Source: an optimization exercise on an open RTL-to-GDS flow (aim: small area, a short achievable clock period and few clock cycles). Production flows keep margins and buffers that such runs may drop.
In this exercise RTL edits were held to simulation tests only and were not proved equivalent to the original.
Not every run is shown, and edits may drop behaviour that the tests do not exercise.
Power is estimated from default activity; no workload was simulated.

==> flow/design.v <==
`timescale 1ns / 1ps
`default_nettype none
module blur_unit #(
    parameter W = 16,
    parameter FREE = 0
) (
    input wire clk_in,
    input wire rst_in,
    input wire in_v,
    input wire [7:0] in_d,
    output logic out_v,
    output logic [7:0] out_d,
    output logic [2*$clog2(W)-1:0] out_addr,
    output logic sub_v  
);
    localparam XW = $clog2(W);
    logic [XW-1:0] ix, iy, fx;
    logic flushing;
    wire tok = in_v | flushing;
    logic [7:0] lb1 [0:W-1];
    logic [7:0] lb2 [0:W-1];
    always_ff @(posedge clk_in) begin
        if (FREE || tok) begin
            lb1[0] <= in_d;
            lb2[0] <= lb1[W-1];
            for (int k = 1; k < W; k++) begin
                lb1[k] <= lb1[k-1];
                lb2[k] <= lb2[k-1];
            end
        end
    end
    wire [7:0] mid = lb1[W-1];
    wire [7:0] top = (in_v && iy == 1) ? mid : lb2[W-1];
    wire [7:0] bot = flushing ? mid : in_d;
    wire [9:0] vsum = {2'b00, top} + {1'b0, mid, 1'b0} + {2'b00, bot};
    wire vtok = (in_v && iy != 0) || flushing;
    logic [9:0] vr;
    logic vv;
    logic [XW-1:0] vx;
    always_ff @(posedge clk_in) begin
        vr <= vsum;
        vx <= flushing ? fx : ix;
        if (rst_in) begin
            ix <= 0;
            iy <= 0;
            fx <= 0;
            flushing <= 0;
            vv <= 0;
        end else begin
            vv <= vtok;
            if (in_v) begin
                ix <= ix + 1'b1;
                if (ix == W-1) begin
                    iy <= iy + 1'b1;
                    if (iy == W-1) flushing <= 1;
                end
            end
            if (flushing) begin
                fx <= fx + 1'b1;
                if (fx == W-1) flushing <= 0;
            end
        end
    end
    logic [9:0] ha, hb;
    logic pend;
    wire [9:0] ta = (vx == 1) ? hb : ha;
    wire [9:0] tc = pend ? hb : vr;
    wire [11:0] hsum = {2'b00, ta} + {1'b0, hb, 1'b0} + {2'b00, tc};
    wire htok = (vv && vx != 0) || pend;
    wire [2*XW-1:0] next_addr = out_addr + out_v;
    always_ff @(posedge clk_in) begin
        if (FREE || vv) begin
            ha <= hb;
            hb <= vr;
        end
        out_d <= hsum[11:4];
        if (rst_in) begin
            pend <= 0;
            out_v <= 0;
            sub_v <= 0;
            out_addr <= 0;
        end else begin
            pend <= vv && vx == W-1;
            out_v <= htok;
            sub_v <= htok && !next_addr[0] && !next_addr[XW];
            out_addr <= next_addr;
        end
    end
endmodule
`default_nettype wire
`timescale 1ns / 1ps
`default_nettype none
module gaussian_pyramid #(
                    parameter BIT_DEPTH = 8,
                    parameter TOP_WIDTH = 16,
                    parameter TOP_HEIGHT = 16
                    ) (
                    input wire clk_in,
                    input wire rst_in,
                    output logic [$clog2(TOP_WIDTH * TOP_HEIGHT)-1:0] ext_read_addr,
                    output logic ext_read_addr_valid,
                    input wire [BIT_DEPTH-1:0] ext_pixel_in,
                    output logic [$clog2(TOP_WIDTH * TOP_HEIGHT)-1:0] O1L1_write_addr,
                    output logic O1L1_write_valid,
                    output logic [BIT_DEPTH-1:0] O1L1_pixel_out,
                    output logic [$clog2(TOP_WIDTH * TOP_HEIGHT)-1:0] O1L2_write_addr,
                    output logic O1L2_write_valid,
                    output logic [BIT_DEPTH-1:0] O1L2_pixel_out,
                    output logic [$clog2(TOP_WIDTH * TOP_HEIGHT)-1:0] O1L3_write_addr,
                    output logic O1L3_write_valid,
                    output logic [BIT_DEPTH-1:0] O1L3_pixel_out,
                    output logic [$clog2(TOP_WIDTH / 2 * TOP_HEIGHT / 2)-1:0] O2L1_write_addr,
                    output logic O2L1_write_valid,
                    output logic [BIT_DEPTH-1:0] O2L1_pixel_out,
                    output logic [$clog2(TOP_WIDTH / 2 * TOP_HEIGHT / 2)-1:0] O2L2_write_addr,
                    output logic O2L2_write_valid,
                    output logic [BIT_DEPTH-1:0] O2L2_pixel_out,
                    output logic [$clog2(TOP_WIDTH / 2 * TOP_HEIGHT / 2)-1:0] O2L3_write_addr,
                    output logic O2L3_write_valid,
                    output logic [BIT_DEPTH-1:0] O2L3_pixel_out,
                    output logic [$clog2(TOP_WIDTH / 4 * TOP_HEIGHT / 4)-1:0] O3L1_write_addr,
                    output logic O3L1_write_valid,
                    output logic [BIT_DEPTH-1:0] O3L1_pixel_out,
                    output logic [$clog2(TOP_WIDTH / 4 * TOP_HEIGHT / 4)-1:0] O3L2_write_addr,
                    output logic O3L2_write_valid,
                    output logic [BIT_DEPTH-1:0] O3L2_pixel_out,
                    output logic [$clog2(TOP_WIDTH / 4 * TOP_HEIGHT / 4)-1:0] O3L3_write_addr,
                    output logic O3L3_write_valid,
                    output logic [BIT_DEPTH-1:0] O3L3_pixel_out,
                    input wire start_in,
                    output logic pyramid_done
                    );
    logic rd_v1, rd_v2;
    always_ff @(posedge clk_in) begin
        if (rst_in) begin
            ext_read_addr_valid <= 0;
            ext_read_addr <= 0;
            rd_v1 <= 0;
            rd_v2 <= 0;
            O1L1_write_valid <= 0;
            O1L1_write_addr <= 0;
        end else begin
            if (start_in) ext_read_addr_valid <= 1;
            else if (ext_read_addr == 8'hff) ext_read_addr_valid <= 0;
            ext_read_addr <= ext_read_addr + ext_read_addr_valid;
            rd_v1 <= ext_read_addr_valid;
            rd_v2 <= rd_v1;
            O1L1_write_valid <= rd_v2;
            O1L1_write_addr <= O1L1_write_addr + O1L1_write_valid;
        end
        O1L1_pixel_out <= ext_pixel_in;
    end
    logic o1_sub, o1l2_sub, o2_sub, o2l2_sub, o3l2_sub, o3l3_sub;
    blur_unit #(.W(16), .FREE(1)) b1 (
        .clk_in(clk_in), .rst_in(rst_in),
        .in_v(O1L1_write_valid), .in_d(O1L1_pixel_out),
        .out_v(O1L2_write_valid), .out_d(O1L2_pixel_out), .out_addr(O1L2_write_addr),
        .sub_v(o1l2_sub));
    blur_unit #(.W(16), .FREE(1)) b2 (
        .clk_in(clk_in), .rst_in(rst_in),
        .in_v(O1L2_write_valid), .in_d(O1L2_pixel_out),
        .out_v(O1L3_write_valid), .out_d(O1L3_pixel_out), .out_addr(O1L3_write_addr),
        .sub_v(o1_sub));
    assign O2L1_write_valid = o1_sub;
    assign O2L1_pixel_out = O1L3_pixel_out;
    assign O2L1_write_addr = {O1L3_write_addr[7:5], O1L3_write_addr[3:1]};
    blur_unit #(.W(8), .FREE(0)) b3 (
        .clk_in(clk_in), .rst_in(rst_in),
        .in_v(o1_sub), .in_d(O1L3_pixel_out),
        .out_v(O2L2_write_valid), .out_d(O2L2_pixel_out), .out_addr(O2L2_write_addr),
        .sub_v(o2l2_sub));
    blur_unit #(.W(8), .FREE(0)) b4 (
        .clk_in(clk_in), .rst_in(rst_in),
        .in_v(O2L2_write_valid), .in_d(O2L2_pixel_out),
        .out_v(O2L3_write_valid), .out_d(O2L3_pixel_out), .out_addr(O2L3_write_addr),
        .sub_v(o2_sub));
    assign O3L1_write_valid = o2_sub;
    assign O3L1_pixel_out = O2L3_pixel_out;
    assign O3L1_write_addr = {O2L3_write_addr[5:4], O2L3_write_addr[2:1]};
    blur_unit #(.W(4), .FREE(0)) b5 (
        .clk_in(clk_in), .rst_in(rst_in),
        .in_v(o2_sub), .in_d(O2L3_pixel_out),
        .out_v(O3L2_write_valid), .out_d(O3L2_pixel_out), .out_addr(O3L2_write_addr),
        .sub_v(o3l2_sub));
    blur_unit #(.W(4), .FREE(0)) b6 (
        .clk_in(clk_in), .rst_in(rst_in),
        .in_v(O3L2_write_valid), .in_d(O3L2_pixel_out),
        .out_v(O3L3_write_valid), .out_d(O3L3_pixel_out), .out_addr(O3L3_write_addr),
        .sub_v(o3l3_sub));
    always_ff @(posedge clk_in) begin
        if (rst_in) pyramid_done <= 0;
        else pyramid_done <= O3L3_write_valid && O3L3_write_addr == 4'hf;
    end
endmodule
`default_nettype wire
==> flow/run.sh <==
#!/bin/bash
# synth_recipe.tcl (not shown) runs the flow's synth.tcl, then flattens the netlist and writes it again
# the make line also repeats each setting of config.mk as NAME=value (left out here)
make -C /OpenROAD-flow-scripts/flow DESIGN_CONFIG=/design/flow/config.mk WORK_HOME=/design/flow/orfs CLKGATE_MAP_FILE= SYNTH_SCRIPT=/design/flow/synth_recipe.tcl finish
==> flow/config.mk <==
export PLATFORM = sky130hd
export DESIGN_NAME = gaussian_pyramid
export DESIGN_NICKNAME = gaussian_pyramid
export VERILOG_FILES = /design/flow/design.v
export SDC_FILE = /design/flow/constraint.sdc
export NUM_CORES = 8
export LEC_CHECK = 0
export CAP_MARGIN = 20
export CORE_MARGIN = 2
export CORE_UTILIZATION = 40
export SLEW_MARGIN = 20
export SYNTH_MEMORY_MAX_BITS = 16384
==> flow/constraint.sdc <==
create_clock -name core_clock -period 10.0 [get_ports {clk_in}]
set_input_delay 2.0000 -clock core_clock [delete_from_list [all_inputs] [get_ports {clk_in}]]
set_output_delay 2.0000 -clock core_clock [all_outputs]
set_load 0.01 [all_outputs]
==> results.py, run 1 <==
metrics = {
    "sta": {
        "setup_skew_ns": 0.0216,
        "rsz_0062_raised_after_global_routing": "false",
        "timing_hold_violations_final": 0,
        "slew_headroom": 0.300,
        "final-max-slew-violation-count": 0,
    },
    "logic_synthesis": {
        "yosys.area.top_type_share": 0.390,
        "synthesis.nets": 3019,
        "synth_top_cell_by_area": "dfxtp_1",
        "yosys_warnings": 10,
    },
    "critical_path": {
        "regToRegEndpoint": "b2.vr[9]",
        "worst-r2r-cell-count": 10,
        "worst-endpoint-arrival_ns": 2.06,
        "worst_ep_required_time_ns": 8.00,
        "timing.critical_path.slowest_stage_cell": "clkdlybuf4s50_1",
        "critPathBufInv": 1,
    },
    "layout": {
        "fill_cells": 9002,
        "syn2layout_area_growth_pct": 17.9,
        "post_route_cells_drive_above_1_share": 0.114,
    },
    "floorplanning": {
        "die_area_mm2": 0.108,
        "die_y_um": 329,
        "num_ports": 156,
        "fp.dieW_um": 329,
    },
    "place": {
        "portBuffers": 155,
        "numPlacedInstances": 4221,
        "pre_cts_slack_ns": 6.16,
    },
    "route": {
        "vias_per_cell": 4.54,
        "detailedRoute.firstPassIterationCount": 4,
    },
    "hold_path": {
        "min-delay-start": "b2.lb2[6][0]",
        "holdCritPathClass": "flip-flop to flip-flop",
        "worstHoldEndpoint": "b2.lb2[7][0]",
    },
    "pwr": {
        "p_leak_nw": 19.3,
        "p_seq_frac": 0.456,
        "power.internal_w": 0.0109,
        "power.net_switching_w": 0.00409,
        "combPwrFrac": 0.207,
        "ir_drop_uv": 285,
    },
    "global_route": {
        "antenna_violations_before_repair": 2,
        "maximum_number_of_pins_on_one_net_before_global_route_repair": 91,
        "first_global_vias": 21100,
    },
    "clock_tree": {
        "clock_sink_count": 1287,
        "number_of_clock_buffers_inserted_by_tritoncts": 131,
        "cts-root-buf": "clkbuf_16",
        "postCtsSetupRepairBufs": 0,
        "cts_repair_resize_count": 0,
    },
    "outcome": {
        "status": "complete, no violations",
    },
}
Testbench counts for the RTL of run 1, summed over its fixed seeds: cycles 7,392.
-- run 1: through the flow --
step | cell area [µm²] | util | power [W] | hold slack [ns]
floorplan | 42300 | - | 0.00907 | 0.310
global placement | 45200 | 0.430 | 0.0100 | 0.310
detailed placement | 45200 | 0.430 | 0.0101 | 0.312
CTS | 49800 | 0.474 | 0.0153 | 0.309
global route | 49800 | 0.474 | 0.0159 | 0.313
finish | 49800 | 0.474 | 0.0150 | 0.309
-- run 1: synth_stat cells, types with 3 or more instances --
master	number
dfxtp_1	823
edfxtp_1	464
inv_1	186
nor2_1	162
ha_1	160
mux2_2	116
mux2i_1	108
fa_1	102
a21oi_1	77
xnor2_1	77
xor2_1	57
nand2_1	52
nand3_1	39
o21ai_0	33
clkbuf_1	31
nor2b_1	30
buf_4	28
a21o_1	23
nor3_1	15
buf_1	13
o21bai_1	13
nand2b_1	12
nand4_1	12
o21a_1	12
and3_1	11
buf_2	5
or2_2	5
nand3b_1	4
o41ai_1	4
a211oi_1	3
a221oi_1	3
a31oi_1	3
nor3b_1	3
or4_1	3
-- run 1: area by class of cell --
type                       instances  area [µm²]  share of cell area
sequential                      1287       30400               0.610
multi-input combinational       1195       10800               0.216
clock buffer                     184        3800              0.0762
tap                             1391        1740              0.0349
timing repair buffer             162        1610              0.0322
clock inverter                    57         820              0.0164
inverter                         186         698              0.0140
-- run 1: state kept, by name, indices dropped and copies added (netlist names), 32 cells and up --
name	flops
b5.lb1	32
b2.lb2	128
b3.lb1	64
b1.lb1	128
b1.lb2	128
b5.lb2	32
b4.lb1	64
b6.lb1	32
b6.lb2	32
b3.lb2	64
b4.lb2	64
b2.lb1	128
-- run 1: logic make-up after synthesis --
logic type,share of synthesized area
mux,0.0565
simple gates,0.0424
fa+ha+maj,0.0956
buf+inv,0.0262
xor+xnor,0.0278
compound gates,0.0324
flops,0.719
-- run 1: routing by layer --
metal | vias to the layer above | GRT usage | share of wire
met1 | 9957 | 0.160 | 0.45
met2 | 333 | 0.202 | 0.47
met3 | 131 | 0.0291 | 0.045
li1 | 9848 | - | -
met5 | - | 0 | 0
met4 | 0 | 0.0514 | 0.026
-- run 1: power groups by stage --
stage          Clock, W  Combinational (W)  Sequential (W)
5_1_grt         0.00542            0.00355         0.00696
3_3_place_gp          0            0.00304         0.00696
2_1_floorplan         0            0.00233         0.00674
4_1_cts         0.00522            0.00315         0.00690
6_report        0.00507            0.00311         0.00685
3_5_place_dp          0            0.00311         0.00698
-- run 1: cell usage in the layout (no fill, tap or decap), types with 5 or more instances in the layout --
cell | Yosys | layout
o21a_1 | 12 | 12
clkbuf_8 | 0 | 15
a21o_1 | 23 | 23
buf_4 | 28 | 7
dfxtp_1 | 823 | 823
edfxtp_1 | 464 | 464
mux2i_1 | 108 | 108
clkinv_2 | 0 | 18
bufinv_16 | 0 | 13
clkdlybuf4s50_1 | 0 | 154
o21bai_1 | 13 | 13
fa_1 | 102 | 102
nor2b_1 | 30 | 30
nand2b_1 | 12 | 12
inv_16 | 0 | 6
nand3_1 | 39 | 39
mux2_2 | 116 | 116
xor2_1 | 57 | 57
clkinvlp_4 | 0 | 5
a21oi_1 | 77 | 77
nand4_1 | 12 | 12
nand2_1 | 52 | 52
clkbuf_16 | 0 | 139
clkbuf_1 | 31 | 30
ha_1 | 160 | 160
nor3_1 | 15 | 15
o21ai_0 | 33 | 33
nor2_1 | 162 | 162
xnor2_1 | 77 | 77
inv_1 | 186 | 186
and3_1 | 11 | 11
-- run 1: worst max-delay path by stage --
stage,from,endpoint,slack [ns],depth (start not counted)
final,b1.out_v,O1L2_write_valid,5.94,1
after detailed placement,rst_in,b6.pend,6.16,3
after global placement,rst_in,pyramid_done,6.19,4
after CTS,b3.out_v,O2L2_write_valid,5.86,1
after floorplan,b1.out_v,b2.vr[8],6.63,12
after global routing,b3.out_v,O2L2_write_valid,5.81,1
run_1/zoom.png
Region (72, 237) to (92, 257) µm. Cells in grey, sequential cells in the stronger grey; small squares are vias.
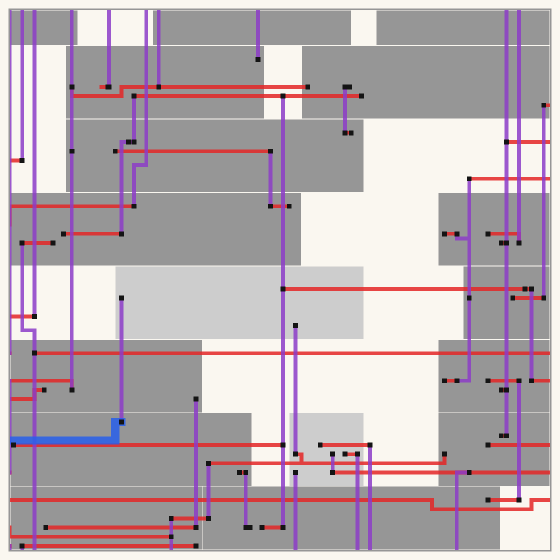
[purple] met2
[red] met1
[blue] met3
cells with their middle in the window: 10
sequential cells in the window: 8
netlist names of flops here include: b3.lb1 (5), b2.lb2 (3)
most frequent: edfxtp_1 (5), dfxtp_1 (3)

run_1/port_nets.png
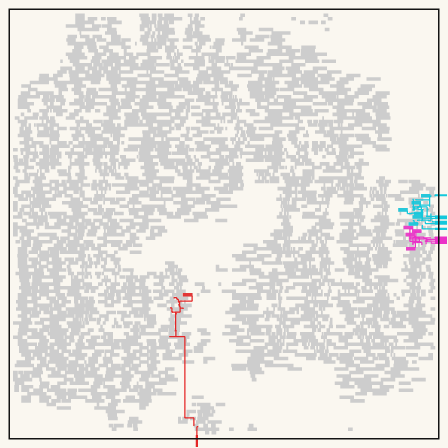
[red] O1L1_write_valid | direction: output | end cells: 1 | buffers: 1 | wire: 161 µm
[magenta] O3L3_write_addr | direction: output | end cells: 4 | buffers: 4 | wire: 131 µm
[cyan] O2L3_write_addr | direction: output | end cells: 6 | buffers: 6 | wire: 183 µm

run_1/final_worst_path.png
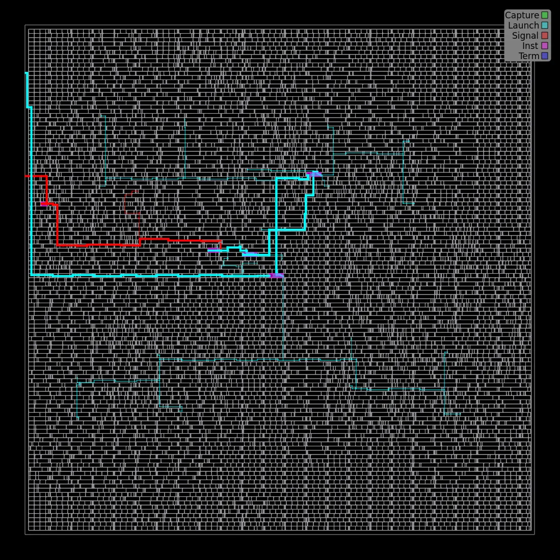
Final Critical Period: 4.06 ns
Finished Core Util: 0.474
final standard cell count with taps included and fillers excluded: 4462
final setup margin: 5.94 ns
sum of negative setup slack: 0 ns

==> run 1 -> run 2 <==
--- a/flow/design.v
+++ b/flow/design.v
@@ -10,2 +10,3 @@
     input wire [7:0] in_d,
+    input wire [2*$clog2(W)-1:0] in_addr,  
     output logic out_v,
@@ -16,3 +17,5 @@
     localparam XW = $clog2(W);
-    logic [XW-1:0] ix, iy, fx;
+    wire [XW-1:0] ix = in_addr[XW-1:0];
+    wire [XW-1:0] iy = in_addr[2*XW-1:XW];
+    logic [XW-1:0] fx;
     logic flushing;
@@ -24,3 +27,3 @@
             lb1[0] <= in_d;
-            lb2[0] <= lb1[W-1];
+            lb2[0] <= (iy == 0) ? in_d : lb1[W-1];
             for (int k = 1; k < W; k++) begin
@@ -32,3 +35,3 @@
     wire [7:0] mid = lb1[W-1];
-    wire [7:0] top = (in_v && iy == 1) ? mid : lb2[W-1];
+    wire [7:0] top = lb2[W-1];
     wire [7:0] bot = flushing ? mid : in_d;
@@ -36,11 +39,10 @@
     wire vtok = (in_v && iy != 0) || flushing;
+    wire [XW-1:0] vxn = flushing ? fx : ix;
     logic [9:0] vr;
-    logic vv;
-    logic [XW-1:0] vx;
+    logic vv, vx0, vxl;
     always_ff @(posedge clk_in) begin
         vr <= vsum;
-        vx <= flushing ? fx : ix;
+        vx0 <= vxn == 0;
+        vxl <= vxn == W-1;
         if (rst_in) begin
-            ix <= 0;
-            iy <= 0;
             fx <= 0;
@@ -50,9 +52,3 @@
             vv <= vtok;
-            if (in_v) begin
-                ix <= ix + 1'b1;
-                if (ix == W-1) begin
-                    iy <= iy + 1'b1;
-                    if (iy == W-1) flushing <= 1;
-                end
-            end
+            if (in_v && ix == W-1 && iy == W-1) flushing <= 1;
             if (flushing) begin
@@ -65,6 +61,5 @@
     logic pend;
-    wire [9:0] ta = (vx == 1) ? hb : ha;
     wire [9:0] tc = pend ? hb : vr;
-    wire [11:0] hsum = {2'b00, ta} + {1'b0, hb, 1'b0} + {2'b00, tc};
-    wire htok = (vv && vx != 0) || pend;
+    wire [11:0] hsum = {2'b00, ha} + {1'b0, hb, 1'b0} + {2'b00, tc};
+    wire htok = (vv && !vx0) || pend;
     wire [2*XW-1:0] next_addr = out_addr + out_v;
@@ -72,3 +67,3 @@
         if (FREE || vv) begin
-            ha <= hb;
+            ha <= vx0 ? vr : hb;
             hb <= vr;
@@ -82,3 +77,3 @@
         end else begin
-            pend <= vv && vx == W-1;
+            pend <= vv && vxl;
             out_v <= htok;
@@ -155,3 +150,3 @@
         .clk_in(clk_in), .rst_in(rst_in),
-        .in_v(O1L1_write_valid), .in_d(O1L1_pixel_out),
+        .in_v(O1L1_write_valid), .in_d(O1L1_pixel_out), .in_addr(O1L1_write_addr),
         .out_v(O1L2_write_valid), .out_d(O1L2_pixel_out), .out_addr(O1L2_write_addr),
@@ -160,3 +155,3 @@
         .clk_in(clk_in), .rst_in(rst_in),
-        .in_v(O1L2_write_valid), .in_d(O1L2_pixel_out),
+        .in_v(O1L2_write_valid), .in_d(O1L2_pixel_out), .in_addr(O1L2_write_addr),
         .out_v(O1L3_write_valid), .out_d(O1L3_pixel_out), .out_addr(O1L3_write_addr),
@@ -168,3 +163,3 @@
         .clk_in(clk_in), .rst_in(rst_in),
-        .in_v(o1_sub), .in_d(O1L3_pixel_out),
+        .in_v(o1_sub), .in_d(O1L3_pixel_out), .in_addr(O2L1_write_addr),
         .out_v(O2L2_write_valid), .out_d(O2L2_pixel_out), .out_addr(O2L2_write_addr),
@@ -173,3 +168,3 @@
         .clk_in(clk_in), .rst_in(rst_in),
-        .in_v(O2L2_write_valid), .in_d(O2L2_pixel_out),
+        .in_v(O2L2_write_valid), .in_d(O2L2_pixel_out), .in_addr(O2L2_write_addr),
         .out_v(O2L3_write_valid), .out_d(O2L3_pixel_out), .out_addr(O2L3_write_addr),
@@ -181,3 +176,3 @@
         .clk_in(clk_in), .rst_in(rst_in),
-        .in_v(o2_sub), .in_d(O2L3_pixel_out),
+        .in_v(o2_sub), .in_d(O2L3_pixel_out), .in_addr(O3L1_write_addr),
         .out_v(O3L2_write_valid), .out_d(O3L2_pixel_out), .out_addr(O3L2_write_addr),
@@ -186,3 +181,3 @@
         .clk_in(clk_in), .rst_in(rst_in),
-        .in_v(O3L2_write_valid), .in_d(O3L2_pixel_out),
+        .in_v(O3L2_write_valid), .in_d(O3L2_pixel_out), .in_addr(O3L2_write_addr),
         .out_v(O3L3_write_valid), .out_d(O3L3_pixel_out), .out_addr(O3L3_write_addr),
run_2/zoom.png
Region (70, 230) to (90, 250) µm. Cells in grey, sequential cells in the stronger grey; small squares are vias.
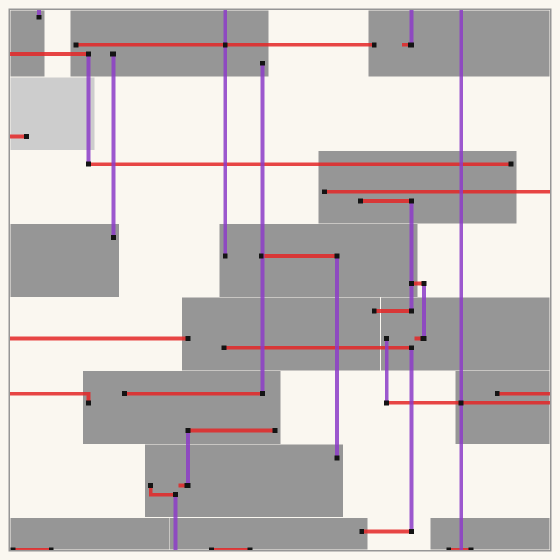
[red] met1
[purple] met2
most frequent: dfxtp_1 (9)
netlist names of flops here include: b2.lb2 (9)
cells with their middle in the window: 9
sequential cells in the window: 9

run_2/port_nets.png
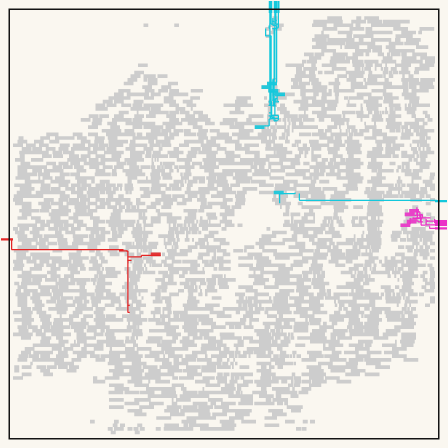
[red] O1L1_write_valid | direction: output | end cells: 1 | buffers: 1 | wire: 175 µm
[magenta] O3L3_write_addr | direction: output | end cells: 4 | buffers: 4 | wire: 105 µm
[cyan] O2L3_write_addr | direction: output | end cells: 6 | buffers: 6 | wire: 606 µm
port buffer count: 155
num ports: 156

==> run 2 against run 1 <==
Still clean. Synthesized cell count down 11%. Setup slack gained 0.082 ns. Via count decreased by 8.1%. Worst hold slack worse by 0.016 ns. Clock skew is 0.014 ns higher. Final cell count shrank 8.9%. Global-route usage up 0.36 points. First-iteration DRC count rose by 9.5%. Sequential share of layout area up 2.2 points. Core utilization is essentially flat. Sequential power shrank 1%. Count of clock-buffer cells in the layout shrank 19. Highest routed layer unchanged.
==> results.py, run 2 <==
metrics = {
    "outcome": {
        "status": "complete, no violations",
    },
    "floorplanning": {
        "fp.dieW_um": 320,
        "die_y_um": 320,
    },
    "layout": {
        "post_route_cells_drive_above_1_share": 0.143,
        "nNetsFinal": 2925,
        "layout_common_cells": "dfxtp_1 (781), edfxtp_1 (464), mux2_2 (190)",
        "syn2layout_area_growth_pct": 17.1,
        "most_frequent_standard_cell_in_the_layout_excluding_fill_and_tap_cells": "dfxtp_1",
    },
    "clock_tree": {
        "number_of_clock_buffers_inserted_by_tritoncts": 120,
        "cts-root-buf": "clkbuf_16",
        "holdBufCountCts": 0,
        "clock_sink_count": 1245,
        "cts_repair_resize_count": 0,
        "postCtsSetupRepairBufs": 0,
    },
    "global_route": {
        "first_global_vias": 19400,
        "grt_usage": 0.128,
        "antenna_violations_before_repair": 2,
        "maximum_number_of_pins_on_one_net_before_global_route_repair": 94,
        "grt_first_pass_wirelength_um": 104000,
    },
    "route": {
        "wl_per_cell_um": 15.9,
        "via_count": 18600,
        "detailedRoute.firstPassIterationCount": 4,
        "vias_per_cell": 4.58,
    },
    "logic_synthesis": {
        "synthesis.area_mm2": 0.0400,
        "netlist-cell-type-count": 54,
        "post-synth-top-count-cell": "dfxtp_1",
        "synth-edff-count": 464,
        "synthesis.nets": 2701,
        "ys_dominant_reg_cell": "dfxtp_1",
        "synth_sequential_area_ratio": 0.740,
        "yosys_warnings": 10,
        "synth.cells.most_frequent": "dfxtp_1 (781), edfxtp_1 (464), mux2_2 (190)",
        "synth_top_cell_by_area": "dfxtp_1",
        "ys_seq_elements": 1245,
        "yosys.area.top_type_share": 0.391,
        "synthArstFlopShare": 0,
        "post_synth_main_area_contributors": "dfxtp_1 (39%), edfxtp_1 (35%), mux2_2 (5.4%), fa_1 (5.1%), ha_1 (4.1%)",
    },
    "critical_path": {
        "critPathBufInv": 1,
        "cp_max_fo": 5,
        "worst-endpoint-arrival_ns": 1.97,
        "timing.critical_path.slowest_stage_cell": "clkdlybuf4s50_1",
        "worst_ep_required_time_ns": 8.00,
        "cpLargestDelayFamily": "buffers and inverters",
        "crit_chain": "clkdlybuf4s50_1",
        "critPathKind": "flip-flop to output pin",
        "worst_setup_path_start_kind": "flip-flop",
    },
    "sta": {
        "final-max-slew-violation-count": 0,
        "slew_headroom": 0.360,
        "tns_ns": 0,
        "hold_slack_ns": 0.293,
        "fmax_mhz": 252,
        "rsz_0062_raised_after_global_routing": "false",
        "timing_hold_violations_final": 0,
        "final_period_minus_worst_setup_slack_ns": 3.97,
        "setup_skew_ns": 0.0359,
    },
    "pwr": {
        "ir_drop_uv": 189,
        "p_leak_nw": 17.7,
    },
    "hold_path": {
        "holdCritPathClass": "flip-flop to flip-flop",
    },
}
Testbench counts for the RTL of run 2, summed over its fixed seeds: cycles 7,392.
run_2/hierarchy.png
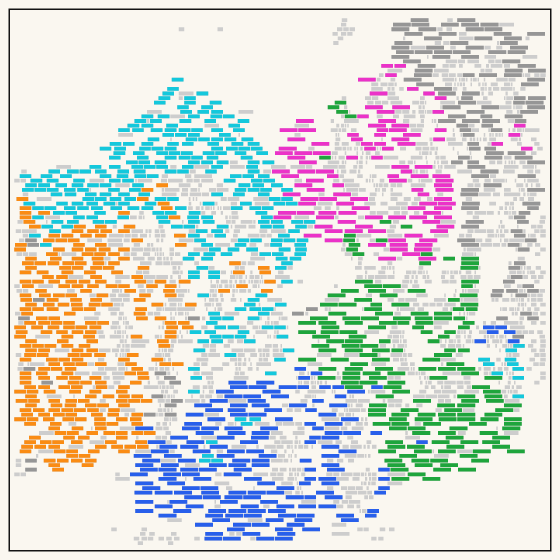
[magenta] b5 | placed flops: 114
[orange] b1 | placed flops: 312
[blue] b3 | placed flops: 181 | where: south
[green] b4 | placed flops: 182
[cyan] b2 | placed flops: 313
final standard cell count with taps included and fillers excluded: 4065
Total Die Area: 0.102 mm²

## run 2: worst paths after layout
| check | cells past startpoint | slack [ns] | endpoint | startpoint |
|---|---|---|---|---|
| max | 1 | 6.03 | O3L1_pixel_out[4] | b4.out_d[4] |
| max reg2reg | 9 | 6.58 | b4.vr[7] | b4.flushing |
| min reg2reg | 0 | 0.29 | b1.lb2[5][6] | b1.lb2[4][6] |
| min | 0 | 0.29 | b1.lb2[5][6] | b1.lb2[4][6] |
## run 2: cell type report
| cell class | count | area, µm² |
|---|---|---|
| fill | 8319 | 51900 |
| sequential | 1245 | 29600 |
| timing repair buffer | 163 | 1610 |
| antenna | 1 | 2.50 |
| tap | 1287 | 1610 |
| inverter | 78 | 293 |
| clock buffer | 165 | 3380 |
| clock inverter | 54 | 543 |
| multi-input combinational | 1072 | 9790 |
## run 2: routing by layer
layer	track usage	share of wire	vias to the layer above
met5	0	0	-
met4	0.0423	0.027	0
met3	0.0370	0.063	121
met2	0.205	0.46	325
met1	0.168	0.45	9158
li1	-	-	9028
## run 2: power breakdown
group          total, W  internal (W)  switching [W]
sequential      0.00675       0.00627       0.000479
clock           0.00441       0.00257        0.00184
combinational   0.00330       0.00163        0.00167
## run 2: logic make-up after synthesis
logic type / share of synthesized area
AO/OA/AOI/OAI: 0.0303
XOR/XNOR: 0.0252
adder cells (fa/ha/maj): 0.0924
buffers and inverters: 0.0155
flip-flops: 0.740
multiplexers: 0.0600
AND/OR/NAND/NOR: 0.0370
## run 2: through the flow
| stage | instance area, µm² | util | worst slack, ns | power, W | std cells |
|---|---|---|---|---|---|
| 2_1_floorplan | 40000 | - | 6.96 | 0.00907 | 2456 |
| 3_3_place_gp | 42900 | 0.434 | 6.64 | 0.0102 | 3845 |
| 3_5_place_dp | 42900 | 0.434 | 6.60 | 0.0102 | 3845 |
| 4_1_cts | 46800 | 0.474 | 5.94 | 0.0147 | 4064 |
| 5_1_grt | 46800 | 0.474 | 5.87 | 0.0154 | 4064 |
| 6_report | 46800 | 0.474 | 6.03 | 0.0145 | 4065 |
==> run 2 -> run 3 <==
==> flow/flow/run.sh (new file) <==
#!/bin/bash
set -euo pipefail
bash standard.sh \
  SETUP_SLACK_MARGIN=7 \
  "BUFFER_PORTS_ARGS=-buffer_cell sky130_fd_sc_hd__buf_2" \
  "CTS_ARGS=-sink_clustering_enable -repair_clock_nets -dont_use_dummy_load" \
  finish > standard_flow.log 2>&1
==> flow/standard.sh (new file) <==
#!/bin/bash
# synth_recipe.tcl (not shown) runs the flow's synth.tcl, then flattens the netlist and writes it again
# the make line also repeats each setting of config.mk as NAME=value (left out here)
make -C /OpenROAD-flow-scripts/flow DESIGN_CONFIG=/design/flow/config.mk WORK_HOME=/design/flow/orfs CLKGATE_MAP_FILE= SYNTH_SCRIPT=/design/flow/synth_recipe.tcl "${@:-finish}"
removed: flow/run.sh
run_3/hierarchy.png
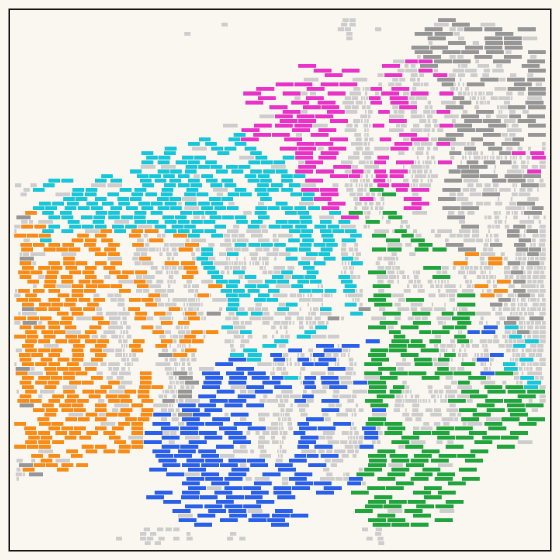
[green] b4 | placed flops: 182
[orange] b1 | placed flops: 312
[blue] b3 | placed flops: 181 | where: south
[cyan] b2 | placed flops: 313
[magenta] b5 | placed flops: 114
not coloured: 143

run_3/port_nets.png
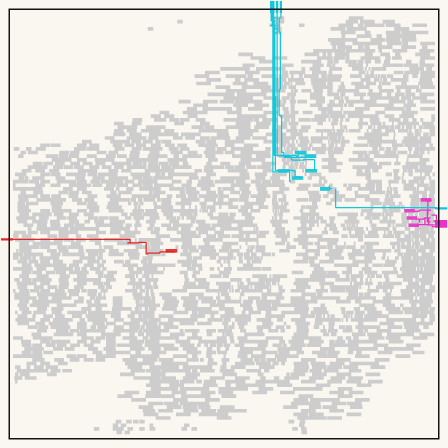
[red] O1L1_write_valid | direction: output | end cells: 1 | buffers: 1 | wire: 139 µm
[cyan] O2L3_write_addr | direction: output | end cells: 6 | buffers: 6 | wire: 818 µm
[magenta] O3L3_write_addr | direction: output | end cells: 4 | buffers: 4 | wire: 96.1 µm

==> run 3 against run 2 <==
Register-to-register slack improved by 0.54 ns. Still clean. Non-clock buffer count increased by 130. Highest routed layer unchanged. Critical endpoint is now O3L1_pixel_out[3]. Sequential power increased by 0.6%. Power decreased by 3.8%. Critical path depth unchanged. Global-route usage increased by 0.45 points.
==> results.py, run 3 <==
metrics = {
    "layout": {
        "fill_cells": 8291,
        "nNetsFinal": 3051,
        "post_route_cells_drive_above_1_share": 0.267,
        "antenna_diode_instance_count": 0,
        "instances_no_fill": 4091,
    },
    "critical_path": {
        "worst-endpoint-arrival_ns": 1.24,
        "timing.critical_path.slowest_stage_cell": "dfxtp_4",
        "crit_chain": "buf_8",
        "cpLargestDelayFamily": "flip-flops",
        "critPathKind": "flip-flop to output pin",
    },
    "pwr": {
        "p_seq_frac": 0.488,
        "clock_power_share": 0.261,
        "ir_drop_uv": 161,
        "p_leak_nw": 18.3,
        "power.net_switching_w": 0.00383,
        "power_w": 0.0139,
        "combPwrFrac": 0.251,
    },
    "logic_synthesis": {
        "synth-edff-count": 464,
        "post_synth_main_area_contributors": "dfxtp_1 (39%), edfxtp_1 (35%), mux2_2 (5.4%), fa_1 (5.1%), ha_1 (4.1%)",
        "synth_top_cell_by_area": "dfxtp_1",
        "yosys_warnings": 10,
        "synthesis.area_mm2": 0.0400,
        "ys_seq_elements": 1245,
        "synth.cells.most_frequent": "dfxtp_1 (781), edfxtp_1 (464), mux2_2 (190)",
        "netlist-cell-type-count": 54,
        "synthArstFlopShare": 0,
        "synth_sequential_area_ratio": 0.740,
    },
    "global_route": {
        "grt_first_pass_wirelength_um": 107000,
        "maximum_number_of_pins_on_one_net_before_global_route_repair": 101,
        "antenna_violations_before_repair": 0,
        "first_global_vias": 19600,
    },
    "clock_tree": {
        "cts-root-buf": "clkbuf_16",
        "clock_sink_count": 1245,
    },
    "floorplanning": {
        "die_y_um": 320,
        "fp.dieW_um": 320,
        "num_ports": 156,
    },
    "sta": {
        "setup_skew_ns": 0.0389,
        "rsz_0062_raised_after_global_routing": "true",
        "slew_headroom": 0.328,
        "tns_ns": 0,
        "final_period_minus_worst_setup_slack_ns": 3.24,
        "hold_slack_ns": 0.305,
        "fmax_mhz": 308,
    },
    "hold_path": {
        "holdCritPathClass": "flip-flop to flip-flop",
    },
    "route": {
        "detailroute.wirelength.met2_um": 31000,
        "met1_length_um": 30700,
        "topRoutingLayerUsed": "met4",
    },
    "place": {
        "portBuffers": 155,
        "numPlacedInstances": 3844,
    },
    "outcome": {
        "status": "complete, no violations",
    },
}
run_3/wire_density.png
The die is cut into 32 by 32 equal tiles; dark purple is low, yellow is high, scaled to the fullest tile. Values are wire area over tile area, all layers added.
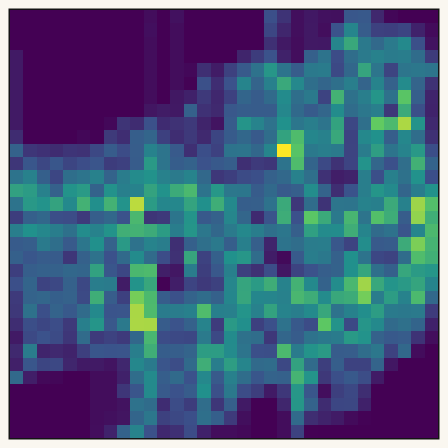
tiles over half the peak: 14%
emptiest ninth of the die: north-west
densest ninth of the die: east
fullest tile: 0.38
nearly empty tiles: 19%
mean over tiles: 0.10
Total Routing Usage GR: 0.133
aggregate routed wire length: 67100 µm
vias: 19.1k
Avg WL per Cell: 16.4 µm

[run 3: changes by cell type in the layout (fill, tap and decap cells not counted), sizes merged]
cell	previous run	this run
clkinvlp	3	0
clkbuf	165	116
bufinv	8	0
clkdlybuf4s50	154	0
diode	1	0
inv	86	78
buf	9	293
clkinv	35	0
[run 3: power by group through the flow]
stage	sequential, W	clock, W	combinational (W)
floorplan	0.00668	0	0.00239
global placement	0.00689	0	0.00304
detailed placement	0.00692	0	0.00308
CTS	0.00683	0.00377	0.00347
global route	0.00691	0.00396	0.00394
finish	0.00679	0.00363	0.00349
[run 3: what timing repair did]
item / CTS / global route
setup endpoints to repair: 177 / 171
cloned: 0 / 0
buffers inserted: 108 / 22
endpoints found under the hold margin: 0 / 0
hold buffers: 0 / 0
gates resized for setup: 389 / 26
[run 3: cell families (layout without fill, tap and decap cells)]
logic type               Yosys count  in the layout  share of synthesized area
XOR/XNOR                         115            115                     0.0252
adder cells (fa/ha/maj)          234            234                     0.0924
buffers and inverters            139            487                     0.0155
AND/OR/NAND/NOR                  315            315                     0.0370
multiplexers                     216            216                     0.0600
AO/OA/AOI/OAI                    192            192                     0.0303
flip-flops                      1245           1245                      0.740
[run 3: through the flow]
| step | cell area [µm²] | setup slack [ns] |
|---|---|---|
| after detailed placement | 42100 | 6.58 |
| after global placement | 42100 | 6.63 |
| after global routing | 47300 | 6.67 |
| final | 47300 | 6.76 |
| after floorplan | 40000 | 7.03 |
| after CTS | 47100 | 6.65 |
[run 3: area by class of cell]
class                   instances  area (µm²)  share of cell area
clock buffers                 116        2900              0.0613
inverters                      78         293             0.00619
multi-input cells            1072        9840               0.208
flip-flops and latches       1245       30000               0.633
well taps                    1287        1610              0.0340
repair buffers                293        2720              0.0574
[run 3: path summary, 6_finish.rpt]
check / start / to / slack (ns) / cells after the start
setup / recovery: b4.out_d[3] / O3L1_pixel_out[3] / 6.76 / 1
hold / removal: b2.lb1[5][4] / b2.lb1[6][4] / 0.30 / 0
setup reg to reg: b3.lb1[7][1] / b3.vr[7] / 7.12 / 9
hold reg to reg: b2.lb1[5][4] / b2.lb1[6][4] / 0.30 / 0
[run 3: per-layer routing]
metal,vias up,GRT usage
li1,9205,-
met1,9429,0.175
met2,335,0.211
met3,120,0.0387
met4,0,0.0419
met5,-,0
==> run 3 -> run 4 <==
==> flow/flow/run.sh (replaced) <==
#!/bin/bash
set -euo pipefail
bash standard.sh SETUP_SLACK_MARGIN=7 BUFFER_PORTS_ARGS=-buffer_cell\ sky130_fd_sc_hd__buf_2 CTS_ARGS=-sink_clustering_enable\ -repair_clock_nets\ -dont_use_dummy_load finish > standard_flow.log 2>&1
--- a/flow/config.mk
+++ b/flow/config.mk
@@ -9,3 +9,3 @@
 export CORE_MARGIN = 2
-export CORE_UTILIZATION = 40
+export CORE_UTILIZATION = 60
 export SLEW_MARGIN = 20
run_4/hierarchy.png
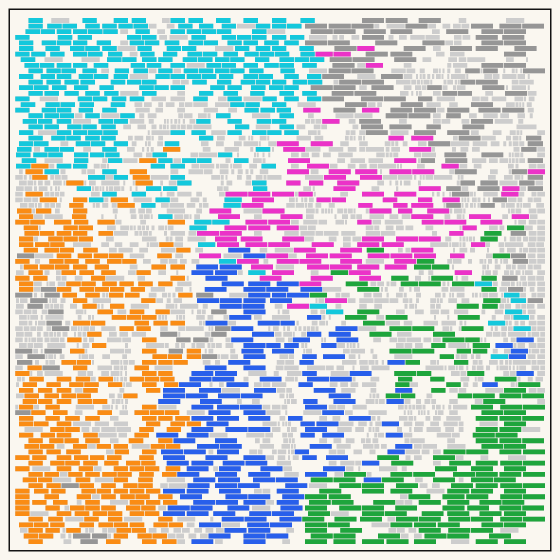
[green] b4 | placed flops: 182 | where: south-east
[orange] b1 | placed flops: 312
[cyan] b2 | placed flops: 313
[magenta] b5 | placed flops: 114
[blue] b3 | placed flops: 181
not coloured: 143

run_4/zoom.png
Region (56, 187) to (76, 207) µm. Cells in grey, sequential cells in the stronger grey; small squares are vias.
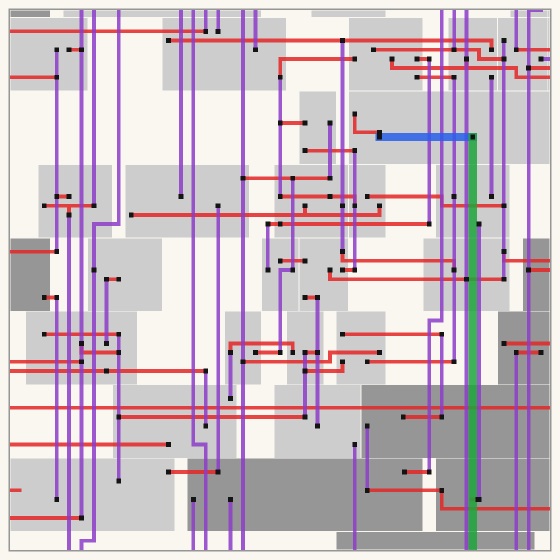
[purple] met2
[red] met1
[blue] met3
[green] met4
cells with their middle in the window: 26
netlist names of flops here include: b2.vr (2), b1.out_d (1)
most frequent: nor2_1 (5), a21oi_1 (3), ha_1 (3)
sequential cells in the window: 3

==> run 4 against run 3 <==
Non-clock buffer count down 4. Count of clock-buffer cells in the layout down 2. Area after synthesis unchanged. Via count down 0.46%. First-iteration DRC count up 5.4%. Sequential power about the same. Largest cell class unchanged. Critical path depth unchanged. Global-route usage up 5.7 points. Clock power down 1%. Largest power group unchanged. Critical endpoint is now O2L1_pixel_out[7]. Combinational power down 2%. Clock skew up 0.037 ns.
==> results.py, run 4 <==
metrics = {
    "critical_path": {
        "worst_ep_required_time_ns": 8.00,
        "worst-endpoint-arrival_ns": 1.17,
        "timing.critical_path.from": "b2.out_d[7]",
        "critPathKind": "flip-flop to output pin",
        "cpLargestDelayFamily": "flip-flops",
        "r2r_start": "O1L1_pixel_out[1]",
        "crit_chain": "buf_6",
    },
    "logic_synthesis": {
        "yosys_warnings": 10,
        "synth_top_cell_by_area": "dfxtp_1",
        "synth.cells.most_frequent": "dfxtp_1 (781), edfxtp_1 (464), mux2_2 (190)",
        "post_synth_main_area_contributors": "dfxtp_1 (39%), edfxtp_1 (35%), mux2_2 (5.4%), fa_1 (5.1%), ha_1 (4.1%)",
        "synthArstFlopShare": 0,
        "netlist-cell-type-count": 54,
        "synth-edff-count": 464,
        "synthesis.area_mm2": 0.0400,
        "synth_area_per_cell_um2": 16.3,
        "synth_sequential_area_ratio": 0.740,
        "ys_seq_elements": 1245,
    },
    "clock_tree": {
        "clk_transition_reported_paths_ns": 0.06,
        "clock_sink_count": 1245,
        "worstSkewPairLatency_ns": 0.68,
        "holdBufCountCts": 0,
        "cts-root-buf": "clkbuf_16",
    },
    "sta": {
        "rsz_0062_raised_after_global_routing": "true",
        "setup_skew_ns": 0.0759,
        "fmax_mhz": 316,
        "final_period_minus_worst_setup_slack_ns": 3.17,
        "timing_worst_slew_pin_value_ns": 1.04,
        "slew_headroom": 0.307,
        "tns_ns": 0,
    },
    "floorplanning": {
        "num_ports": 156,
        "die_y_um": 262,
    },
    "route": {
        "via_count": 19000,
        "aggregate_routed_wire_length_um": 64200,
        "post-route-drc-count": 0,
        "final_antenna_violating_net_count": 0,
        "detailedRoute.firstPassIterationCount": 5,
        "wl_per_cell_um": 17.5,
    },
    "place": {
        "portBuffers": 155,
    },
    "global_route": {
        "first_global_vias": 19300,
        "antenna_violations_before_repair": 1,
        "maximum_number_of_pins_on_one_net_before_global_route_repair": 92,
        "grt_usage": 0.190,
        "grt_use_met3": 0.0340,
        "met1_usage": 0.260,
        "globalRouteMet2Util": 0.313,
        "grt_first_pass_wirelength_um": 102000,
        "top_usage_layer": "met2",
    },
    "pwr": {
        "ir_drop_uv": 196,
        "p_leak_nw": 18.2,
    },
    "outcome": {
        "status": "complete, no violations",
    },
    "hold_path": {
        "min-delay-start": "b1.lb2[3][3]",
        "holdCritPathClass": "flip-flop to flip-flop",
    },
    "layout": {
        "nNetsFinal": 3045,
        "post_route_cells_drive_above_1_share": 0.267,
        "antenna_diode_instance_count": 0,
    },
}
run_4/port_nets.png
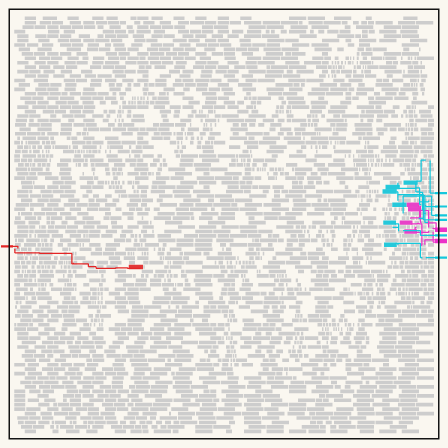
[cyan] O2L3_write_addr | direction: output | end cells: 6 | buffers: 6 | wire: 283 µm
[magenta] O3L3_write_addr | direction: output | end cells: 4 | buffers: 4 | wire: 104 µm
[red] O1L1_write_valid | direction: output | end cells: 1 | buffers: 1 | wire: 95.6 µm

==> run 4: cell count changes in the layout (fill, tap and decap cells not counted), sizes merged <==
cell    before  now
buf        293  289
clkbuf     116  114
==> run 4: stage by stage <==
| step | instance area, µm² | setup slack [ns] | hold WS (ns) | instances | total power, W |
|---|---|---|---|---|---|
| global placement | 41600 | 6.61 | 0.310 | 3421 | 0.00989 |
| floorplan | 40000 | 7.03 | 0.310 | 2456 | 0.00907 |
| finish | 46700 | 6.83 | 0.278 | 3662 | 0.0138 |
| detailed placement | 41600 | 6.56 | 0.312 | 3421 | 0.00997 |
| CTS | 46400 | 6.77 | 0.272 | 3639 | 0.0139 |
| global route | 46700 | 6.78 | 0.280 | 3662 | 0.0146 |
==> run 4: final cells by class <==
type                    count  area (µm²)
flip-flops and latches   1245       30000
fillers                  4185       19100
multi-input cells        1072        9820
clock buffers             114        2850
repair buffers            289        2710
well taps                 864        1080
inverters                  78         293
==> run 4: worst paths after layout <==
kind | to | slack [ns] | cells after the start
min reg2reg | b1.lb2[4][3] | 0.28 | 0
min | b1.lb2[4][3] | 0.28 | 0
max reg2reg | b1.vr[7] | 7.11 | 11
max | O2L1_pixel_out[7] | 6.83 | 1
==> run 4: routing by layer <==
metal  wire [µm]  vias up
met5           0        -
met4        1240        0
met3        2970       96
met2       31100      329
met1       29000     9402
li1            -     9174
==> run 4: logic make-up after synthesis <==
group	after synthesis	synth area share
xor+xnor	115	0.0252
fa+ha+maj	234	0.0924
simple gates	315	0.0370
mux	216	0.0600
buf+inv	139	0.0155
compound gates	192	0.0303
flops	1245	0.740
==> run 4: timing repair <==
action                     in CTS  in global routing
setup buffers                 104                 23
gates resized for setup       360                 32
pin swaps                       0                  2
setup endpoints to repair     168                171
==> run 4: where the power goes <==
part	leakage, nW	internal (W)	switching (W)	total, W
Sequential	10.8	0.00632	0.000473	0.00679
Clock	1.40	0.00198	0.00161	0.00359
Combinational	6.06	0.00174	0.00166	0.00341
==> run 4 -> run 5 <==
--- a/flow/config.mk
+++ b/flow/config.mk
@@ -10,2 +10,3 @@
 export CORE_UTILIZATION = 60
+export PLACE_DENSITY = 0.75
 export SLEW_MARGIN = 20
run_5/hierarchy.png
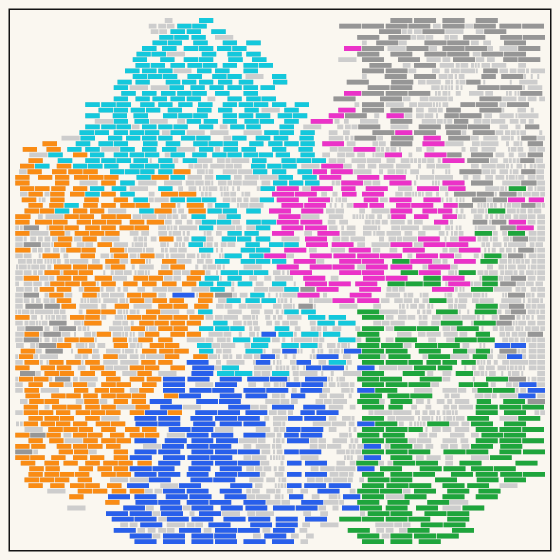
[green] b4 | placed flops: 182
[magenta] b5 | placed flops: 114
[blue] b3 | placed flops: 181
[cyan] b2 | placed flops: 313
[orange] b1 | placed flops: 312
not coloured: 143

run_5/zoom.png
Region (56, 187) to (76, 207) µm. Cells in grey, sequential cells in the stronger grey; small squares are vias.
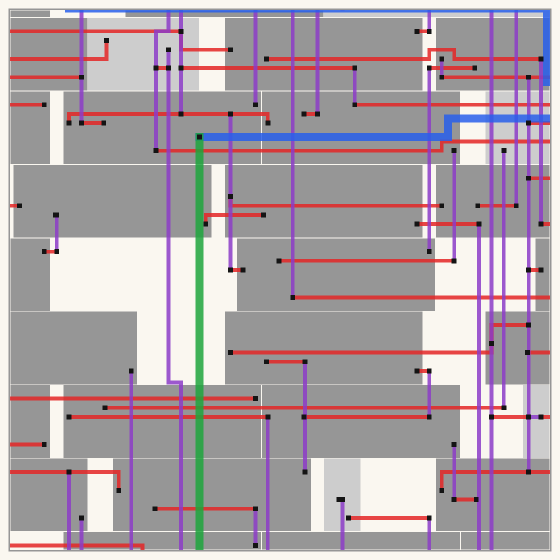
[blue] met3
[red] met1
[purple] met2
[green] met4
netlist names of flops here include: b2.lb2 (8), b2.lb1 (6)
sequential cells in the window: 14
cells with their middle in the window: 17
most frequent: dfxtp_1 (14), mux2_2 (2), inv_1 (1)

==> run 5 against run 4 <==
Still clean on timing, DRC and antenna. Die area unchanged. Setup slack worse by 0.022 ns. First-iteration DRC count up 13%. Critical path depth unchanged. Count of clock-buffer cells in the layout down 1.
==> results.py, run 5 <==
metrics = {
    "hold_path": {
        "holdCritPathClass": "flip-flop to flip-flop",
    },
    "logic_synthesis": {
        "synth-edff-count": 464,
        "synthesis.area_mm2": 0.0400,
        "ys_seq_elements": 1245,
        "synth_sequential_area_ratio": 0.740,
        "synth_top_cell_by_area": "dfxtp_1",
        "synth_area_per_cell_um2": 16.3,
        "synth.cells.most_frequent": "dfxtp_1 (781), edfxtp_1 (464), mux2_2 (190)",
        "synthArstFlopShare": 0,
    },
    "critical_path": {
        "critPathKind": "flip-flop to output pin",
        "worst_setup_path_endpoint": "O1L3_pixel_out[1]",
        "critical_path_depth": 1,
        "regToRegEndpoint": "b4.vr[7]",
        "worst-r2r-cell-count": 11,
        "worst_ep_required_time_ns": 8.00,
        "timing.critical_path.from": "b2.out_d[1]",
        "cpLargestDelayFamily": "flip-flops",
    },
    "sta": {
        "rsz_0062_raised_after_global_routing": "true",
        "tns_ns": 0,
        "timing_worst_slew_pin_value_ns": 1.03,
        "final_period_minus_worst_setup_slack_ns": 3.19,
        "fmax_mhz": 313,
    },
    "route": {
        "post-route-drc-count": 0,
        "detailroute.wirelength.met2_um": 32500,
        "met3WireLength_um": 3140,
        "detailedRoute.firstPassIterationCount": 5,
        "final_antenna_violating_net_count": 0,
        "topRoutingLayerUsed": "met4",
        "via_count": 19300,
        "met1_length_um": 28600,
    },
    "layout": {
        "fill_cells": 3995,
        "nNetsFinal": 3049,
        "post_route_cells_drive_above_1_share": 0.268,
        "antenna_diode_instance_count": 0,
    },
    "global_route": {
        "maximum_number_of_pins_on_one_net_before_global_route_repair": 101,
    },
    "clock_tree": {
        "worstSkewPairLatency_ns": 0.66,
        "cts-root-buf": "clkbuf_16",
        "holdBufCountCts": 0,
    },
    "pwr": {
        "power_w": 0.0139,
        "ir_drop_uv": 216,
    },
    "outcome": {
        "status": "complete, no violations",
    },
}
run_5/port_nets.png
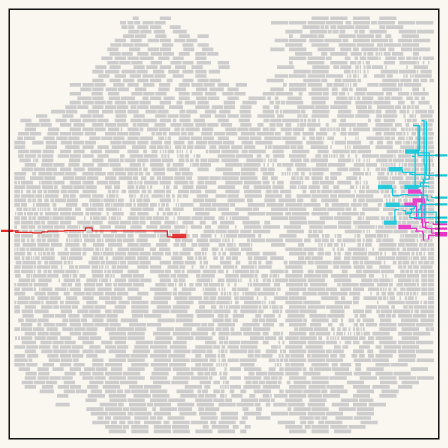
[magenta] O3L3_write_addr | direction: output | end cells: 4 | buffers: 4 | wire: 103 µm
[cyan] O2L3_write_addr | direction: output | end cells: 6 | buffers: 6 | wire: 379 µm
[red] O1L1_write_valid | direction: output | end cells: 1 | buffers: 1 | wire: 118 µm

-- run 5: cell types whose count changed in the layout (fill, tap and decap cells not counted), sizes merged --
cell,delta
buf,+5
clkbuf,-1
-- run 5: worst register-to-register path, stage by stage, from the launching register on --
cell and delay, ns:
dfxtp_4 0.35, buf_4 0.13, buf_4 0.14, mux2_2 0.28
fa_1 0.48, ha_1 0.24, fa_1 0.40, a21o_1 0.21
a21oi_2 0.18, nor2_1 0.08, o31ai_2 0.21, a21boi_1 0.20
-- run 5: worst min-delay path by stage --
stage	from	to	slack, ns	cells after the start
detailed placement	b1.lb2[1][0]	b1.lb2[2][0]	0.31	0
finish	b1.lb1[7][1]	b1.lb1[8][1]	0.30	0
global route	b1.lb1[7][1]	b1.lb1[8][1]	0.30	0
floorplan	b1.lb1[9][0]	b1.lb1[10][0]	0.31	0
global placement	b2.lb1[14][0]	b2.lb1[15][0]	0.31	0
CTS	b2.lb2[11][1]	b2.lb2[12][1]	0.31	0
-- run 5: layout make-up --
class | instances | area [µm²] | share of cell area
Tap cell | 864 | 1080 | 0.0231
Inverter | 78 | 293 | 0.00626
Clock buffer | 113 | 2830 | 0.0605
Multi-Input combinational cell | 1072 | 9860 | 0.211
Timing Repair Buffer | 294 | 2730 | 0.0584
Sequential cell | 1245 | 30000 | 0.641
-- run 5: routing by layer --
layer	global-route usage	vias to the layer above
met5	0	-
met4	0.0574	0
met3	0.0346	108
met2	0.332	413
met1	0.254	9631
li1	-	9177
-- run 5: kinds of logic after synthesis --
kind of cell	count (synthesis)	share of synthesized area
compound gates	192	0.0303
xor+xnor	115	0.0252
fa+ha+maj	234	0.0924
buf+inv	139	0.0155
flops	1245	0.740
mux	216	0.0600
simple gates	315	0.0370
-- run 5: stage by stage --
| step | utilization | setup slack (ns) | instance area [µm²] | std cells | hold slack, ns |
|---|---|---|---|---|---|
| 4_1_cts | 0.705 | 6.77 | 46400 | 3643 | 0.305 |
| 3_3_place_gp | 0.631 | 6.69 | 41600 | 3420 | 0.310 |
| 6_report | 0.710 | 6.81 | 46700 | 3666 | 0.298 |
| 3_5_place_dp | 0.631 | 6.60 | 41600 | 3420 | 0.312 |
| 5_1_grt | 0.710 | 6.76 | 46700 | 3666 | 0.302 |
| 2_1_floorplan | - | 7.03 | 40000 | 2456 | 0.310 |
-- run 5: power by group --
group	switching, W	internal (W)	total (W)	leakage [nW]
clock	0.00161	0.00197	0.00358	1.39
combinational	0.00174	0.00175	0.00349	6.09
sequential	0.000481	0.00632	0.00680	10.8
total	0.00382	0.0100	0.0139	18.3
-- run 5: timing repair --
item,CTS,global route
gates resized for setup,344,36
cloned,0,0
setup buffers,110,22
pin swaps,0,2
endpoints found under the setup margin,176,173
==> run 5 -> run 6 <==
--- a/flow/config.mk
+++ b/flow/config.mk
@@ -9,4 +9,3 @@
 export CORE_MARGIN = 2
-export CORE_UTILIZATION = 60
-export PLACE_DENSITY = 0.75
+export CORE_UTILIZATION = 75
 export SLEW_MARGIN = 20
run_6/wire_density.png
The die is cut into 23 by 23 equal tiles; dark purple is low, yellow is high, scaled to the fullest tile. Values are wire area over tile area, all layers added.
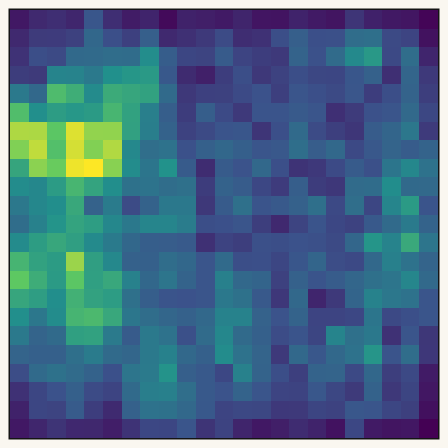
densest ninth of the die: west
tiles over half the peak: 13%
nearly empty tiles: 0.40%
fullest tile: 0.82
mean over tiles: 0.26

run_6/hierarchy.png
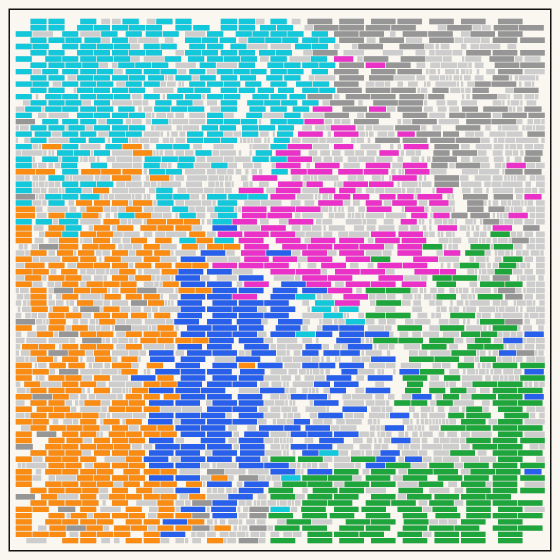
[orange] b1 | placed flops: 312
[cyan] b2 | placed flops: 313
[magenta] b5 | placed flops: 114
[blue] b3 | placed flops: 181
[green] b4 | placed flops: 182 | where: south-east
Total Die Area: 0.0552 mm²
final standard cell count with taps included and fillers excluded: 3499

==> run 6 against run 5 <==
Non-clock buffer count up 12. Critical path depth stayed put. Clock power rose by 1%. Die area shrank 20%. Combinational power rose by 12%. Count of clock-buffer cells in the layout down 4. Via count increased by 7.9%. Clock skew rose by 0.025 ns. Register-to-register slack worse by 0.19 ns. Power rose by 4.3%. Maximum frequency shrank 2.1%. Critical path type unchanged.
==> results.py, run 6 <==
metrics = {
    "pwr": {
        "power.internal_w": 0.0101,
        "clock_power_share": 0.251,
        "combPwrFrac": 0.271,
        "ir_drop_uv": 270,
        "power.net_switching_w": 0.00440,
        "power_w": 0.0145,
    },
    "route": {
        "detailedRoute.firstPassIterationCount": 6,
        "via_count": 20900,
        "post-route-drc-count": 0,
        "final_antenna_violating_net_count": 0,
    },
    "logic_synthesis": {
        "synth-edff-count": 464,
        "synth.cells.most_frequent": "dfxtp_1 (781), edfxtp_1 (464), mux2_2 (190)",
        "synth_area_per_cell_um2": 16.3,
        "synthesis.area_mm2": 0.0400,
        "synth_sequential_area_ratio": 0.740,
        "synth_top_cell_by_area": "dfxtp_1",
        "synthArstFlopShare": 0,
        "ys_seq_elements": 1245,
    },
    "clock_tree": {
        "cts-root-buf": "clkbuf_16",
        "worstSkewPairLatency_ns": 0.66,
    },
    "critical_path": {
        "critical_path_depth": 1,
        "worst_ep_required_time_ns": 8.00,
        "timing.critical_path.from": "b2.out_d[4]",
        "worst_setup_path_endpoint": "O2L1_pixel_out[4]",
        "regToRegEndpoint": "b1.vr[7]",
        "worst-r2r-cell-count": 10,
    },
    "sta": {
        "rsz_0062_raised_after_global_routing": "true",
        "final_period_minus_worst_setup_slack_ns": 3.26,
        "tns_ns": 0,
    },
    "place": {
        "numPlacedInstances": 3245,
    },
    "layout": {
        "fill_cells": 1940,
        "post_route_cells_drive_above_1_share": 0.273,
        "nNetsFinal": 3057,
    },
    "outcome": {
        "status": "complete, no violations",
    },
    "hold_path": {
        "holdCritPathClass": "flip-flop to flip-flop",
    },
}
run_6/zoom.png
Region (49, 166) to (69, 186) µm. Cells in grey, sequential cells in the stronger grey; small squares are vias.
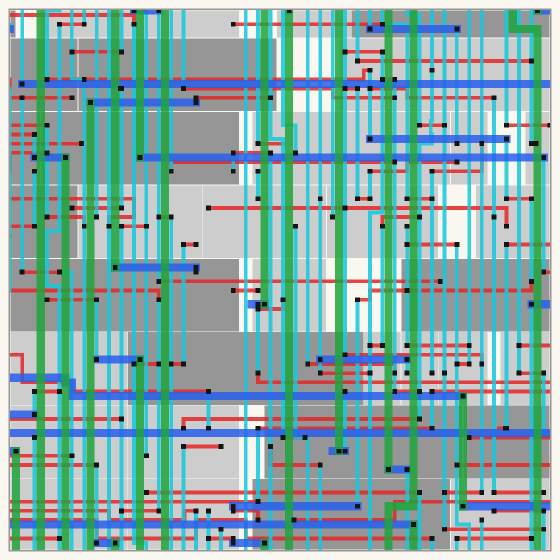
[blue] met3
[cyan] met2
[green] met4
[red] met1
most frequent: dfxtp_1 (5), nor2_1 (4)
sequential cells in the window: 7
cells with their middle in the window: 25
netlist names of flops here include: b2.lb2 (3), b1.out_d (2)

-- run 6: cell counts after synthesis --
Identical to the previous run, type by type.
-- run 6: worst min-delay path by stage --
stage / slack, ns / from / cells after the start / endpoint
3_5_place_dp: 0.31 / b1.lb1[6][3] / 0 / b1.lb1[7][3]
6_report: 0.28 / b2.lb2[11][3] / 0 / b2.lb2[12][3]
5_1_grt: 0.30 / b2.lb2[8][2] / 0 / b2.lb2[9][2]
2_1_floorplan: 0.31 / b1.lb1[9][0] / 0 / b1.lb1[10][0]
3_3_place_gp: 0.31 / b2.lb1[0][0] / 0 / b2.lb1[1][0]
4_1_cts: 0.29 / b2.lb1[8][1] / 0 / b2.lb1[9][1]
-- run 6: cell families after synthesis --
kind of cell,count (synthesis),synth area share
adders and majority gates,234,0.0924
AOI/OAI and AO/OA,192,0.0303
and+or+nand+nor,315,0.0370
xor gates and xnor gates,115,0.0252
DFF,1245,0.740
muxes,216,0.0600
buffers and inverters,139,0.0155
-- run 6: metal layers --
layer	up-vias	GRT usage	wire length, µm
met2	905	0.543	45900
met4	4	0.135	4930
li1	9196	-	-
met3	361	0.0538	5120
met5	-	0	27
met1	10400	0.367	32600
-- run 6: power groups by stage --
stage | clock network [W] | logic, W | registers, W
after detailed placement | 0 | 0.00307 | 0.00691
after floorplan | 0 | 0.00239 | 0.00668
after CTS | 0.00359 | 0.00356 | 0.00686
final | 0.00363 | 0.00392 | 0.00690
after global placement | 0 | 0.00295 | 0.00686
after global routing | 0.00381 | 0.00425 | 0.00697
-- run 6: repair_timing --
item	CTS	global route
gates resized for setup	379	35
buffers inserted	119	25
endpoints found under the setup margin	187	176
pin swaps	0	3
hold buffers	0	0
-- run 6: per-stage QoR --
step / worst slack [ns] / area (µm²)
2_1_floorplan: 7.03 / 40000
3_3_place_gp: 6.58 / 41300
3_5_place_dp: 6.48 / 41300
4_1_cts: 6.71 / 46300
5_1_grt: 6.73 / 46500
6_report: 6.74 / 46500
-- run 6: cell type report --
class,instances,area (µm²),share of cell area
inverters,78,293,0.00629
flip-flops and latches,1245,30000,0.644
diodes,1,2.50,0.0000538
multi-input cells,1072,9880,0.212
well taps,688,861,0.0185
clock buffers,109,2730,0.0586
repair buffers,306,2800,0.0602
==> run 6 -> run 7 <==
==> flow/flow/run.sh (replaced) <==
#!/bin/bash
set -euo pipefail
bash standard.sh SETUP_SLACK_MARGIN=7 BUFFER_PORTS_ARGS=-buffer_cell\ sky130_fd_sc_hd__buf_2 CTS_ARGS=-sink_clustering_enable\ -repair_clock_nets\ -dont_use_dummy_load\ -sink_clustering_size\ 25\ -sink_clustering_max_diameter\ 50 finish > standard_flow.log 2>&1
--- a/flow/config.mk
+++ b/flow/config.mk
@@ -9,3 +9,3 @@
 export CORE_MARGIN = 2
-export CORE_UTILIZATION = 75
+export CORE_UTILIZATION = 70
 export SLEW_MARGIN = 20
run_7/hierarchy.png
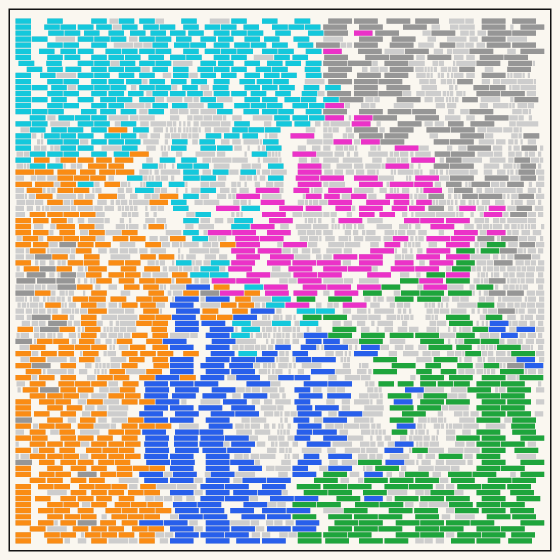
[cyan] b2 | placed flops: 313
[orange] b1 | placed flops: 312
[green] b4 | placed flops: 182 | where: south-east
[magenta] b5 | placed flops: 114
[blue] b3 | placed flops: 181 | where: south
not coloured: 143

run_7/zoom.png
Region (51, 172) to (71, 192) µm. Cells in grey, sequential cells in the stronger grey; small squares are vias.
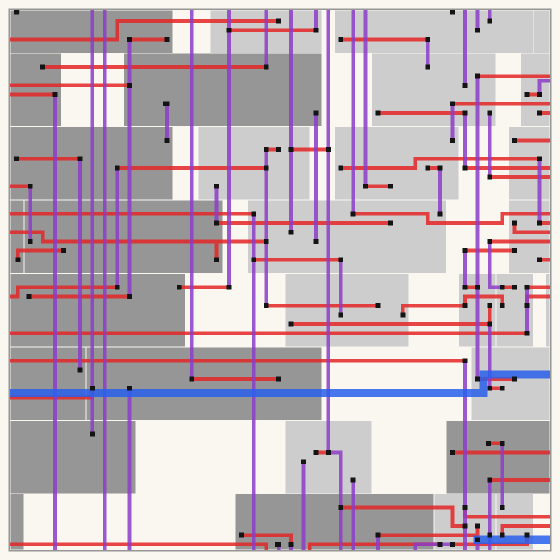
[red] met1
[purple] met2
[blue] met3
cells with their middle in the window: 25
sequential cells in the window: 9
netlist names of flops here include: b2.lb2 (4), b1.out_d (2), b2.fx (2)
most frequent: dfxtp_1 (7), nor2_1 (4), ha_1 (3)

==> run 7 against run 6 <==
Maximum frequency grew 2.7%. Largest power group unchanged. Still clean on timing, DRC and antenna. Setup slack gained 0.085 ns. Area after synthesis is the same. Final cell count grew 1.0%. Cell area shrank 1.4%. Worst hold slack gained 0.015 ns. Die area grew 7.0%.
==> results.py, run 7 <==
metrics = {
    "outcome": {
        "status": "complete, no violations",
    },
    "hold_path": {
        "min-delay-start": "b1.lb2[1][2]",
        "holdCritPathClass": "flip-flop to flip-flop",
    },
    "sta": {
        "slew_headroom": 0.304,
        "tns_ns": 0,
        "final-max-slew-violation-count": 0,
        "timing_hold_violations_final": 0,
        "fmax_mhz": 315,
        "rsz_0062_raised_after_global_routing": "true",
        "setup_viol_count_final": 0,
    },
    "route": {
        "detailedRoute.firstPassIterationCount": 4,
        "aggregate_routed_wire_length_um": 69400,
        "via_count": 19300,
        "final_antenna_violating_net_count": 0,
        "post-route-drc-count": 0,
        "detailedRoute.firstIterationViolations": 1062,
    },
    "logic_synthesis": {
        "synth_top_cell_by_area": "dfxtp_1",
        "ys_seq_elements": 1245,
        "synth-edff-count": 464,
        "synthesis.area_mm2": 0.0400,
        "synthArstFlopShare": 0,
        "netlist_instances": 2456,
        "synth.cells.most_frequent": "dfxtp_1 (781), edfxtp_1 (464), mux2_2 (190)",
        "synth_area_per_cell_um2": 16.3,
        "synth_sequential_area_ratio": 0.740,
        "yosys.area.top_type_share": 0.391,
    },
    "global_route": {
        "grt_first_pass_wirelength_um": 110000,
        "globalRouteMet2Util": 0.413,
        "grt_use_met3": 0.0414,
        "met1_usage": 0.317,
        "top_usage_layer": "met2",
    },
    "layout": {
        "most_frequent_standard_cell_in_the_layout_excluding_fill_and_tap_cells": "dfxtp_1",
        "antenna_diode_instance_count": 0,
        "fill_cells": 2918,
        "nNetsFinal": 3026,
        "post_route_cells_drive_above_1_share": 0.260,
    },
    "floorplanning": {
        "die_y_um": 243,
        "num_ports": 156,
        "die_area_mm2": 0.0590,
    },
    "critical_path": {
        "worst_ep_required_time_ns": 8.00,
        "timing.critical_path.slowest_stage_cell": "dfxtp_4",
        "endpoint_kind": "output pin",
        "timing.critical_path.from": "b4.out_d[4]",
        "cp_max_fo": 5,
        "r2r_start": "O1L1_pixel_out[1]",
    },
    "clock_tree": {
        "cts_tree": "yes",
        "holdBufCountCts": 0,
        "cts-root-buf": "clkbuf_16",
        "worstSkewPairLatency_ns": 0.62,
        "htree_num_levels": 3,
        "number_of_clock_buffers_inserted_by_tritoncts": 83,
    },
    "place": {
        "numPlacedInstances": 3312,
    },
    "pwr": {
        "ir_drop_uv": 221,
    },
}
run_7/final_worst_path.png
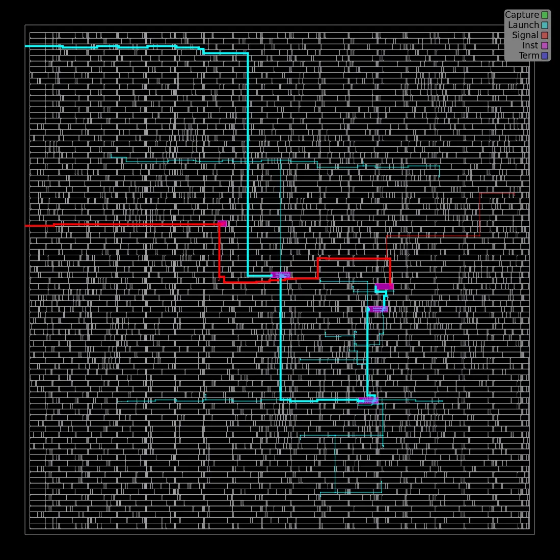
final standard cell count with taps included and fillers excluded: 3535
Finished Core Util: 0.814
final setup margin: 6.83 ns
Final Critical Period: 3.17 ns

==> run 7: cell type report <==
type                            count  area [µm²]  area share
Clock buffer                       83        2080      0.0453
Inverter                           78         293     0.00638
Multi-Input combinational cell   1072        9860       0.215
Sequential cell                  1245       30000       0.653
Tap cell                          756         946      0.0206
Timing Repair Buffer              301        2750      0.0600
==> run 7: worst register-to-register path, stage by stage (launching register included) <==
cell and delay, ns:
dfxtp_4 0.36, buf_4 0.15, mux2_2 0.27, fa_1 0.43
ha_1 0.24, fa_1 0.40, a21o_1 0.17, a21oi_1 0.20
nor2_1 0.12, o31ai_2 0.23, a21boi_0 0.22
==> run 7: stage by stage <==
step / power, W / area, µm² / utilization / setup slack, ns / hold WS [ns]
after floorplan: 0.00907 / 40000 / - / 7.03 / 0.310
after global placement: 0.00986 / 41400 / 0.735 / 6.76 / 0.309
after detailed placement: 0.00998 / 41400 / 0.735 / 6.67 / 0.312
after CTS: 0.0133 / 45600 / 0.808 / 6.78 / 0.299
after global routing: 0.0140 / 45900 / 0.814 / 6.77 / 0.305
final: 0.0133 / 45900 / 0.814 / 6.83 / 0.299
==> run 7: cells by family after synthesis <==
logic type	count (synthesis)	synth area share
flip-flops	1245	0.740
AND/OR/NAND/NOR	315	0.0370
adder cells (fa/ha/maj)	234	0.0924
multiplexers	216	0.0600
AO/OA/AOI/OAI	192	0.0303
buffers and inverters	139	0.0155
XOR/XNOR	115	0.0252
==> run 7: worst paths after layout <==
kind	depth (start not counted)	endpoint	slack, ns
setup / recovery	1	O3L1_pixel_out[4]	6.83
hold / removal	0	b1.lb2[2][2]	0.30
setup reg to reg	10	b1.vr[7]	7.09
hold reg to reg	0	b1.lb2[2][2]	0.30
==> run 7: what timing repair did <==
| item | in CTS | in global routing |
|---|---|---|
| gates resized for setup | 361 | 21 |
| buffers inserted | 110 | 29 |
| endpoints found under the setup margin | 173 | 173 |
==> run 7: per-layer routing <==
| metal | vias to the layer above | part of all wire |
|---|---|---|
| met5 | - | 0 |
| met4 | 0 | 0.025 |
| met3 | 113 | 0.045 |
| met2 | 440 | 0.50 |
| met1 | 9635 | 0.43 |
| li1 | 9121 | - |
==> run 7: power breakdown <==
group          leakage [nW]  total [W]  internal, W  switching, W
Clock                  1.02    0.00298      0.00147       0.00152
Sequential             10.8    0.00680      0.00631      0.000490
Combinational          6.11    0.00352      0.00176       0.00175
==> run 7 -> run 8 <==
==> flow/flow/run.sh (replaced) <==
#!/bin/bash
set -euo pipefail
bash standard.sh SETUP_SLACK_MARGIN=6.0 BUFFER_PORTS_ARGS=-buffer_cell\ sky130_fd_sc_hd__buf_2 CTS_ARGS=-sink_clustering_enable\ -repair_clock_nets\ -dont_use_dummy_load\ -sink_clustering_size\ 30\ -sink_clustering_max_diameter\ 60 finish > standard_flow.log 2>&1
--- a/flow/config.mk
+++ b/flow/config.mk
@@ -9,3 +9,3 @@
 export CORE_MARGIN = 2
-export CORE_UTILIZATION = 70
+export CORE_UTILIZATION = 60
 export SLEW_MARGIN = 20
run_8/wire_density.png
The die is cut into 26 by 26 equal tiles; dark purple is low, yellow is high, scaled to the fullest tile. Values are wire area over tile area, all layers added.
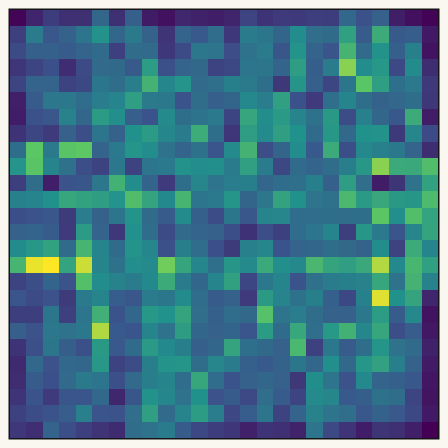
nearly empty tiles: 0.40%
mean over tiles: 0.13
tiles over half the peak: 19%
fullest tile: 0.36

run_8/port_nets.png
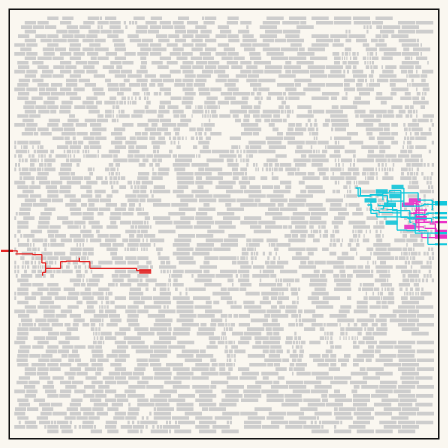
[red] O1L1_write_valid | direction: output | end cells: 1 | buffers: 1 | wire: 116 µm
[cyan] O2L3_write_addr | direction: output | end cells: 6 | buffers: 6 | wire: 390 µm
[magenta] O3L3_write_addr | direction: output | end cells: 4 | buffers: 4 | wire: 134 µm

==> run 8 against run 7 <==
Still clean on timing, DRC and antenna. Final cell count is 1.3% lower. Sequential share of layout area rose by 3.1 points. Sequential power fell by 0.6%. Sequential cell count is the same. Global-route usage fell by 6.4 points. Synthesized cell count is the same. Worst hold slack worse by 0.017 ns. Core utilization fell by 16 points. Area after synthesis stayed put. Setup slack lost 0.27 ns. First-iteration DRC count decreased by 1.4%. Critical endpoint unchanged. Largest cell class unchanged.
==> results.py, run 8 <==
metrics = {
    "clock_tree": {
        "holdBufCountCts": 0,
        "cts_repair_resize_count": 0,
        "number_of_clock_buffers_inserted_by_tritoncts": 67,
        "cts_tree": "yes",
    },
    "logic_synthesis": {
        "yosys.area.top_type_share": 0.391,
        "synthArstFlopShare": 0,
        "synthesis.area_mm2": 0.0400,
    },
    "critical_path": {
        "worst-r2r-cell-count": 9,
        "worst_ep_required_time_ns": 8.00,
        "timing.critical_path.slowest_stage_cell": "dfxtp_1",
        "regToRegEndpoint": "b5.vr[9]",
        "r2r_start": "b5.flushing",
        "timing.critical_path.from": "b4.out_d[4]",
        "worst_setup_path_endpoint": "O3L1_pixel_out[4]",
    },
    "layout": {
        "final-seq-area_mm2": 0.0296,
        "antenna_diode_instance_count": 0,
        "fill_cells": 4641,
        "most_frequent_standard_cell_in_the_layout_excluding_fill_and_tap_cells": "dfxtp_1",
    },
    "sta": {
        "tns_ns": 0,
        "setup_viol_count_final": 0,
        "final-max-slew-violation-count": 0,
        "fmax_mhz": 290,
    },
    "route": {
        "final_antenna_violating_net_count": 0,
    },
    "place": {
        "pre_cts_slack_ns": 6.51,
    },
    "outcome": {
        "status": "complete, no violations",
    },
    "hold_path": {
        "holdCritPathClass": "flip-flop to flip-flop",
    },
}
run_8/final_worst_path.png
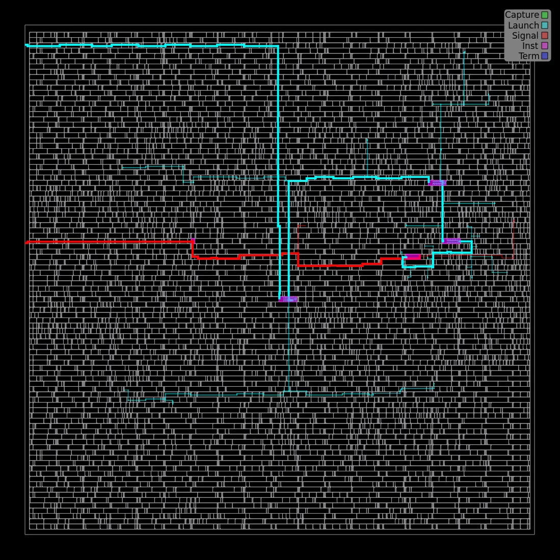
Final Critical Period: 3.45 ns
final standard cell count with taps included and fillers excluded: 3488

## run 8: cell counts after synthesis
No cell type changed its count.
## run 8: layer usage
metal  part of all wire  wire, µm  track usage  up-vias
li1                   -         -            -     8807
met4              0.024      1440       0.0494        0
met2               0.47     27400        0.284      240
met5                  0         0            0        -
met1               0.47     27700        0.244     8907
met3              0.037      2160       0.0329       99
## run 8: final cells by class
class | instances | area share
Inverter | 78 | 0.00677
Sequential cell | 1245 | 0.684
Multi-Input combinational cell | 1072 | 0.227
Timing Repair Buffer | 162 | 0.0192
Tap cell | 864 | 0.0250
Clock buffer | 67 | 0.0388
## run 8: report_power, final
| group | internal [W] | total [W] | switching (W) | leakage [nW] |
|---|---|---|---|---|
| clock network | 0.00120 | 0.00263 | 0.00143 | 0.826 |
| logic | 0.00148 | 0.00304 | 0.00156 | 5.21 |
| registers | 0.00626 | 0.00676 | 0.000493 | 10.7 |
## run 8: how the worst min path moves through the flow
stage	cells past startpoint	endpoint	slack, ns
detailed placement	0	b1.lb1[2][5]	0.31
global placement	0	b2.lb2[2][1]	0.31
floorplan	0	b1.lb1[10][0]	0.31
finish	0	b2.lb2[14][0]	0.28
CTS	0	b2.lb2[14][0]	0.28
global route	0	b1.lb2[6][2]	0.29
## run 8: cells by family after synthesis
kind of cell | count (synthesis) | synth area share
flip-flops | 1245 | 0.740
AND/OR/NAND/NOR | 315 | 0.0370
adder cells (fa/ha/maj) | 234 | 0.0924
multiplexers | 216 | 0.0600
AO/OA/AOI/OAI | 192 | 0.0303
buffers and inverters | 139 | 0.0155
XOR/XNOR | 115 | 0.0252
## run 8: stage by stage
step	instance area, µm²	total power (W)
finish	43200	0.0124
global route	43200	0.0133
CTS	43200	0.0126
detailed placement	41600	0.00999
global placement	41600	0.00991
floorplan	40000	0.00907
==> run 8 -> run 9 <==
==> flow/flow/run.sh (replaced) <==
#!/bin/bash
set -euo pipefail
bash standard.sh SETUP_SLACK_MARGIN=6.5 BUFFER_PORTS_ARGS=-buffer_cell\ sky130_fd_sc_hd__buf_2 CTS_ARGS=-sink_clustering_enable\ -repair_clock_nets\ -dont_use_dummy_load\ -sink_clustering_size\ 30\ -sink_clustering_max_diameter\ 60 finish > standard_flow.log 2>&1
run_9/zoom.png
Region (56, 187) to (76, 207) µm. Cells in grey, sequential cells in the stronger grey; small squares are vias.
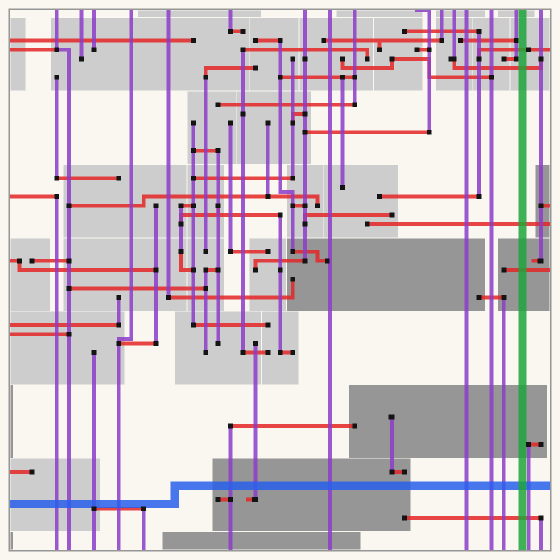
[red] met1
[green] met4
[purple] met2
[blue] met3
sequential cells in the window: 3
cells with their middle in the window: 21
netlist names of flops here include: b2.vr (2), b2.hb (1)
most frequent: nor2_1 (6), dfxtp_1 (3)

run_9/final_worst_path.png
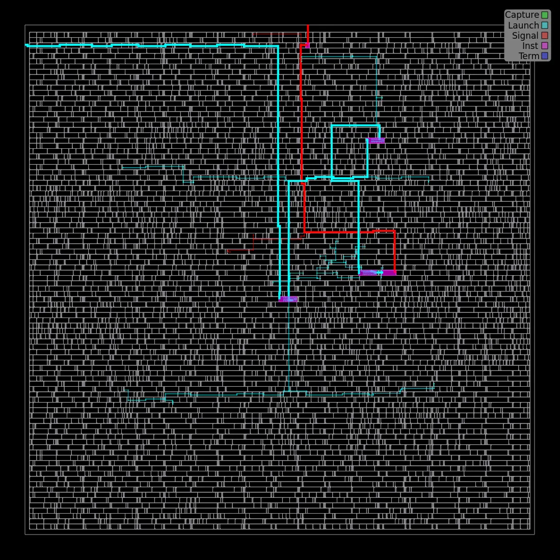
final setup margin: 6.62 ns
Final Critical Period: 3.38 ns

==> run 9 against run 8 <==
Maximum frequency up 1.9%. Setup slack better by 0.064 ns. Die area unchanged. Non-clock buffer count stayed put. Core utilization about the same. First-iteration DRC count down 0.57%. Cell area about the same. Register-to-register slack better by 0.20 ns. Area after synthesis stayed put.
==> results.py, run 9 <==
metrics = {
    "critical_path": {
        "worst_ep_required_time_ns": 8.00,
        "cp_max_fo": 5,
        "critPathBufInv": 1,
        "crit_chain": "buf_2",
        "timing.critical_path.slowest_stage_cell": "dfxtp_1",
        "critPathKind": "flip-flop to output pin",
    },
    "layout": {
        "instances_no_fill": 3488,
        "nNetsFinal": 2871,
        "post_route_cells_drive_above_1_share": 0.169,
        "antenna_diode_instance_count": 0,
        "most_frequent_standard_cell_in_the_layout_excluding_fill_and_tap_cells": "dfxtp_1",
    },
    "sta": {
        "tns_ns": 0,
        "setup_viol_count_final": 0,
        "fmax_mhz": 296,
        "slew_headroom": 0.324,
        "setup_skew_ns": 0.0598,
        "final-max-slew-violation-count": 0,
        "rsz_0062_raised_after_global_routing": "false",
        "timing_worst_slew_pin_value_ns": 1.01,
    },
    "logic_synthesis": {
        "synthesis.area_mm2": 0.0400,
        "synthesis.nets": 2701,
        "post-synth-top-count-cell": "dfxtp_1",
        "synth.cells.most_frequent": "dfxtp_1 (781), edfxtp_1 (464), mux2_2 (190)",
        "synthArstFlopShare": 0,
        "synth_area_per_cell_um2": 16.3,
        "netlist-cell-type-count": 54,
        "yosys.area.top_type_share": 0.391,
        "synth_sequential_area_ratio": 0.740,
        "ys_dominant_reg_cell": "dfxtp_1",
    },
    "global_route": {
        "grt_overflow_total": 0,
        "globalRouteMet2Util": 0.284,
        "grt_use_met3": 0.0329,
        "top_usage_layer": "met2",
        "met1_usage": 0.244,
        "antenna_violations_before_repair": 1,
        "grt_usage": 0.175,
    },
    "clock_tree": {
        "cts_tree": "yes",
        "holdBufCountCts": 0,
        "clk_transition_reported_paths_ns": 0.10,
        "postCtsSetupRepairBufs": 0,
        "cts-root-buf": "clkbuf_16",
        "htree_num_levels": 3,
        "number_of_clock_buffers_inserted_by_tritoncts": 67,
    },
    "floorplanning": {
        "row_count": 94,
        "die_y_um": 262,
        "core_region_area_mm2": 0.0659,
        "num_ports": 156,
    },
    "hold_path": {
        "holdCritPathClass": "flip-flop to flip-flop",
    },
    "pwr": {
        "power_w": 0.0124,
    },
    "route": {
        "aggregate_routed_wire_length_um": 58800,
        "final_antenna_violating_net_count": 0,
    },
    "place": {
        "placer_congestion_estimate": 0.796,
    },
    "outcome": {
        "status": "complete, no violations",
    },
}
run_9/wire_density.png
The die is cut into 26 by 26 equal tiles; dark purple is low, yellow is high, scaled to the fullest tile. Values are wire area over tile area, all layers added.
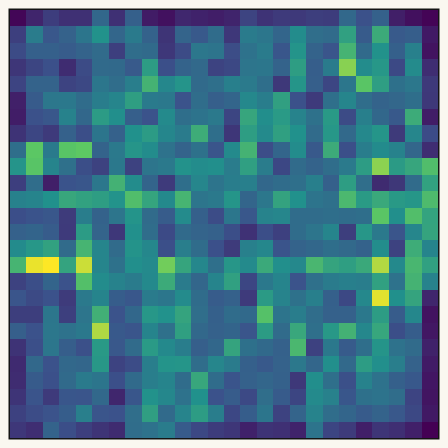
fullest tile: 0.36
mean over tiles: 0.13
nearly empty tiles: 0.40%
tiles over half the peak: 19%

[run 9: cell counts after synthesis]
No cell type changed its count.
[run 9: final timing paths]
check,to,depth (start not counted),from,slack [ns]
setup / recovery,O2L3_pixel_out[5],1,b4.out_d[5],6.62
hold reg to reg,b2.lb2[14][0],0,b2.lb2[13][0],0.28
setup reg to reg,b4.out_d[6],8,b4.pend,6.87
hold / removal,b2.lb2[14][0],0,b2.lb2[13][0],0.28
[run 9: kinds of logic after synthesis]
group           share of synthesized area
flops                               0.740
simple gates                       0.0370
fa+ha+maj                          0.0924
mux                                0.0600
compound gates                     0.0303
buf+inv                            0.0155
xor+xnor                           0.0252
[run 9: layout make-up]
class	instances	area, µm²
repair buffers	162	831
inverters	78	293
fillers	4639	22600
well taps	864	1080
clock buffers	67	1680
flip-flops and latches	1245	29600
multi-input cells	1072	9800
[run 9: routing by layer]
metal | vias to the layer above | part of all wire | wire, µm
li1 | 8807 | - | -
met1 | 8905 | 0.47 | 27700
met2 | 238 | 0.47 | 27500
met3 | 99 | 0.037 | 2150
met4 | 0 | 0.024 | 1440
met5 | - | 0 | 0
[run 9: stage by stage]
step                      worst slack, ns  area, µm²  utilization
final                                6.62      43300        0.657
after global routing                 6.54      43300        0.657
after CTS                            6.52      43200        0.657
after detailed placement             6.51      41600        0.631
after global placement               6.55      41600        0.631
after floorplan                      6.96      40000            -
[run 9: repair_timing]
action | in CTS | in global routing
resized for setup | 1 | 7
pin swaps | 0 | 0
setup endpoints to repair | 2 | 11
[run 9: power breakdown]
group	total (W)	switching, W	internal (W)
logic	0.00304	0.00156	0.00148
registers	0.00676	0.000493	0.00626
clock network	0.00263	0.00143	0.00120
total	0.0124	0.00348	0.00895
==> run 9 -> run 10 <==
==> flow/flow/run.sh (replaced) <==
#!/bin/bash
set -euo pipefail
bash standard.sh SETUP_SLACK_MARGIN=7.5 BUFFER_PORTS_ARGS=-buffer_cell\ sky130_fd_sc_hd__buf_2 CTS_ARGS=-sink_clustering_enable\ -repair_clock_nets\ -dont_use_dummy_load\ -sink_clustering_size\ 30\ -sink_clustering_max_diameter\ 60 finish > standard_flow.log 2>&1
run_10/wire_density.png
The die is cut into 26 by 26 equal tiles; dark purple is low, yellow is high, scaled to the fullest tile. Values are wire area over tile area, all layers added.
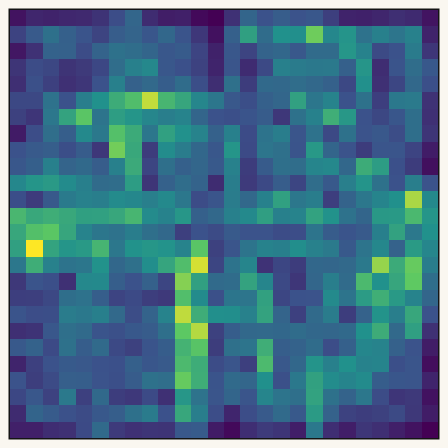
nearly empty tiles: 0.30%
fullest tile: 0.44
mean over tiles: 0.15
emptiest ninth of the die: south-west
tiles over half the peak: 16%
aggregate routed wire length: 66300 µm
Avg WL per Cell: 17.9 µm

run_10/final_worst_path.png
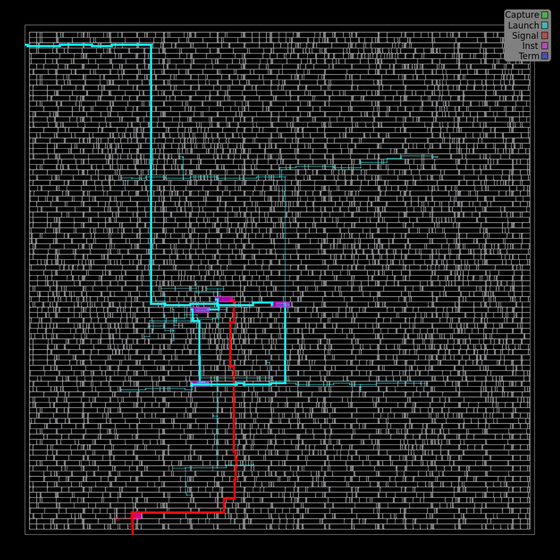
Finished Core Util: 0.723
final standard cell count with taps included and fillers excluded: 3709
final setup margin: 6.82 ns
Final Critical Period: 3.18 ns

==> run 10 against run 9 <==
Area after synthesis unchanged. Synthesized cell count did not move. Clock power about the same. Non-clock buffer count grew 222. Critical path depth stayed put. Sequential share of layout area shrank 5.5 points. Cell area is 10% higher. Core utilization is 6.6 points higher. Sequential power about the same. Largest cell class unchanged.
==> results.py, run 10 <==
metrics = {
    "logic_synthesis": {
        "synthArstFlopShare": 0,
        "synth_sequential_area_ratio": 0.740,
        "synthesis.nets": 2701,
        "post-synth-top-count-cell": "dfxtp_1",
        "ys_dominant_reg_cell": "dfxtp_1",
        "yosys.area.top_type_share": 0.391,
        "netlist-cell-type-count": 54,
    },
    "critical_path": {
        "regToRegEndpoint": "b5.out_d[7]",
        "worst-r2r-cell-count": 9,
        "r2r_slack_ns": 7.22,
        "timing.critical_path.from": "b2.out_d[6]",
        "worst_ep_required_time_ns": 8.00,
        "r2r_start": "b5.pend",
        "critical_path_depth": 1,
        "crit_chain": "buf_6",
        "critPathKind": "flip-flop to output pin",
        "timing.critical_path.slowest_stage_cell": "dfxtp_4",
        "worst_setup_path_endpoint": "O2L1_pixel_out[6]",
    },
    "sta": {
        "rsz_0062_raised_after_global_routing": "true",
        "fmax_mhz": 314,
        "final-max-slew-violation-count": 0,
        "setup_viol_count_final": 0,
        "slew_headroom": 0.285,
        "tns_ns": 0,
    },
    "hold_path": {
        "holdCritPathClass": "flip-flop to flip-flop",
    },
    "clock_tree": {
        "htree_num_levels": 3,
        "cts-root-buf": "clkbuf_16",
        "number_of_clock_buffers_inserted_by_tritoncts": 66,
        "cts_tree": "yes",
    },
    "global_route": {
        "grt_usage": 0.192,
        "grt_overflow_total": 0,
        "antenna_violations_before_repair": 0,
        "top_usage_layer": "met2",
        "met1_usage": 0.265,
    },
    "pwr": {
        "p_seq_frac": 0.481,
        "power.internal_w": 0.0100,
        "power.net_switching_w": 0.00407,
        "clock_power_share": 0.186,
    },
    "floorplanning": {
        "row_count": 94,
        "die_y_um": 262,
        "num_ports": 156,
    },
    "place": {
        "placer_congestion_estimate": 0.770,
    },
    "layout": {
        "antenna_diode_instance_count": 0,
        "nNetsFinal": 3092,
        "most_frequent_standard_cell_in_the_layout_excluding_fill_and_tap_cells": "dfxtp_1",
    },
    "outcome": {
        "status": "complete, no violations",
    },
}
run_10/hierarchy.png
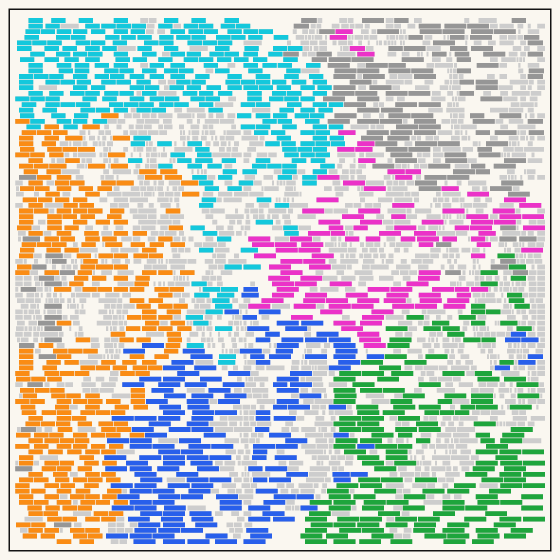
[green] b4 | placed flops: 182 | where: south-east
[blue] b3 | placed flops: 181
[cyan] b2 | placed flops: 313
[magenta] b5 | placed flops: 114
[orange] b1 | placed flops: 312 | where: a vertical strip on the left
Total Die Area: 0.0687 mm²

-- run 10: cell counts after synthesis --
Identical to the previous run, type by type.
-- run 10: area by class of cell --
type                       instances  area, µm²
tap                              864       1080
clock buffer                      66       1650
fill                            4136      18200
timing repair buffer             384       3600
inverter                          78        295
sequential                      1245      30000
multi-input combinational       1072      11000
-- run 10: worst min path at each step --
stage / start / endpoint / slack [ns] / depth (start not counted)
after floorplan: b1.lb1[9][0] / b1.lb1[10][0] / 0.31 / 0
after global placement: b2.lb2[0][0] / b2.lb2[1][0] / 0.31 / 0
after detailed placement: b2.lb2[14][0] / b2.lb2[15][0] / 0.31 / 0
after CTS: b1.lb2[5][5] / b1.lb2[6][5] / 0.28 / 0
after global routing: b1.lb1[9][5] / b1.lb1[10][5] / 0.27 / 0
final: b1.lb2[5][5] / b1.lb2[6][5] / 0.27 / 0
-- run 10: what timing repair did --
| item | 4_1_cts | 5_1_grt |
|---|---|---|
| resized for setup | 408 | 174 |
| hold buffers | 0 | 0 |
| endpoints found under the setup margin | 478 | 203 |
| pin swaps | 57 | 108 |
| gates cloned | 0 | 0 |
| buffers inserted | 172 | 50 |
-- run 10: per-layer routing --
layer,wire (µm),share of wire
met4,1630,0.025
met1,30300,0.46
met2,31600,0.48
met3,2770,0.042
met5,0,0
-- run 10: power groups by stage --
stage | clock network, W | registers [W] | logic, W
detailed placement | 0 | 0.00690 | 0.00319
global route | 0.00287 | 0.00688 | 0.00516
floorplan | 0 | 0.00669 | 0.00254
global placement | 0 | 0.00687 | 0.00312
CTS | 0.00271 | 0.00678 | 0.00389
finish | 0.00262 | 0.00677 | 0.00469
-- run 10: logic make-up (layout without fill, tap and decap cells) --
kind of cell    after synthesis  after routing  share of synthesized area
mux                         216            216                     0.0600
fa+ha+maj                   234            234                     0.0924
flops                      1245           1245                      0.740
compound gates              192            192                     0.0303
xor+xnor                    115            115                     0.0252
buf+inv                     139            528                     0.0155
simple gates                315            315                     0.0370
-- run 10: per-stage QoR --
| stage | utilization | power, W | hold WS [ns] | cell area, µm² | worst slack [ns] |
|---|---|---|---|---|---|
| final | 0.723 | 0.0141 | 0.273 | 47600 | 6.82 |
| after CTS | 0.704 | 0.0134 | 0.277 | 46300 | 6.78 |
| after global routing | 0.723 | 0.0149 | 0.268 | 47600 | 6.76 |
| after detailed placement | 0.635 | 0.0101 | 0.312 | 41800 | 6.60 |
| after floorplan | - | 0.00922 | 0.310 | 40400 | 7.38 |
| after global placement | 0.635 | 0.00999 | 0.310 | 41800 | 6.67 |
==> run 10 -> run 11 <==
==> flow/flow/run.sh (replaced) <==
#!/bin/bash
set -euo pipefail
bash standard.sh SETUP_SLACK_MARGIN=7 BUFFER_PORTS_ARGS=-buffer_cell\ sky130_fd_sc_hd__buf_2 CTS_ARGS=-sink_clustering_enable\ -repair_clock_nets\ -dont_use_dummy_load\ -sink_clustering_size\ 30\ -sink_clustering_max_diameter\ 60 finish > standard_flow.log 2>&1
--- a/flow/config.mk
+++ b/flow/config.mk
@@ -7,2 +7,3 @@
 export LEC_CHECK = 0
+export ABC_AREA = 1
 export CAP_MARGIN = 20
run_11/wire_density.png
The die is cut into 27 by 27 equal tiles; dark purple is low, yellow is high, scaled to the fullest tile. Values are wire area over tile area, all layers added.
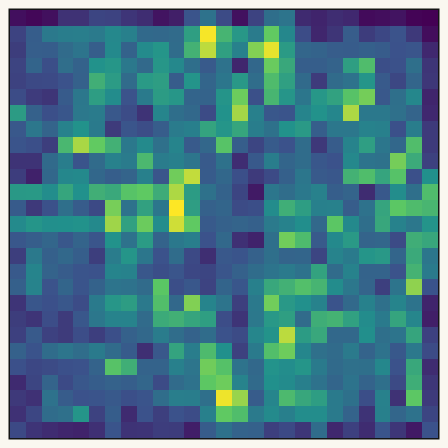
mean over tiles: 0.15
nearly empty tiles: 0.40%
fullest tile: 0.39
emptiest ninth of the die: south-west
Total Routing Usage GR: 0.193
aggregate routed wire length: 66700 µm
vias: 21.9k

run_11/zoom.png
Region (56, 189) to (76, 209) µm. Cells in grey, sequential cells in the stronger grey; small squares are vias.
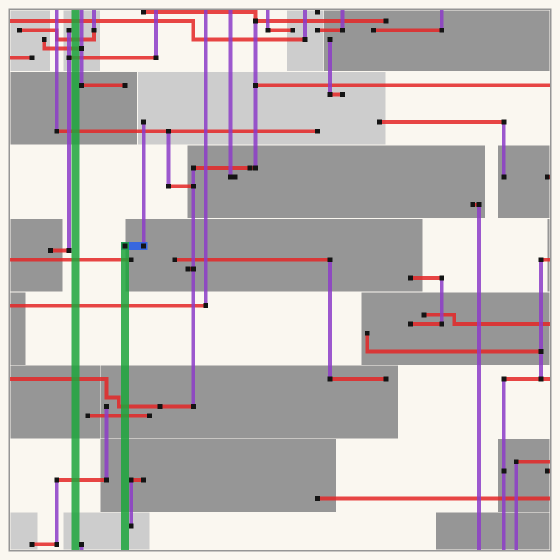
[green] met4
[blue] met3
[red] met1
[purple] met2
most frequent: edfxtp_1 (5), nand2_1 (2)
cells with their middle in the window: 11
netlist names of flops here include: b3.lb2 (5), b2.out_d (1)
sequential cells in the window: 6

==> run 11 against run 10 <==
Power decreased by 5.5%. Still clean on timing, DRC and antenna. Final cell count increased by 16%. Highest routed layer unchanged. Global-route usage increased by 0.073 points. Cell area decreased by 2.9%. Synthesized cell count increased by 29%. Critical path type unchanged. Die area increased by 2.6%. First-iteration DRC count increased by 15%. Count of clock-buffer cells in the layout increased by 1. Sequential share of layout area increased by 1.7 points. Sequential cell count unchanged. Largest power group unchanged. Wire length increased by 0.69%. Via count increased by 14%. Largest cell class unchanged.
==> results.py, run 11 <==
metrics = {
    "outcome": {
        "status": "complete, no violations",
    },
    "critical_path": {
        "worst_ep_required_time_ns": 8.00,
        "crit_chain": "buf_6",
        "critPathKind": "flip-flop to output pin",
        "r2r_start": "b6.flushing",
        "timing.critical_path.from": "b2.out_d[3]",
    },
    "global_route": {
        "antenna_violations_before_repair": 2,
        "met1_usage": 0.269,
        "grt_overflow_total": 0,
        "top_usage_layer": "met2",
    },
    "hold_path": {
        "min-delay-start": "b1.lb2[8][5]",
        "holdCritPathClass": "flip-flop to flip-flop",
    },
    "sta": {
        "fmax_mhz": 319,
        "setup_viol_count_final": 0,
        "final-max-slew-violation-count": 0,
        "tns_ns": 0,
        "slew_headroom": 0.269,
        "final_period_minus_worst_setup_slack_ns": 3.14,
    },
    "layout": {
        "nNetsFinal": 3681,
    },
    "logic_synthesis": {
        "ys_dominant_reg_cell": "dfxtp_1",
        "synthesis.nets": 3417,
        "post-synth-top-count-cell": "dfxtp_1",
        "synthArstFlopShare": 0,
        "synth_sequential_area_ratio": 0.720,
        "yosys.area.top_type_share": 0.381,
    },
    "place": {
        "placer_congestion_estimate": 0.867,
    },
    "clock_tree": {
        "holdBufCountCts": 0,
        "cts-root-buf": "clkbuf_16",
        "htree_num_levels": 3,
        "number_of_clock_buffers_inserted_by_tritoncts": 67,
        "cts_tree": "yes",
    },
    "floorplanning": {
        "die_y_um": 266,
        "num_ports": 156,
    },
    "pwr": {
        "power_w": 0.0133,
    },
}
run_11/port_nets.png
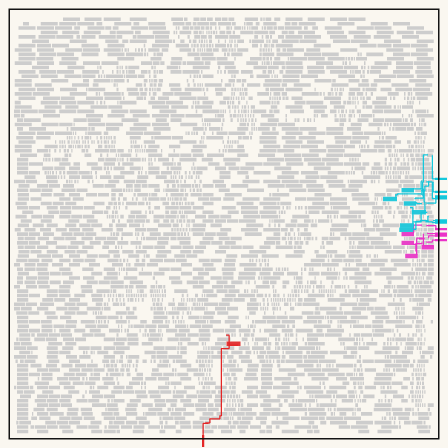
[red] O1L1_write_valid | direction: output | end cells: 1 | buffers: 1 | wire: 88.4 µm
[magenta] O3L3_write_addr | direction: output | end cells: 4 | buffers: 4 | wire: 82.8 µm
[cyan] O2L3_write_addr | direction: output | end cells: 6 | buffers: 6 | wire: 211 µm

-- run 11: cell types whose count changed after synthesis, sizes merged, moves of 32 or more --
cell   previous run  this run
mux2            190         0
nand3            28        69
inv              78       315
xnor2            51        19
a21oi            69       114
nand2            45       528
o21ai            40       260
-- run 11: kinds of logic (layout without fill, tap and decap cells) --
logic type,Yosys count,after routing,share of synthesized area
flip-flops,1245,1245,0.720
adder cells (fa/ha/maj),234,234,0.0900
other,0,1,0
XOR/XNOR,65,65,0.0139
buffers and inverters,391,653,0.0386
AND/OR/NAND/NOR,803,803,0.0803
multiplexers,4,4,0.000976
AO/OA/AOI/OAI,430,430,0.0558
-- run 11: timing repair --
item | 4_1_cts | 5_1_grt
gates resized for setup | 320 | 15
cloned | 0 | 1
buffers inserted | 95 | 14
endpoints found under the setup margin | 146 | 151
-- run 11: area by class of cell --
cell class,instances,area (µm²)
antenna,1,2.50
sequential,1245,29900
tap,873,1090
inverter,315,1190
clock buffer,67,1680
multi-input combinational,1536,9900
fill,4740,21200
timing repair buffer,270,2510
timing repair inverter,1,5.00
-- run 11: path summary, 6_finish.rpt --
check / endpoint / slack [ns] / cells past startpoint
min reg2reg: b1.lb2[9][5] / 0.30 / 0
min: b1.lb2[9][5] / 0.30 / 0
max: O2L1_pixel_out[3] / 6.86 / 1
max reg2reg: b6.vr[8] / 7.16 / 10
-- run 11: report_power, final --
group,switching [W],leakage (nW),internal [W]
Sequential,0.000437,10.8,0.00631
Clock,0.00144,0.826,0.00120
Combinational,0.00225,7.52,0.00169
-- run 11: per-layer routing --
layer,vias to the layer above,wire length [µm],part of all wire
li1,11000,-,-
met1,10500,31400,0.47
met2,330,30800,0.46
met3,115,2850,0.043
met4,0,1630,0.024
met5,-,0,0
-- run 11: per-stage QoR --
step / setup WS [ns] / std cells / utilization / instance area (µm²) / hold WS (ns)
floorplan: 7.35 / 3172 / - / 41000 / 0.310
global placement: 6.55 / 4130 / 0.632 / 42600 / 0.310
detailed placement: 6.47 / 4130 / 0.632 / 42600 / 0.312
CTS: 6.81 / 4292 / 0.684 / 46100 / 0.300
global route: 6.80 / 4308 / 0.686 / 46200 / 0.309
finish: 6.86 / 4308 / 0.686 / 46200 / 0.303
==> run 11 -> run 12 <==
--- a/flow/config.mk
+++ b/flow/config.mk
@@ -7,3 +7,2 @@
 export LEC_CHECK = 0
-export ABC_AREA = 1
 export CAP_MARGIN = 20
run_12/wire_density.png
The die is cut into 26 by 26 equal tiles; dark purple is low, yellow is high, scaled to the fullest tile. Values are wire area over tile area, all layers added.
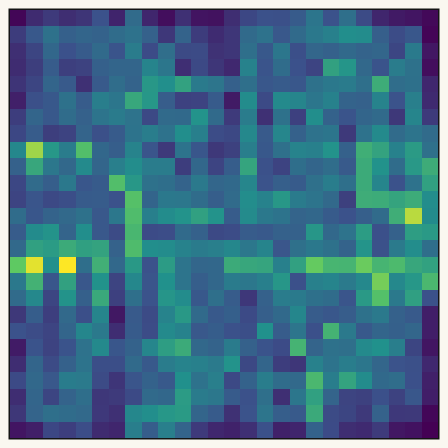
tiles over half the peak: 14%
nearly empty tiles: 0.60%
mean over tiles: 0.14
Total Routing Usage GR: 0.185
Avg WL per Cell: 17.3 µm
aggregate routed wire length: 62500 µm
vias: 18.6k

run_12/zoom.png
Region (56, 187) to (76, 207) µm. Cells in grey, sequential cells in the stronger grey; small squares are vias.
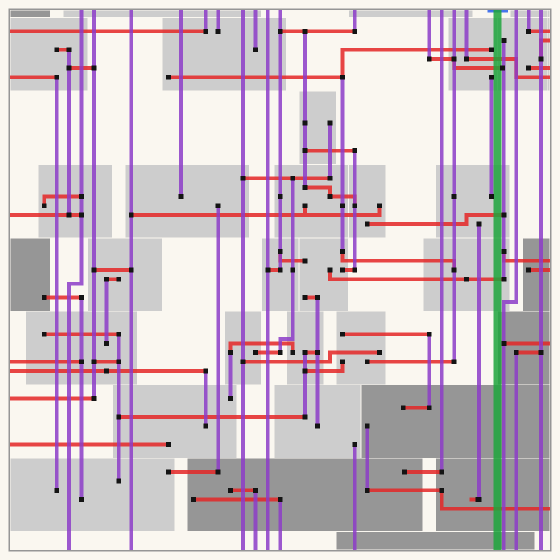
[green] met4
[blue] met3
[red] met1
[purple] met2
most frequent: nor2_1 (5), a21oi_1 (3), ha_1 (3)
sequential cells in the window: 3
netlist names of flops here include: b2.vr (2), b1.out_d (1)
cells with their middle in the window: 24

==> run 12 against run 11 <==
Power decreased by 3.5%. Still clean on timing, DRC and antenna. Global-route usage decreased by 0.75 points. Via count is 15% lower. Setup slack got worse by 0.031 ns. Sequential cell count unchanged. Combinational power decreased by 13%.
==> results.py, run 12 <==
metrics = {
    "outcome": {
        "status": "complete, no violations",
    },
    "sta": {
        "slew_headroom": 0.315,
        "setup_viol_count_final": 0,
        "final_period_minus_worst_setup_slack_ns": 3.17,
        "tns_ns": 0,
        "min_period_over_period": 0.317,
        "setup_ws_ns": 6.83,
        "timing_hold_violations_final": 0,
        "final-max-slew-violation-count": 0,
        "fmax_mhz": 316,
    },
    "clock_tree": {
        "number_of_clock_buffers_inserted_by_tritoncts": 68,
        "clk_transition_reported_paths_ns": 0.10,
        "cts_tree": "yes",
        "cts-root-buf": "clkbuf_16",
        "htree_num_levels": 3,
        "worstSkewPairLatency_ns": 0.62,
        "holdBufCountCts": 0,
        "clock_sink_count": 1245,
    },
    "critical_path": {
        "r2r_start": "b4.out_d[1]",
        "worst-endpoint-arrival_ns": 1.17,
        "endpoint_kind": "output pin",
        "critical_path.max_stage_delay_ns": 0.42,
        "worst_ep_required_time_ns": 8.00,
        "critPathKind": "flip-flop to output pin",
        "timing.critical_path.from": "b2.out_d[4]",
        "crit_chain": "buf_6",
    },
    "logic_synthesis": {
        "synth_sequential_area_ratio": 0.740,
        "yosys.area.top_type_share": 0.391,
        "synthArstFlopShare": 0,
        "ys_dominant_reg_cell": "dfxtp_1",
        "combinational_family_with_the_most_area_after_synthesis": "adder cells",
        "synth_top_cell_by_area": "dfxtp_1",
        "synth_adder_area_share": 0.0924,
        "synthesis.nets": 2701,
        "simple_gate_portion_of_the_synthesized_area": 0.0370,
        "post-synth-top-count-cell": "dfxtp_1",
        "synthXorXnorAreaFrac": 0.0252,
        "synth-compound-area-share": 0.0303,
        "yosys-mux-area-fraction": 0.0600,
    },
    "route": {
        "post-route-drc-count": 0,
        "detailedRoute.firstIterationViolations": 1037,
    },
    "layout": {
        "layout_common_cells": "dfxtp_1 (650), edfxtp_1 (464), mux2_2 (190)",
        "nNetsFinal": 2997,
    },
    "floorplanning": {
        "num_ports": 156,
        "fp.dieW_um": 262,
        "die_y_um": 262,
        "die_area_mm2": 0.0687,
        "row_count": 94,
    },
    "pwr": {
        "power_w": 0.0128,
        "power_per_cell_area_mw_per_mm2": 282,
        "ir_drop_uv": 190,
    },
    "place": {
        "placer_congestion_estimate": 0.776,
        "pre_cts_slack_ns": 6.56,
    },
    "global_route": {
        "antenna_violations_before_repair": 1,
        "maximum_number_of_pins_on_one_net_before_global_route_repair": 92,
        "grt_overflow_total": 0,
        "grt_first_pass_wirelength_um": 99100,
    },
    "hold_path": {
        "min-delay-start": "b2.lb2[8][0]",
        "holdCritPathClass": "flip-flop to flip-flop",
    },
}
run_12/port_nets.png
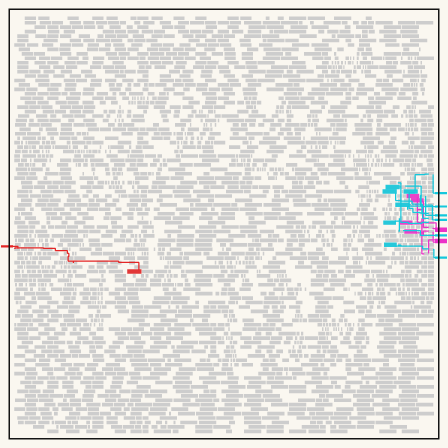
[cyan] O2L3_write_addr | direction: output | end cells: 6 | buffers: 6 | wire: 298 µm
[red] O1L1_write_valid | direction: output | end cells: 1 | buffers: 1 | wire: 97.7 µm
[magenta] O3L3_write_addr | direction: output | end cells: 4 | buffers: 4 | wire: 120 µm

-- run 12: cell types whose count changed after synthesis, moves of 12 or more --
cell     previous run  this run
buf_2              14         0
xor2_1             46        64
mux2i_1             4        26
nand3_1            69        28
a21oi_1           114        69
mux2_2              0       190
nand4_1            32        20
nor2_1            132       152
xnor2_1            19        51
inv_1             308        78
nand2_1           517        45
o21ai_0           256        39
nor2b_1             0        21
-- run 12: timing repair --
item,in CTS,in global routing
setup buffers,106,19
pin swaps,0,2
setup endpoints to repair,173,171
resized for setup,362,28
-- run 12: logic make-up (layout without fill, tap and decap cells) --
family,count (synthesis),count (layout)
other cells,0,1
fa+ha+maj,234,234
xor+xnor,115,115
mux,216,216
compound gates,192,192
simple gates,315,315
buf+inv,139,433
flops,1245,1245
-- run 12: routing by layer --
layer / track usage / wire [µm] / part of all wire
met1: 0.258 / 29200 / 0.47
met2: 0.305 / 29800 / 0.48
met3: 0.0299 / 2320 / 0.037
met4: 0.0512 / 1150 / 0.018
met5: 0 / 0 / 0
-- run 12: area by class of cell --
type	count	area [µm²]
multi-input cells	1072	9830
well taps	864	1080
repair buffers	287	2680
flip-flops and latches	1245	30000
diodes	1	2.50
inverters	78	293
clock buffers	68	1700
fillers	4351	20300
-- run 12: through the flow --
stage | cell area (µm²) | std cells | utilization | hold slack (ns)
5_1_grt | 45500 | 3614 | 0.692 | 0.289
3_3_place_gp | 41600 | 3421 | 0.631 | 0.310
2_1_floorplan | 40000 | 2456 | - | 0.310
3_5_place_dp | 41600 | 3421 | 0.631 | 0.312
4_1_cts | 45300 | 3595 | 0.688 | 0.288
6_report | 45500 | 3615 | 0.692 | 0.288
-- run 12: path summary, 6_finish.rpt --
kind / endpoint / slack, ns / cells after the start
setup reg to reg: b5.vr[7] / 7.11 / 10
setup / recovery: O1L3_pixel_out[4] / 6.83 / 1
hold reg to reg: b2.lb2[9][0] / 0.29 / 0
hold / removal: b2.lb2[9][0] / 0.29 / 0
-- run 12: power breakdown --
part	internal, W	leakage (nW)	switching (W)	total, W
sequential	0.00631	10.8	0.000470	0.00678
clock	0.00122	0.838	0.00144	0.00266
combinational	0.00174	6.04	0.00167	0.00341
==> run 12 -> run 13 <==
--- a/flow/config.mk
+++ b/flow/config.mk
@@ -7,2 +7,3 @@
 export LEC_CHECK = 0
+export ABC_CLOCK_PERIOD_IN_PS = 3000
 export CAP_MARGIN = 20
run_13/final_worst_path.png
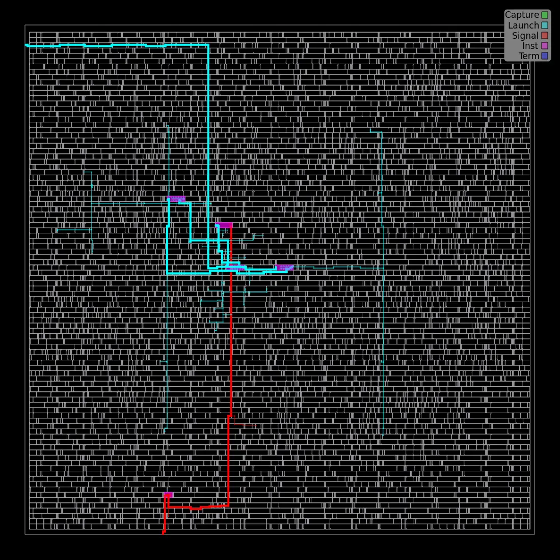
Final Critical Period: 3.17 ns
Finished Core Util: 0.692
final setup margin: 6.83 ns
final standard cell count with taps included and fillers excluded: 3615

==> run 13 against run 12 <==
Still clean on timing, DRC and antenna. Register-to-register slack about the same. Core utilization unchanged. Combinational power hardly changed. Synthesized cell count stayed put. Sequential cell count did not move.
==> results.py, run 13 <==
metrics = {
    "place": {
        "pre_cts_slack_ns": 6.56,
        "placer_congestion_estimate": 0.776,
        "numPlacedInstances": 3421,
    },
    "route": {
        "post-route-drc-count": 0,
        "aggregate_routed_wire_length_um": 62500,
        "wl_per_cell_um": 17.3,
    },
    "clock_tree": {
        "cts_tree": "yes",
        "holdBufCountCts": 0,
        "htree_num_levels": 3,
        "clock_sink_count": 1245,
        "number_of_clock_buffers_inserted_by_tritoncts": 68,
    },
    "logic_synthesis": {
        "ys_dominant_reg_cell": "dfxtp_1",
        "simple_gate_portion_of_the_synthesized_area": 0.0370,
        "synth_sequential_area_ratio": 0.740,
        "synth_top_cell_by_area": "dfxtp_1",
        "yosys-mux-area-fraction": 0.0600,
        "combinational_family_with_the_most_area_after_synthesis": "adder cells",
        "post-synth-top-count-cell": "dfxtp_1",
        "yosys.area.top_type_share": 0.391,
        "synthesis.nets": 2701,
    },
    "layout": {
        "final-seq-area_mm2": 0.0300,
        "nNetsFinal": 2997,
        "fill_cells": 4351,
        "multi_input_area_mm2": 0.00983,
    },
    "sta": {
        "setup_viol_count_final": 0,
        "fmax_mhz": 316,
        "timing_hold_violations_final": 0,
    },
    "pwr": {
        "power_switching_share": 0.279,
        "clock_power_share": 0.207,
        "p_seq_frac": 0.528,
        "power_per_cell_area_mw_per_mm2": 282,
        "ir_drop_uv": 190,
    },
    "critical_path": {
        "r2r_start": "b4.out_d[1]",
        "critical_path.max_stage_delay_ns": 0.42,
        "worst-endpoint-arrival_ns": 1.17,
        "worst_ep_required_time_ns": 8.00,
        "r2r_slack_ns": 7.11,
        "worst-r2r-cell-count": 10,
        "regToRegEndpoint": "b5.vr[7]",
    },
    "hold_path": {
        "holdCritPathClass": "flip-flop to flip-flop",
        "hold-path-cell-count": 0,
        "worstHoldEndpoint": "b2.lb2[9][0]",
    },
    "outcome": {
        "status": "complete, no violations",
    },
    "global_route": {
        "antenna_violations_before_repair": 1,
        "grt_first_pass_wirelength_um": 99100,
    },
    "floorplanning": {
        "die_y_um": 262,
    },
}
run_13/hierarchy.png
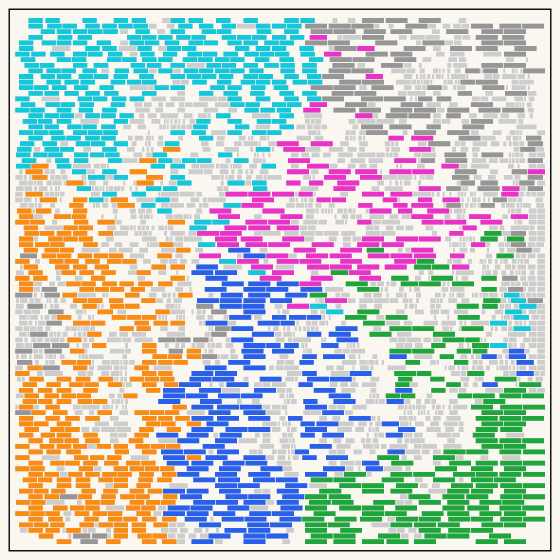
[green] b4 | placed flops: 182 | where: south-east
[magenta] b5 | placed flops: 114
[cyan] b2 | placed flops: 313
[orange] b1 | placed flops: 312
[blue] b3 | placed flops: 181

run 13: cell type report:
type / instances / area share
antenna: 1 / 0.0000549
tap: 864 / 0.0237
clock buffer: 68 / 0.0374
inverter: 78 / 0.00643
multi-input combinational: 1072 / 0.216
timing repair buffer: 287 / 0.0588
sequential: 1245 / 0.658
run 13: worst max-delay path by stage:
stage	cells past startpoint	end	start	slack, ns
finish	1	O1L3_pixel_out[4]	b2.out_d[4]	6.83
global route	1	O1L3_pixel_out[4]	b2.out_d[4]	6.79
CTS	1	O2L1_pixel_out[4]	b2.out_d[4]	6.78
detailed placement	4	b4.sub_v	rst_in	6.56
global placement	4	b4.sub_v	rst_in	6.61
floorplan	9	b6.out_d[5]	b6.pend	7.03
run 13: cells by family (layout without fill, tap and decap cells):
kind of cell / after synthesis / count (layout)
buffers and inverters: 139 / 433
other: 0 / 1
multiplexers: 216 / 216
flip-flops: 1245 / 1245
AND/OR/NAND/NOR: 315 / 315
XOR/XNOR: 115 / 115
AO/OA/AOI/OAI: 192 / 192
adder cells (fa/ha/maj): 234 / 234
run 13: layer usage:
metal  GRT usage  up-vias  share of wire
met1       0.258     9195           0.47
met5           0        -              0
met4      0.0512        0          0.018
met2       0.305      255           0.48
met3      0.0299       79          0.037
li1            -     9079              -
run 13: repair_timing:
action                                  4_1_cts  5_1_grt
gates resized for setup                     362       28
pin swaps                                     0        2
gates cloned                                  0        0
endpoints found under the setup margin      173      171
buffers inserted                            106       19
run 13: power by group through the flow:
| stage | registers [W] | logic [W] | clock network, W |
|---|---|---|---|
| floorplan | 0.00668 | 0.00239 | 0 |
| global placement | 0.00687 | 0.00303 | 0 |
| detailed placement | 0.00690 | 0.00307 | 0 |
| CTS | 0.00681 | 0.00342 | 0.00274 |
| global route | 0.00689 | 0.00388 | 0.00291 |
| finish | 0.00678 | 0.00341 | 0.00266 |
run 13: per-stage QoR:
stage / utilization / power, W
after global routing: 0.692 / 0.0137
final: 0.692 / 0.0128
after floorplan: - / 0.00907
after CTS: 0.688 / 0.0130
after global placement: 0.631 / 0.00989
after detailed placement: 0.631 / 0.00997

==> gallery <==
Wire density map.
image #1
The die is cut into 26 by 26 equal tiles; dark purple is low, yellow is high, scaled to the fullest tile. Values are wire area over tile area, all layers added.
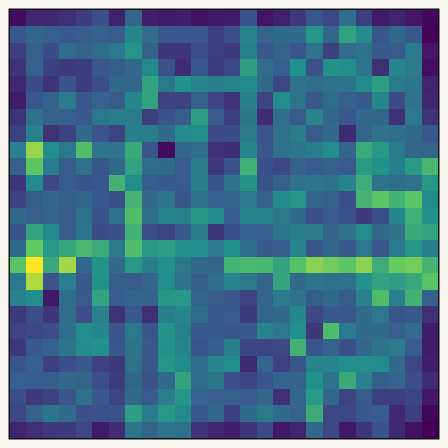
image #2
The die is cut into 33 by 33 equal tiles; dark purple is low, yellow is high, scaled to the fullest tile. Values are wire area over tile area, all layers added.
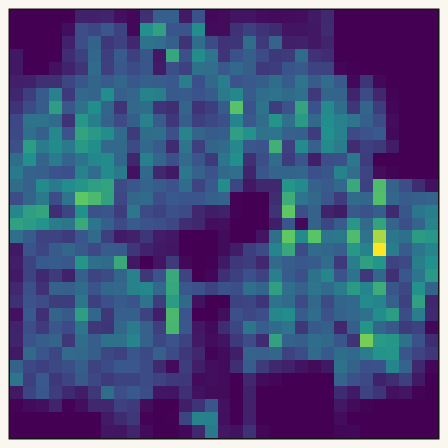
image #3
The die is cut into 32 by 32 equal tiles; dark purple is low, yellow is high, scaled to the fullest tile. Values are wire area over tile area, all layers added.
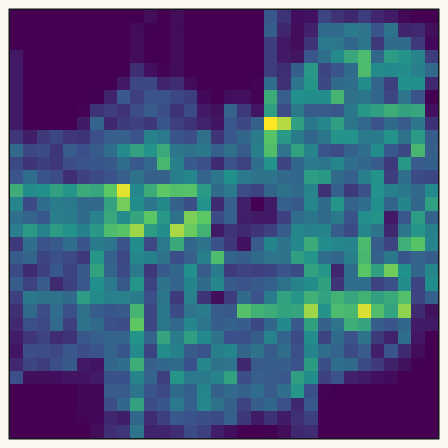
Image #3 is run 2.
Image #2 is run 1.
Image #1 is run 4.

Key to image #1:
fullest tile: 0.43
tiles over half the peak: 14%
densest ninth of the die: east
nearly empty tiles: 0.40%
mean over tiles: 0.15


==> layout pictures side by side <==
Port wiring.
panel A
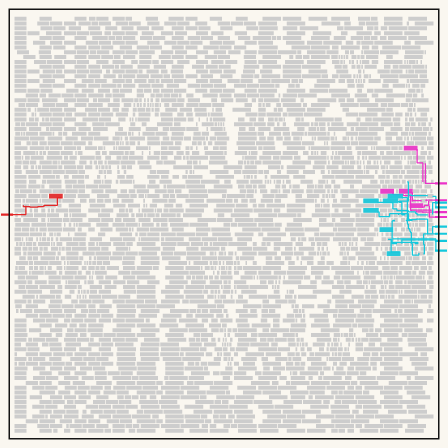
panel B
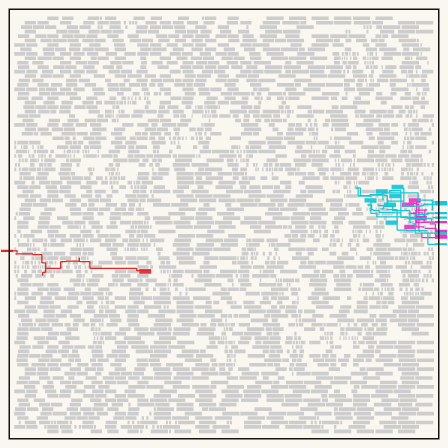
| from | picture |
|---|---|
| run 7 | panel A |
| run 9 | panel B |

Key to panel A:
[cyan] O2L3_write_addr | direction: output | end cells: 6 | buffers: 6 | wire: 316 µm
[magenta] O3L3_write_addr | direction: output | end cells: 4 | buffers: 4 | wire: 120 µm
[red] O1L1_write_valid | direction: output | end cells: 1 | buffers: 1 | wire: 41.5 µm

## static timing again, ports no longer ideal
The flow's constraints put no driver on any port. The routed layouts listed below were extracted and timed again, unchanged, in two steps. Step 1 assumes that a clkbuf_16 drives the clock port and a buf_2 every other input. Step 2 moves the port delays by t, midway between the first and last clock arrival at a register: inputs arrive t later, outputs are due t later. That takes back most of the time a late clock gives input paths. Three values: ideal ports, drivers, drivers and shift; two values: the first two.
| run | shift t [ns] | slack for setup (ns) | hold slack, ns | worst setup path at the end |
|---|---|---|---|---|
| run 1 | 0.780 | 5.944 / 5.877 / 6.225 | 0.309 / 0.309 / 0.309 | input to register |
| run 2 | 0.742 | 6.027 / 5.965 / 6.582 | 0.293 / 0.293 / 0.293 | register to register |
| run 3 | 0.717 | 6.755 / 6.693 / 6.925 | 0.305 / 0.305 / 0.305 | input to register |
| run 4 | 0.703 | 6.831 / 6.769 / 6.523 | 0.278 / 0.278 / 0.278 | input to register |
| run 5 | 0.695 | 6.809 / 6.750 / 6.998 | 0.298 / 0.298 / 0.298 | input to register |
| run 6 | 0.700 | 6.741 / 6.681 / 6.479 | 0.284 / 0.284 / 0.284 | input to register |
| run 7 | 0.655 | 6.826 / 6.767 / 6.906 | 0.299 / 0.299 / 0.299 | input to register |
| run 8 | 0.655 | 6.553 / 6.489 / 6.472 | 0.282 / 0.282 / 0.282 | input to register |
| run 9 | 0.656 | 6.617 / 6.554 / 6.471 | 0.282 / 0.282 / 0.282 | input to register |
| run 10 | 0.662 | 6.817 / 6.749 / 6.895 | 0.273 / 0.273 / 0.273 | input to register |
| run 11 | 0.656 | 6.863 / 6.803 / 6.733 | 0.303 / 0.303 / 0.303 | input to register |
| run 12 | 0.653 | 6.832 / 6.771 / 6.547 | 0.288 / 0.288 / 0.288 | input to register |
| run 13 | 0.653 | 6.832 / 6.771 / 6.547 | 0.288 / 0.288 / 0.288 | input to register |
After both steps setup and hold are still met in every run listed. For run 4, which loses most, drivers alone change the setup slack by -0.062 ns; drivers and shift together by -0.308 ns.
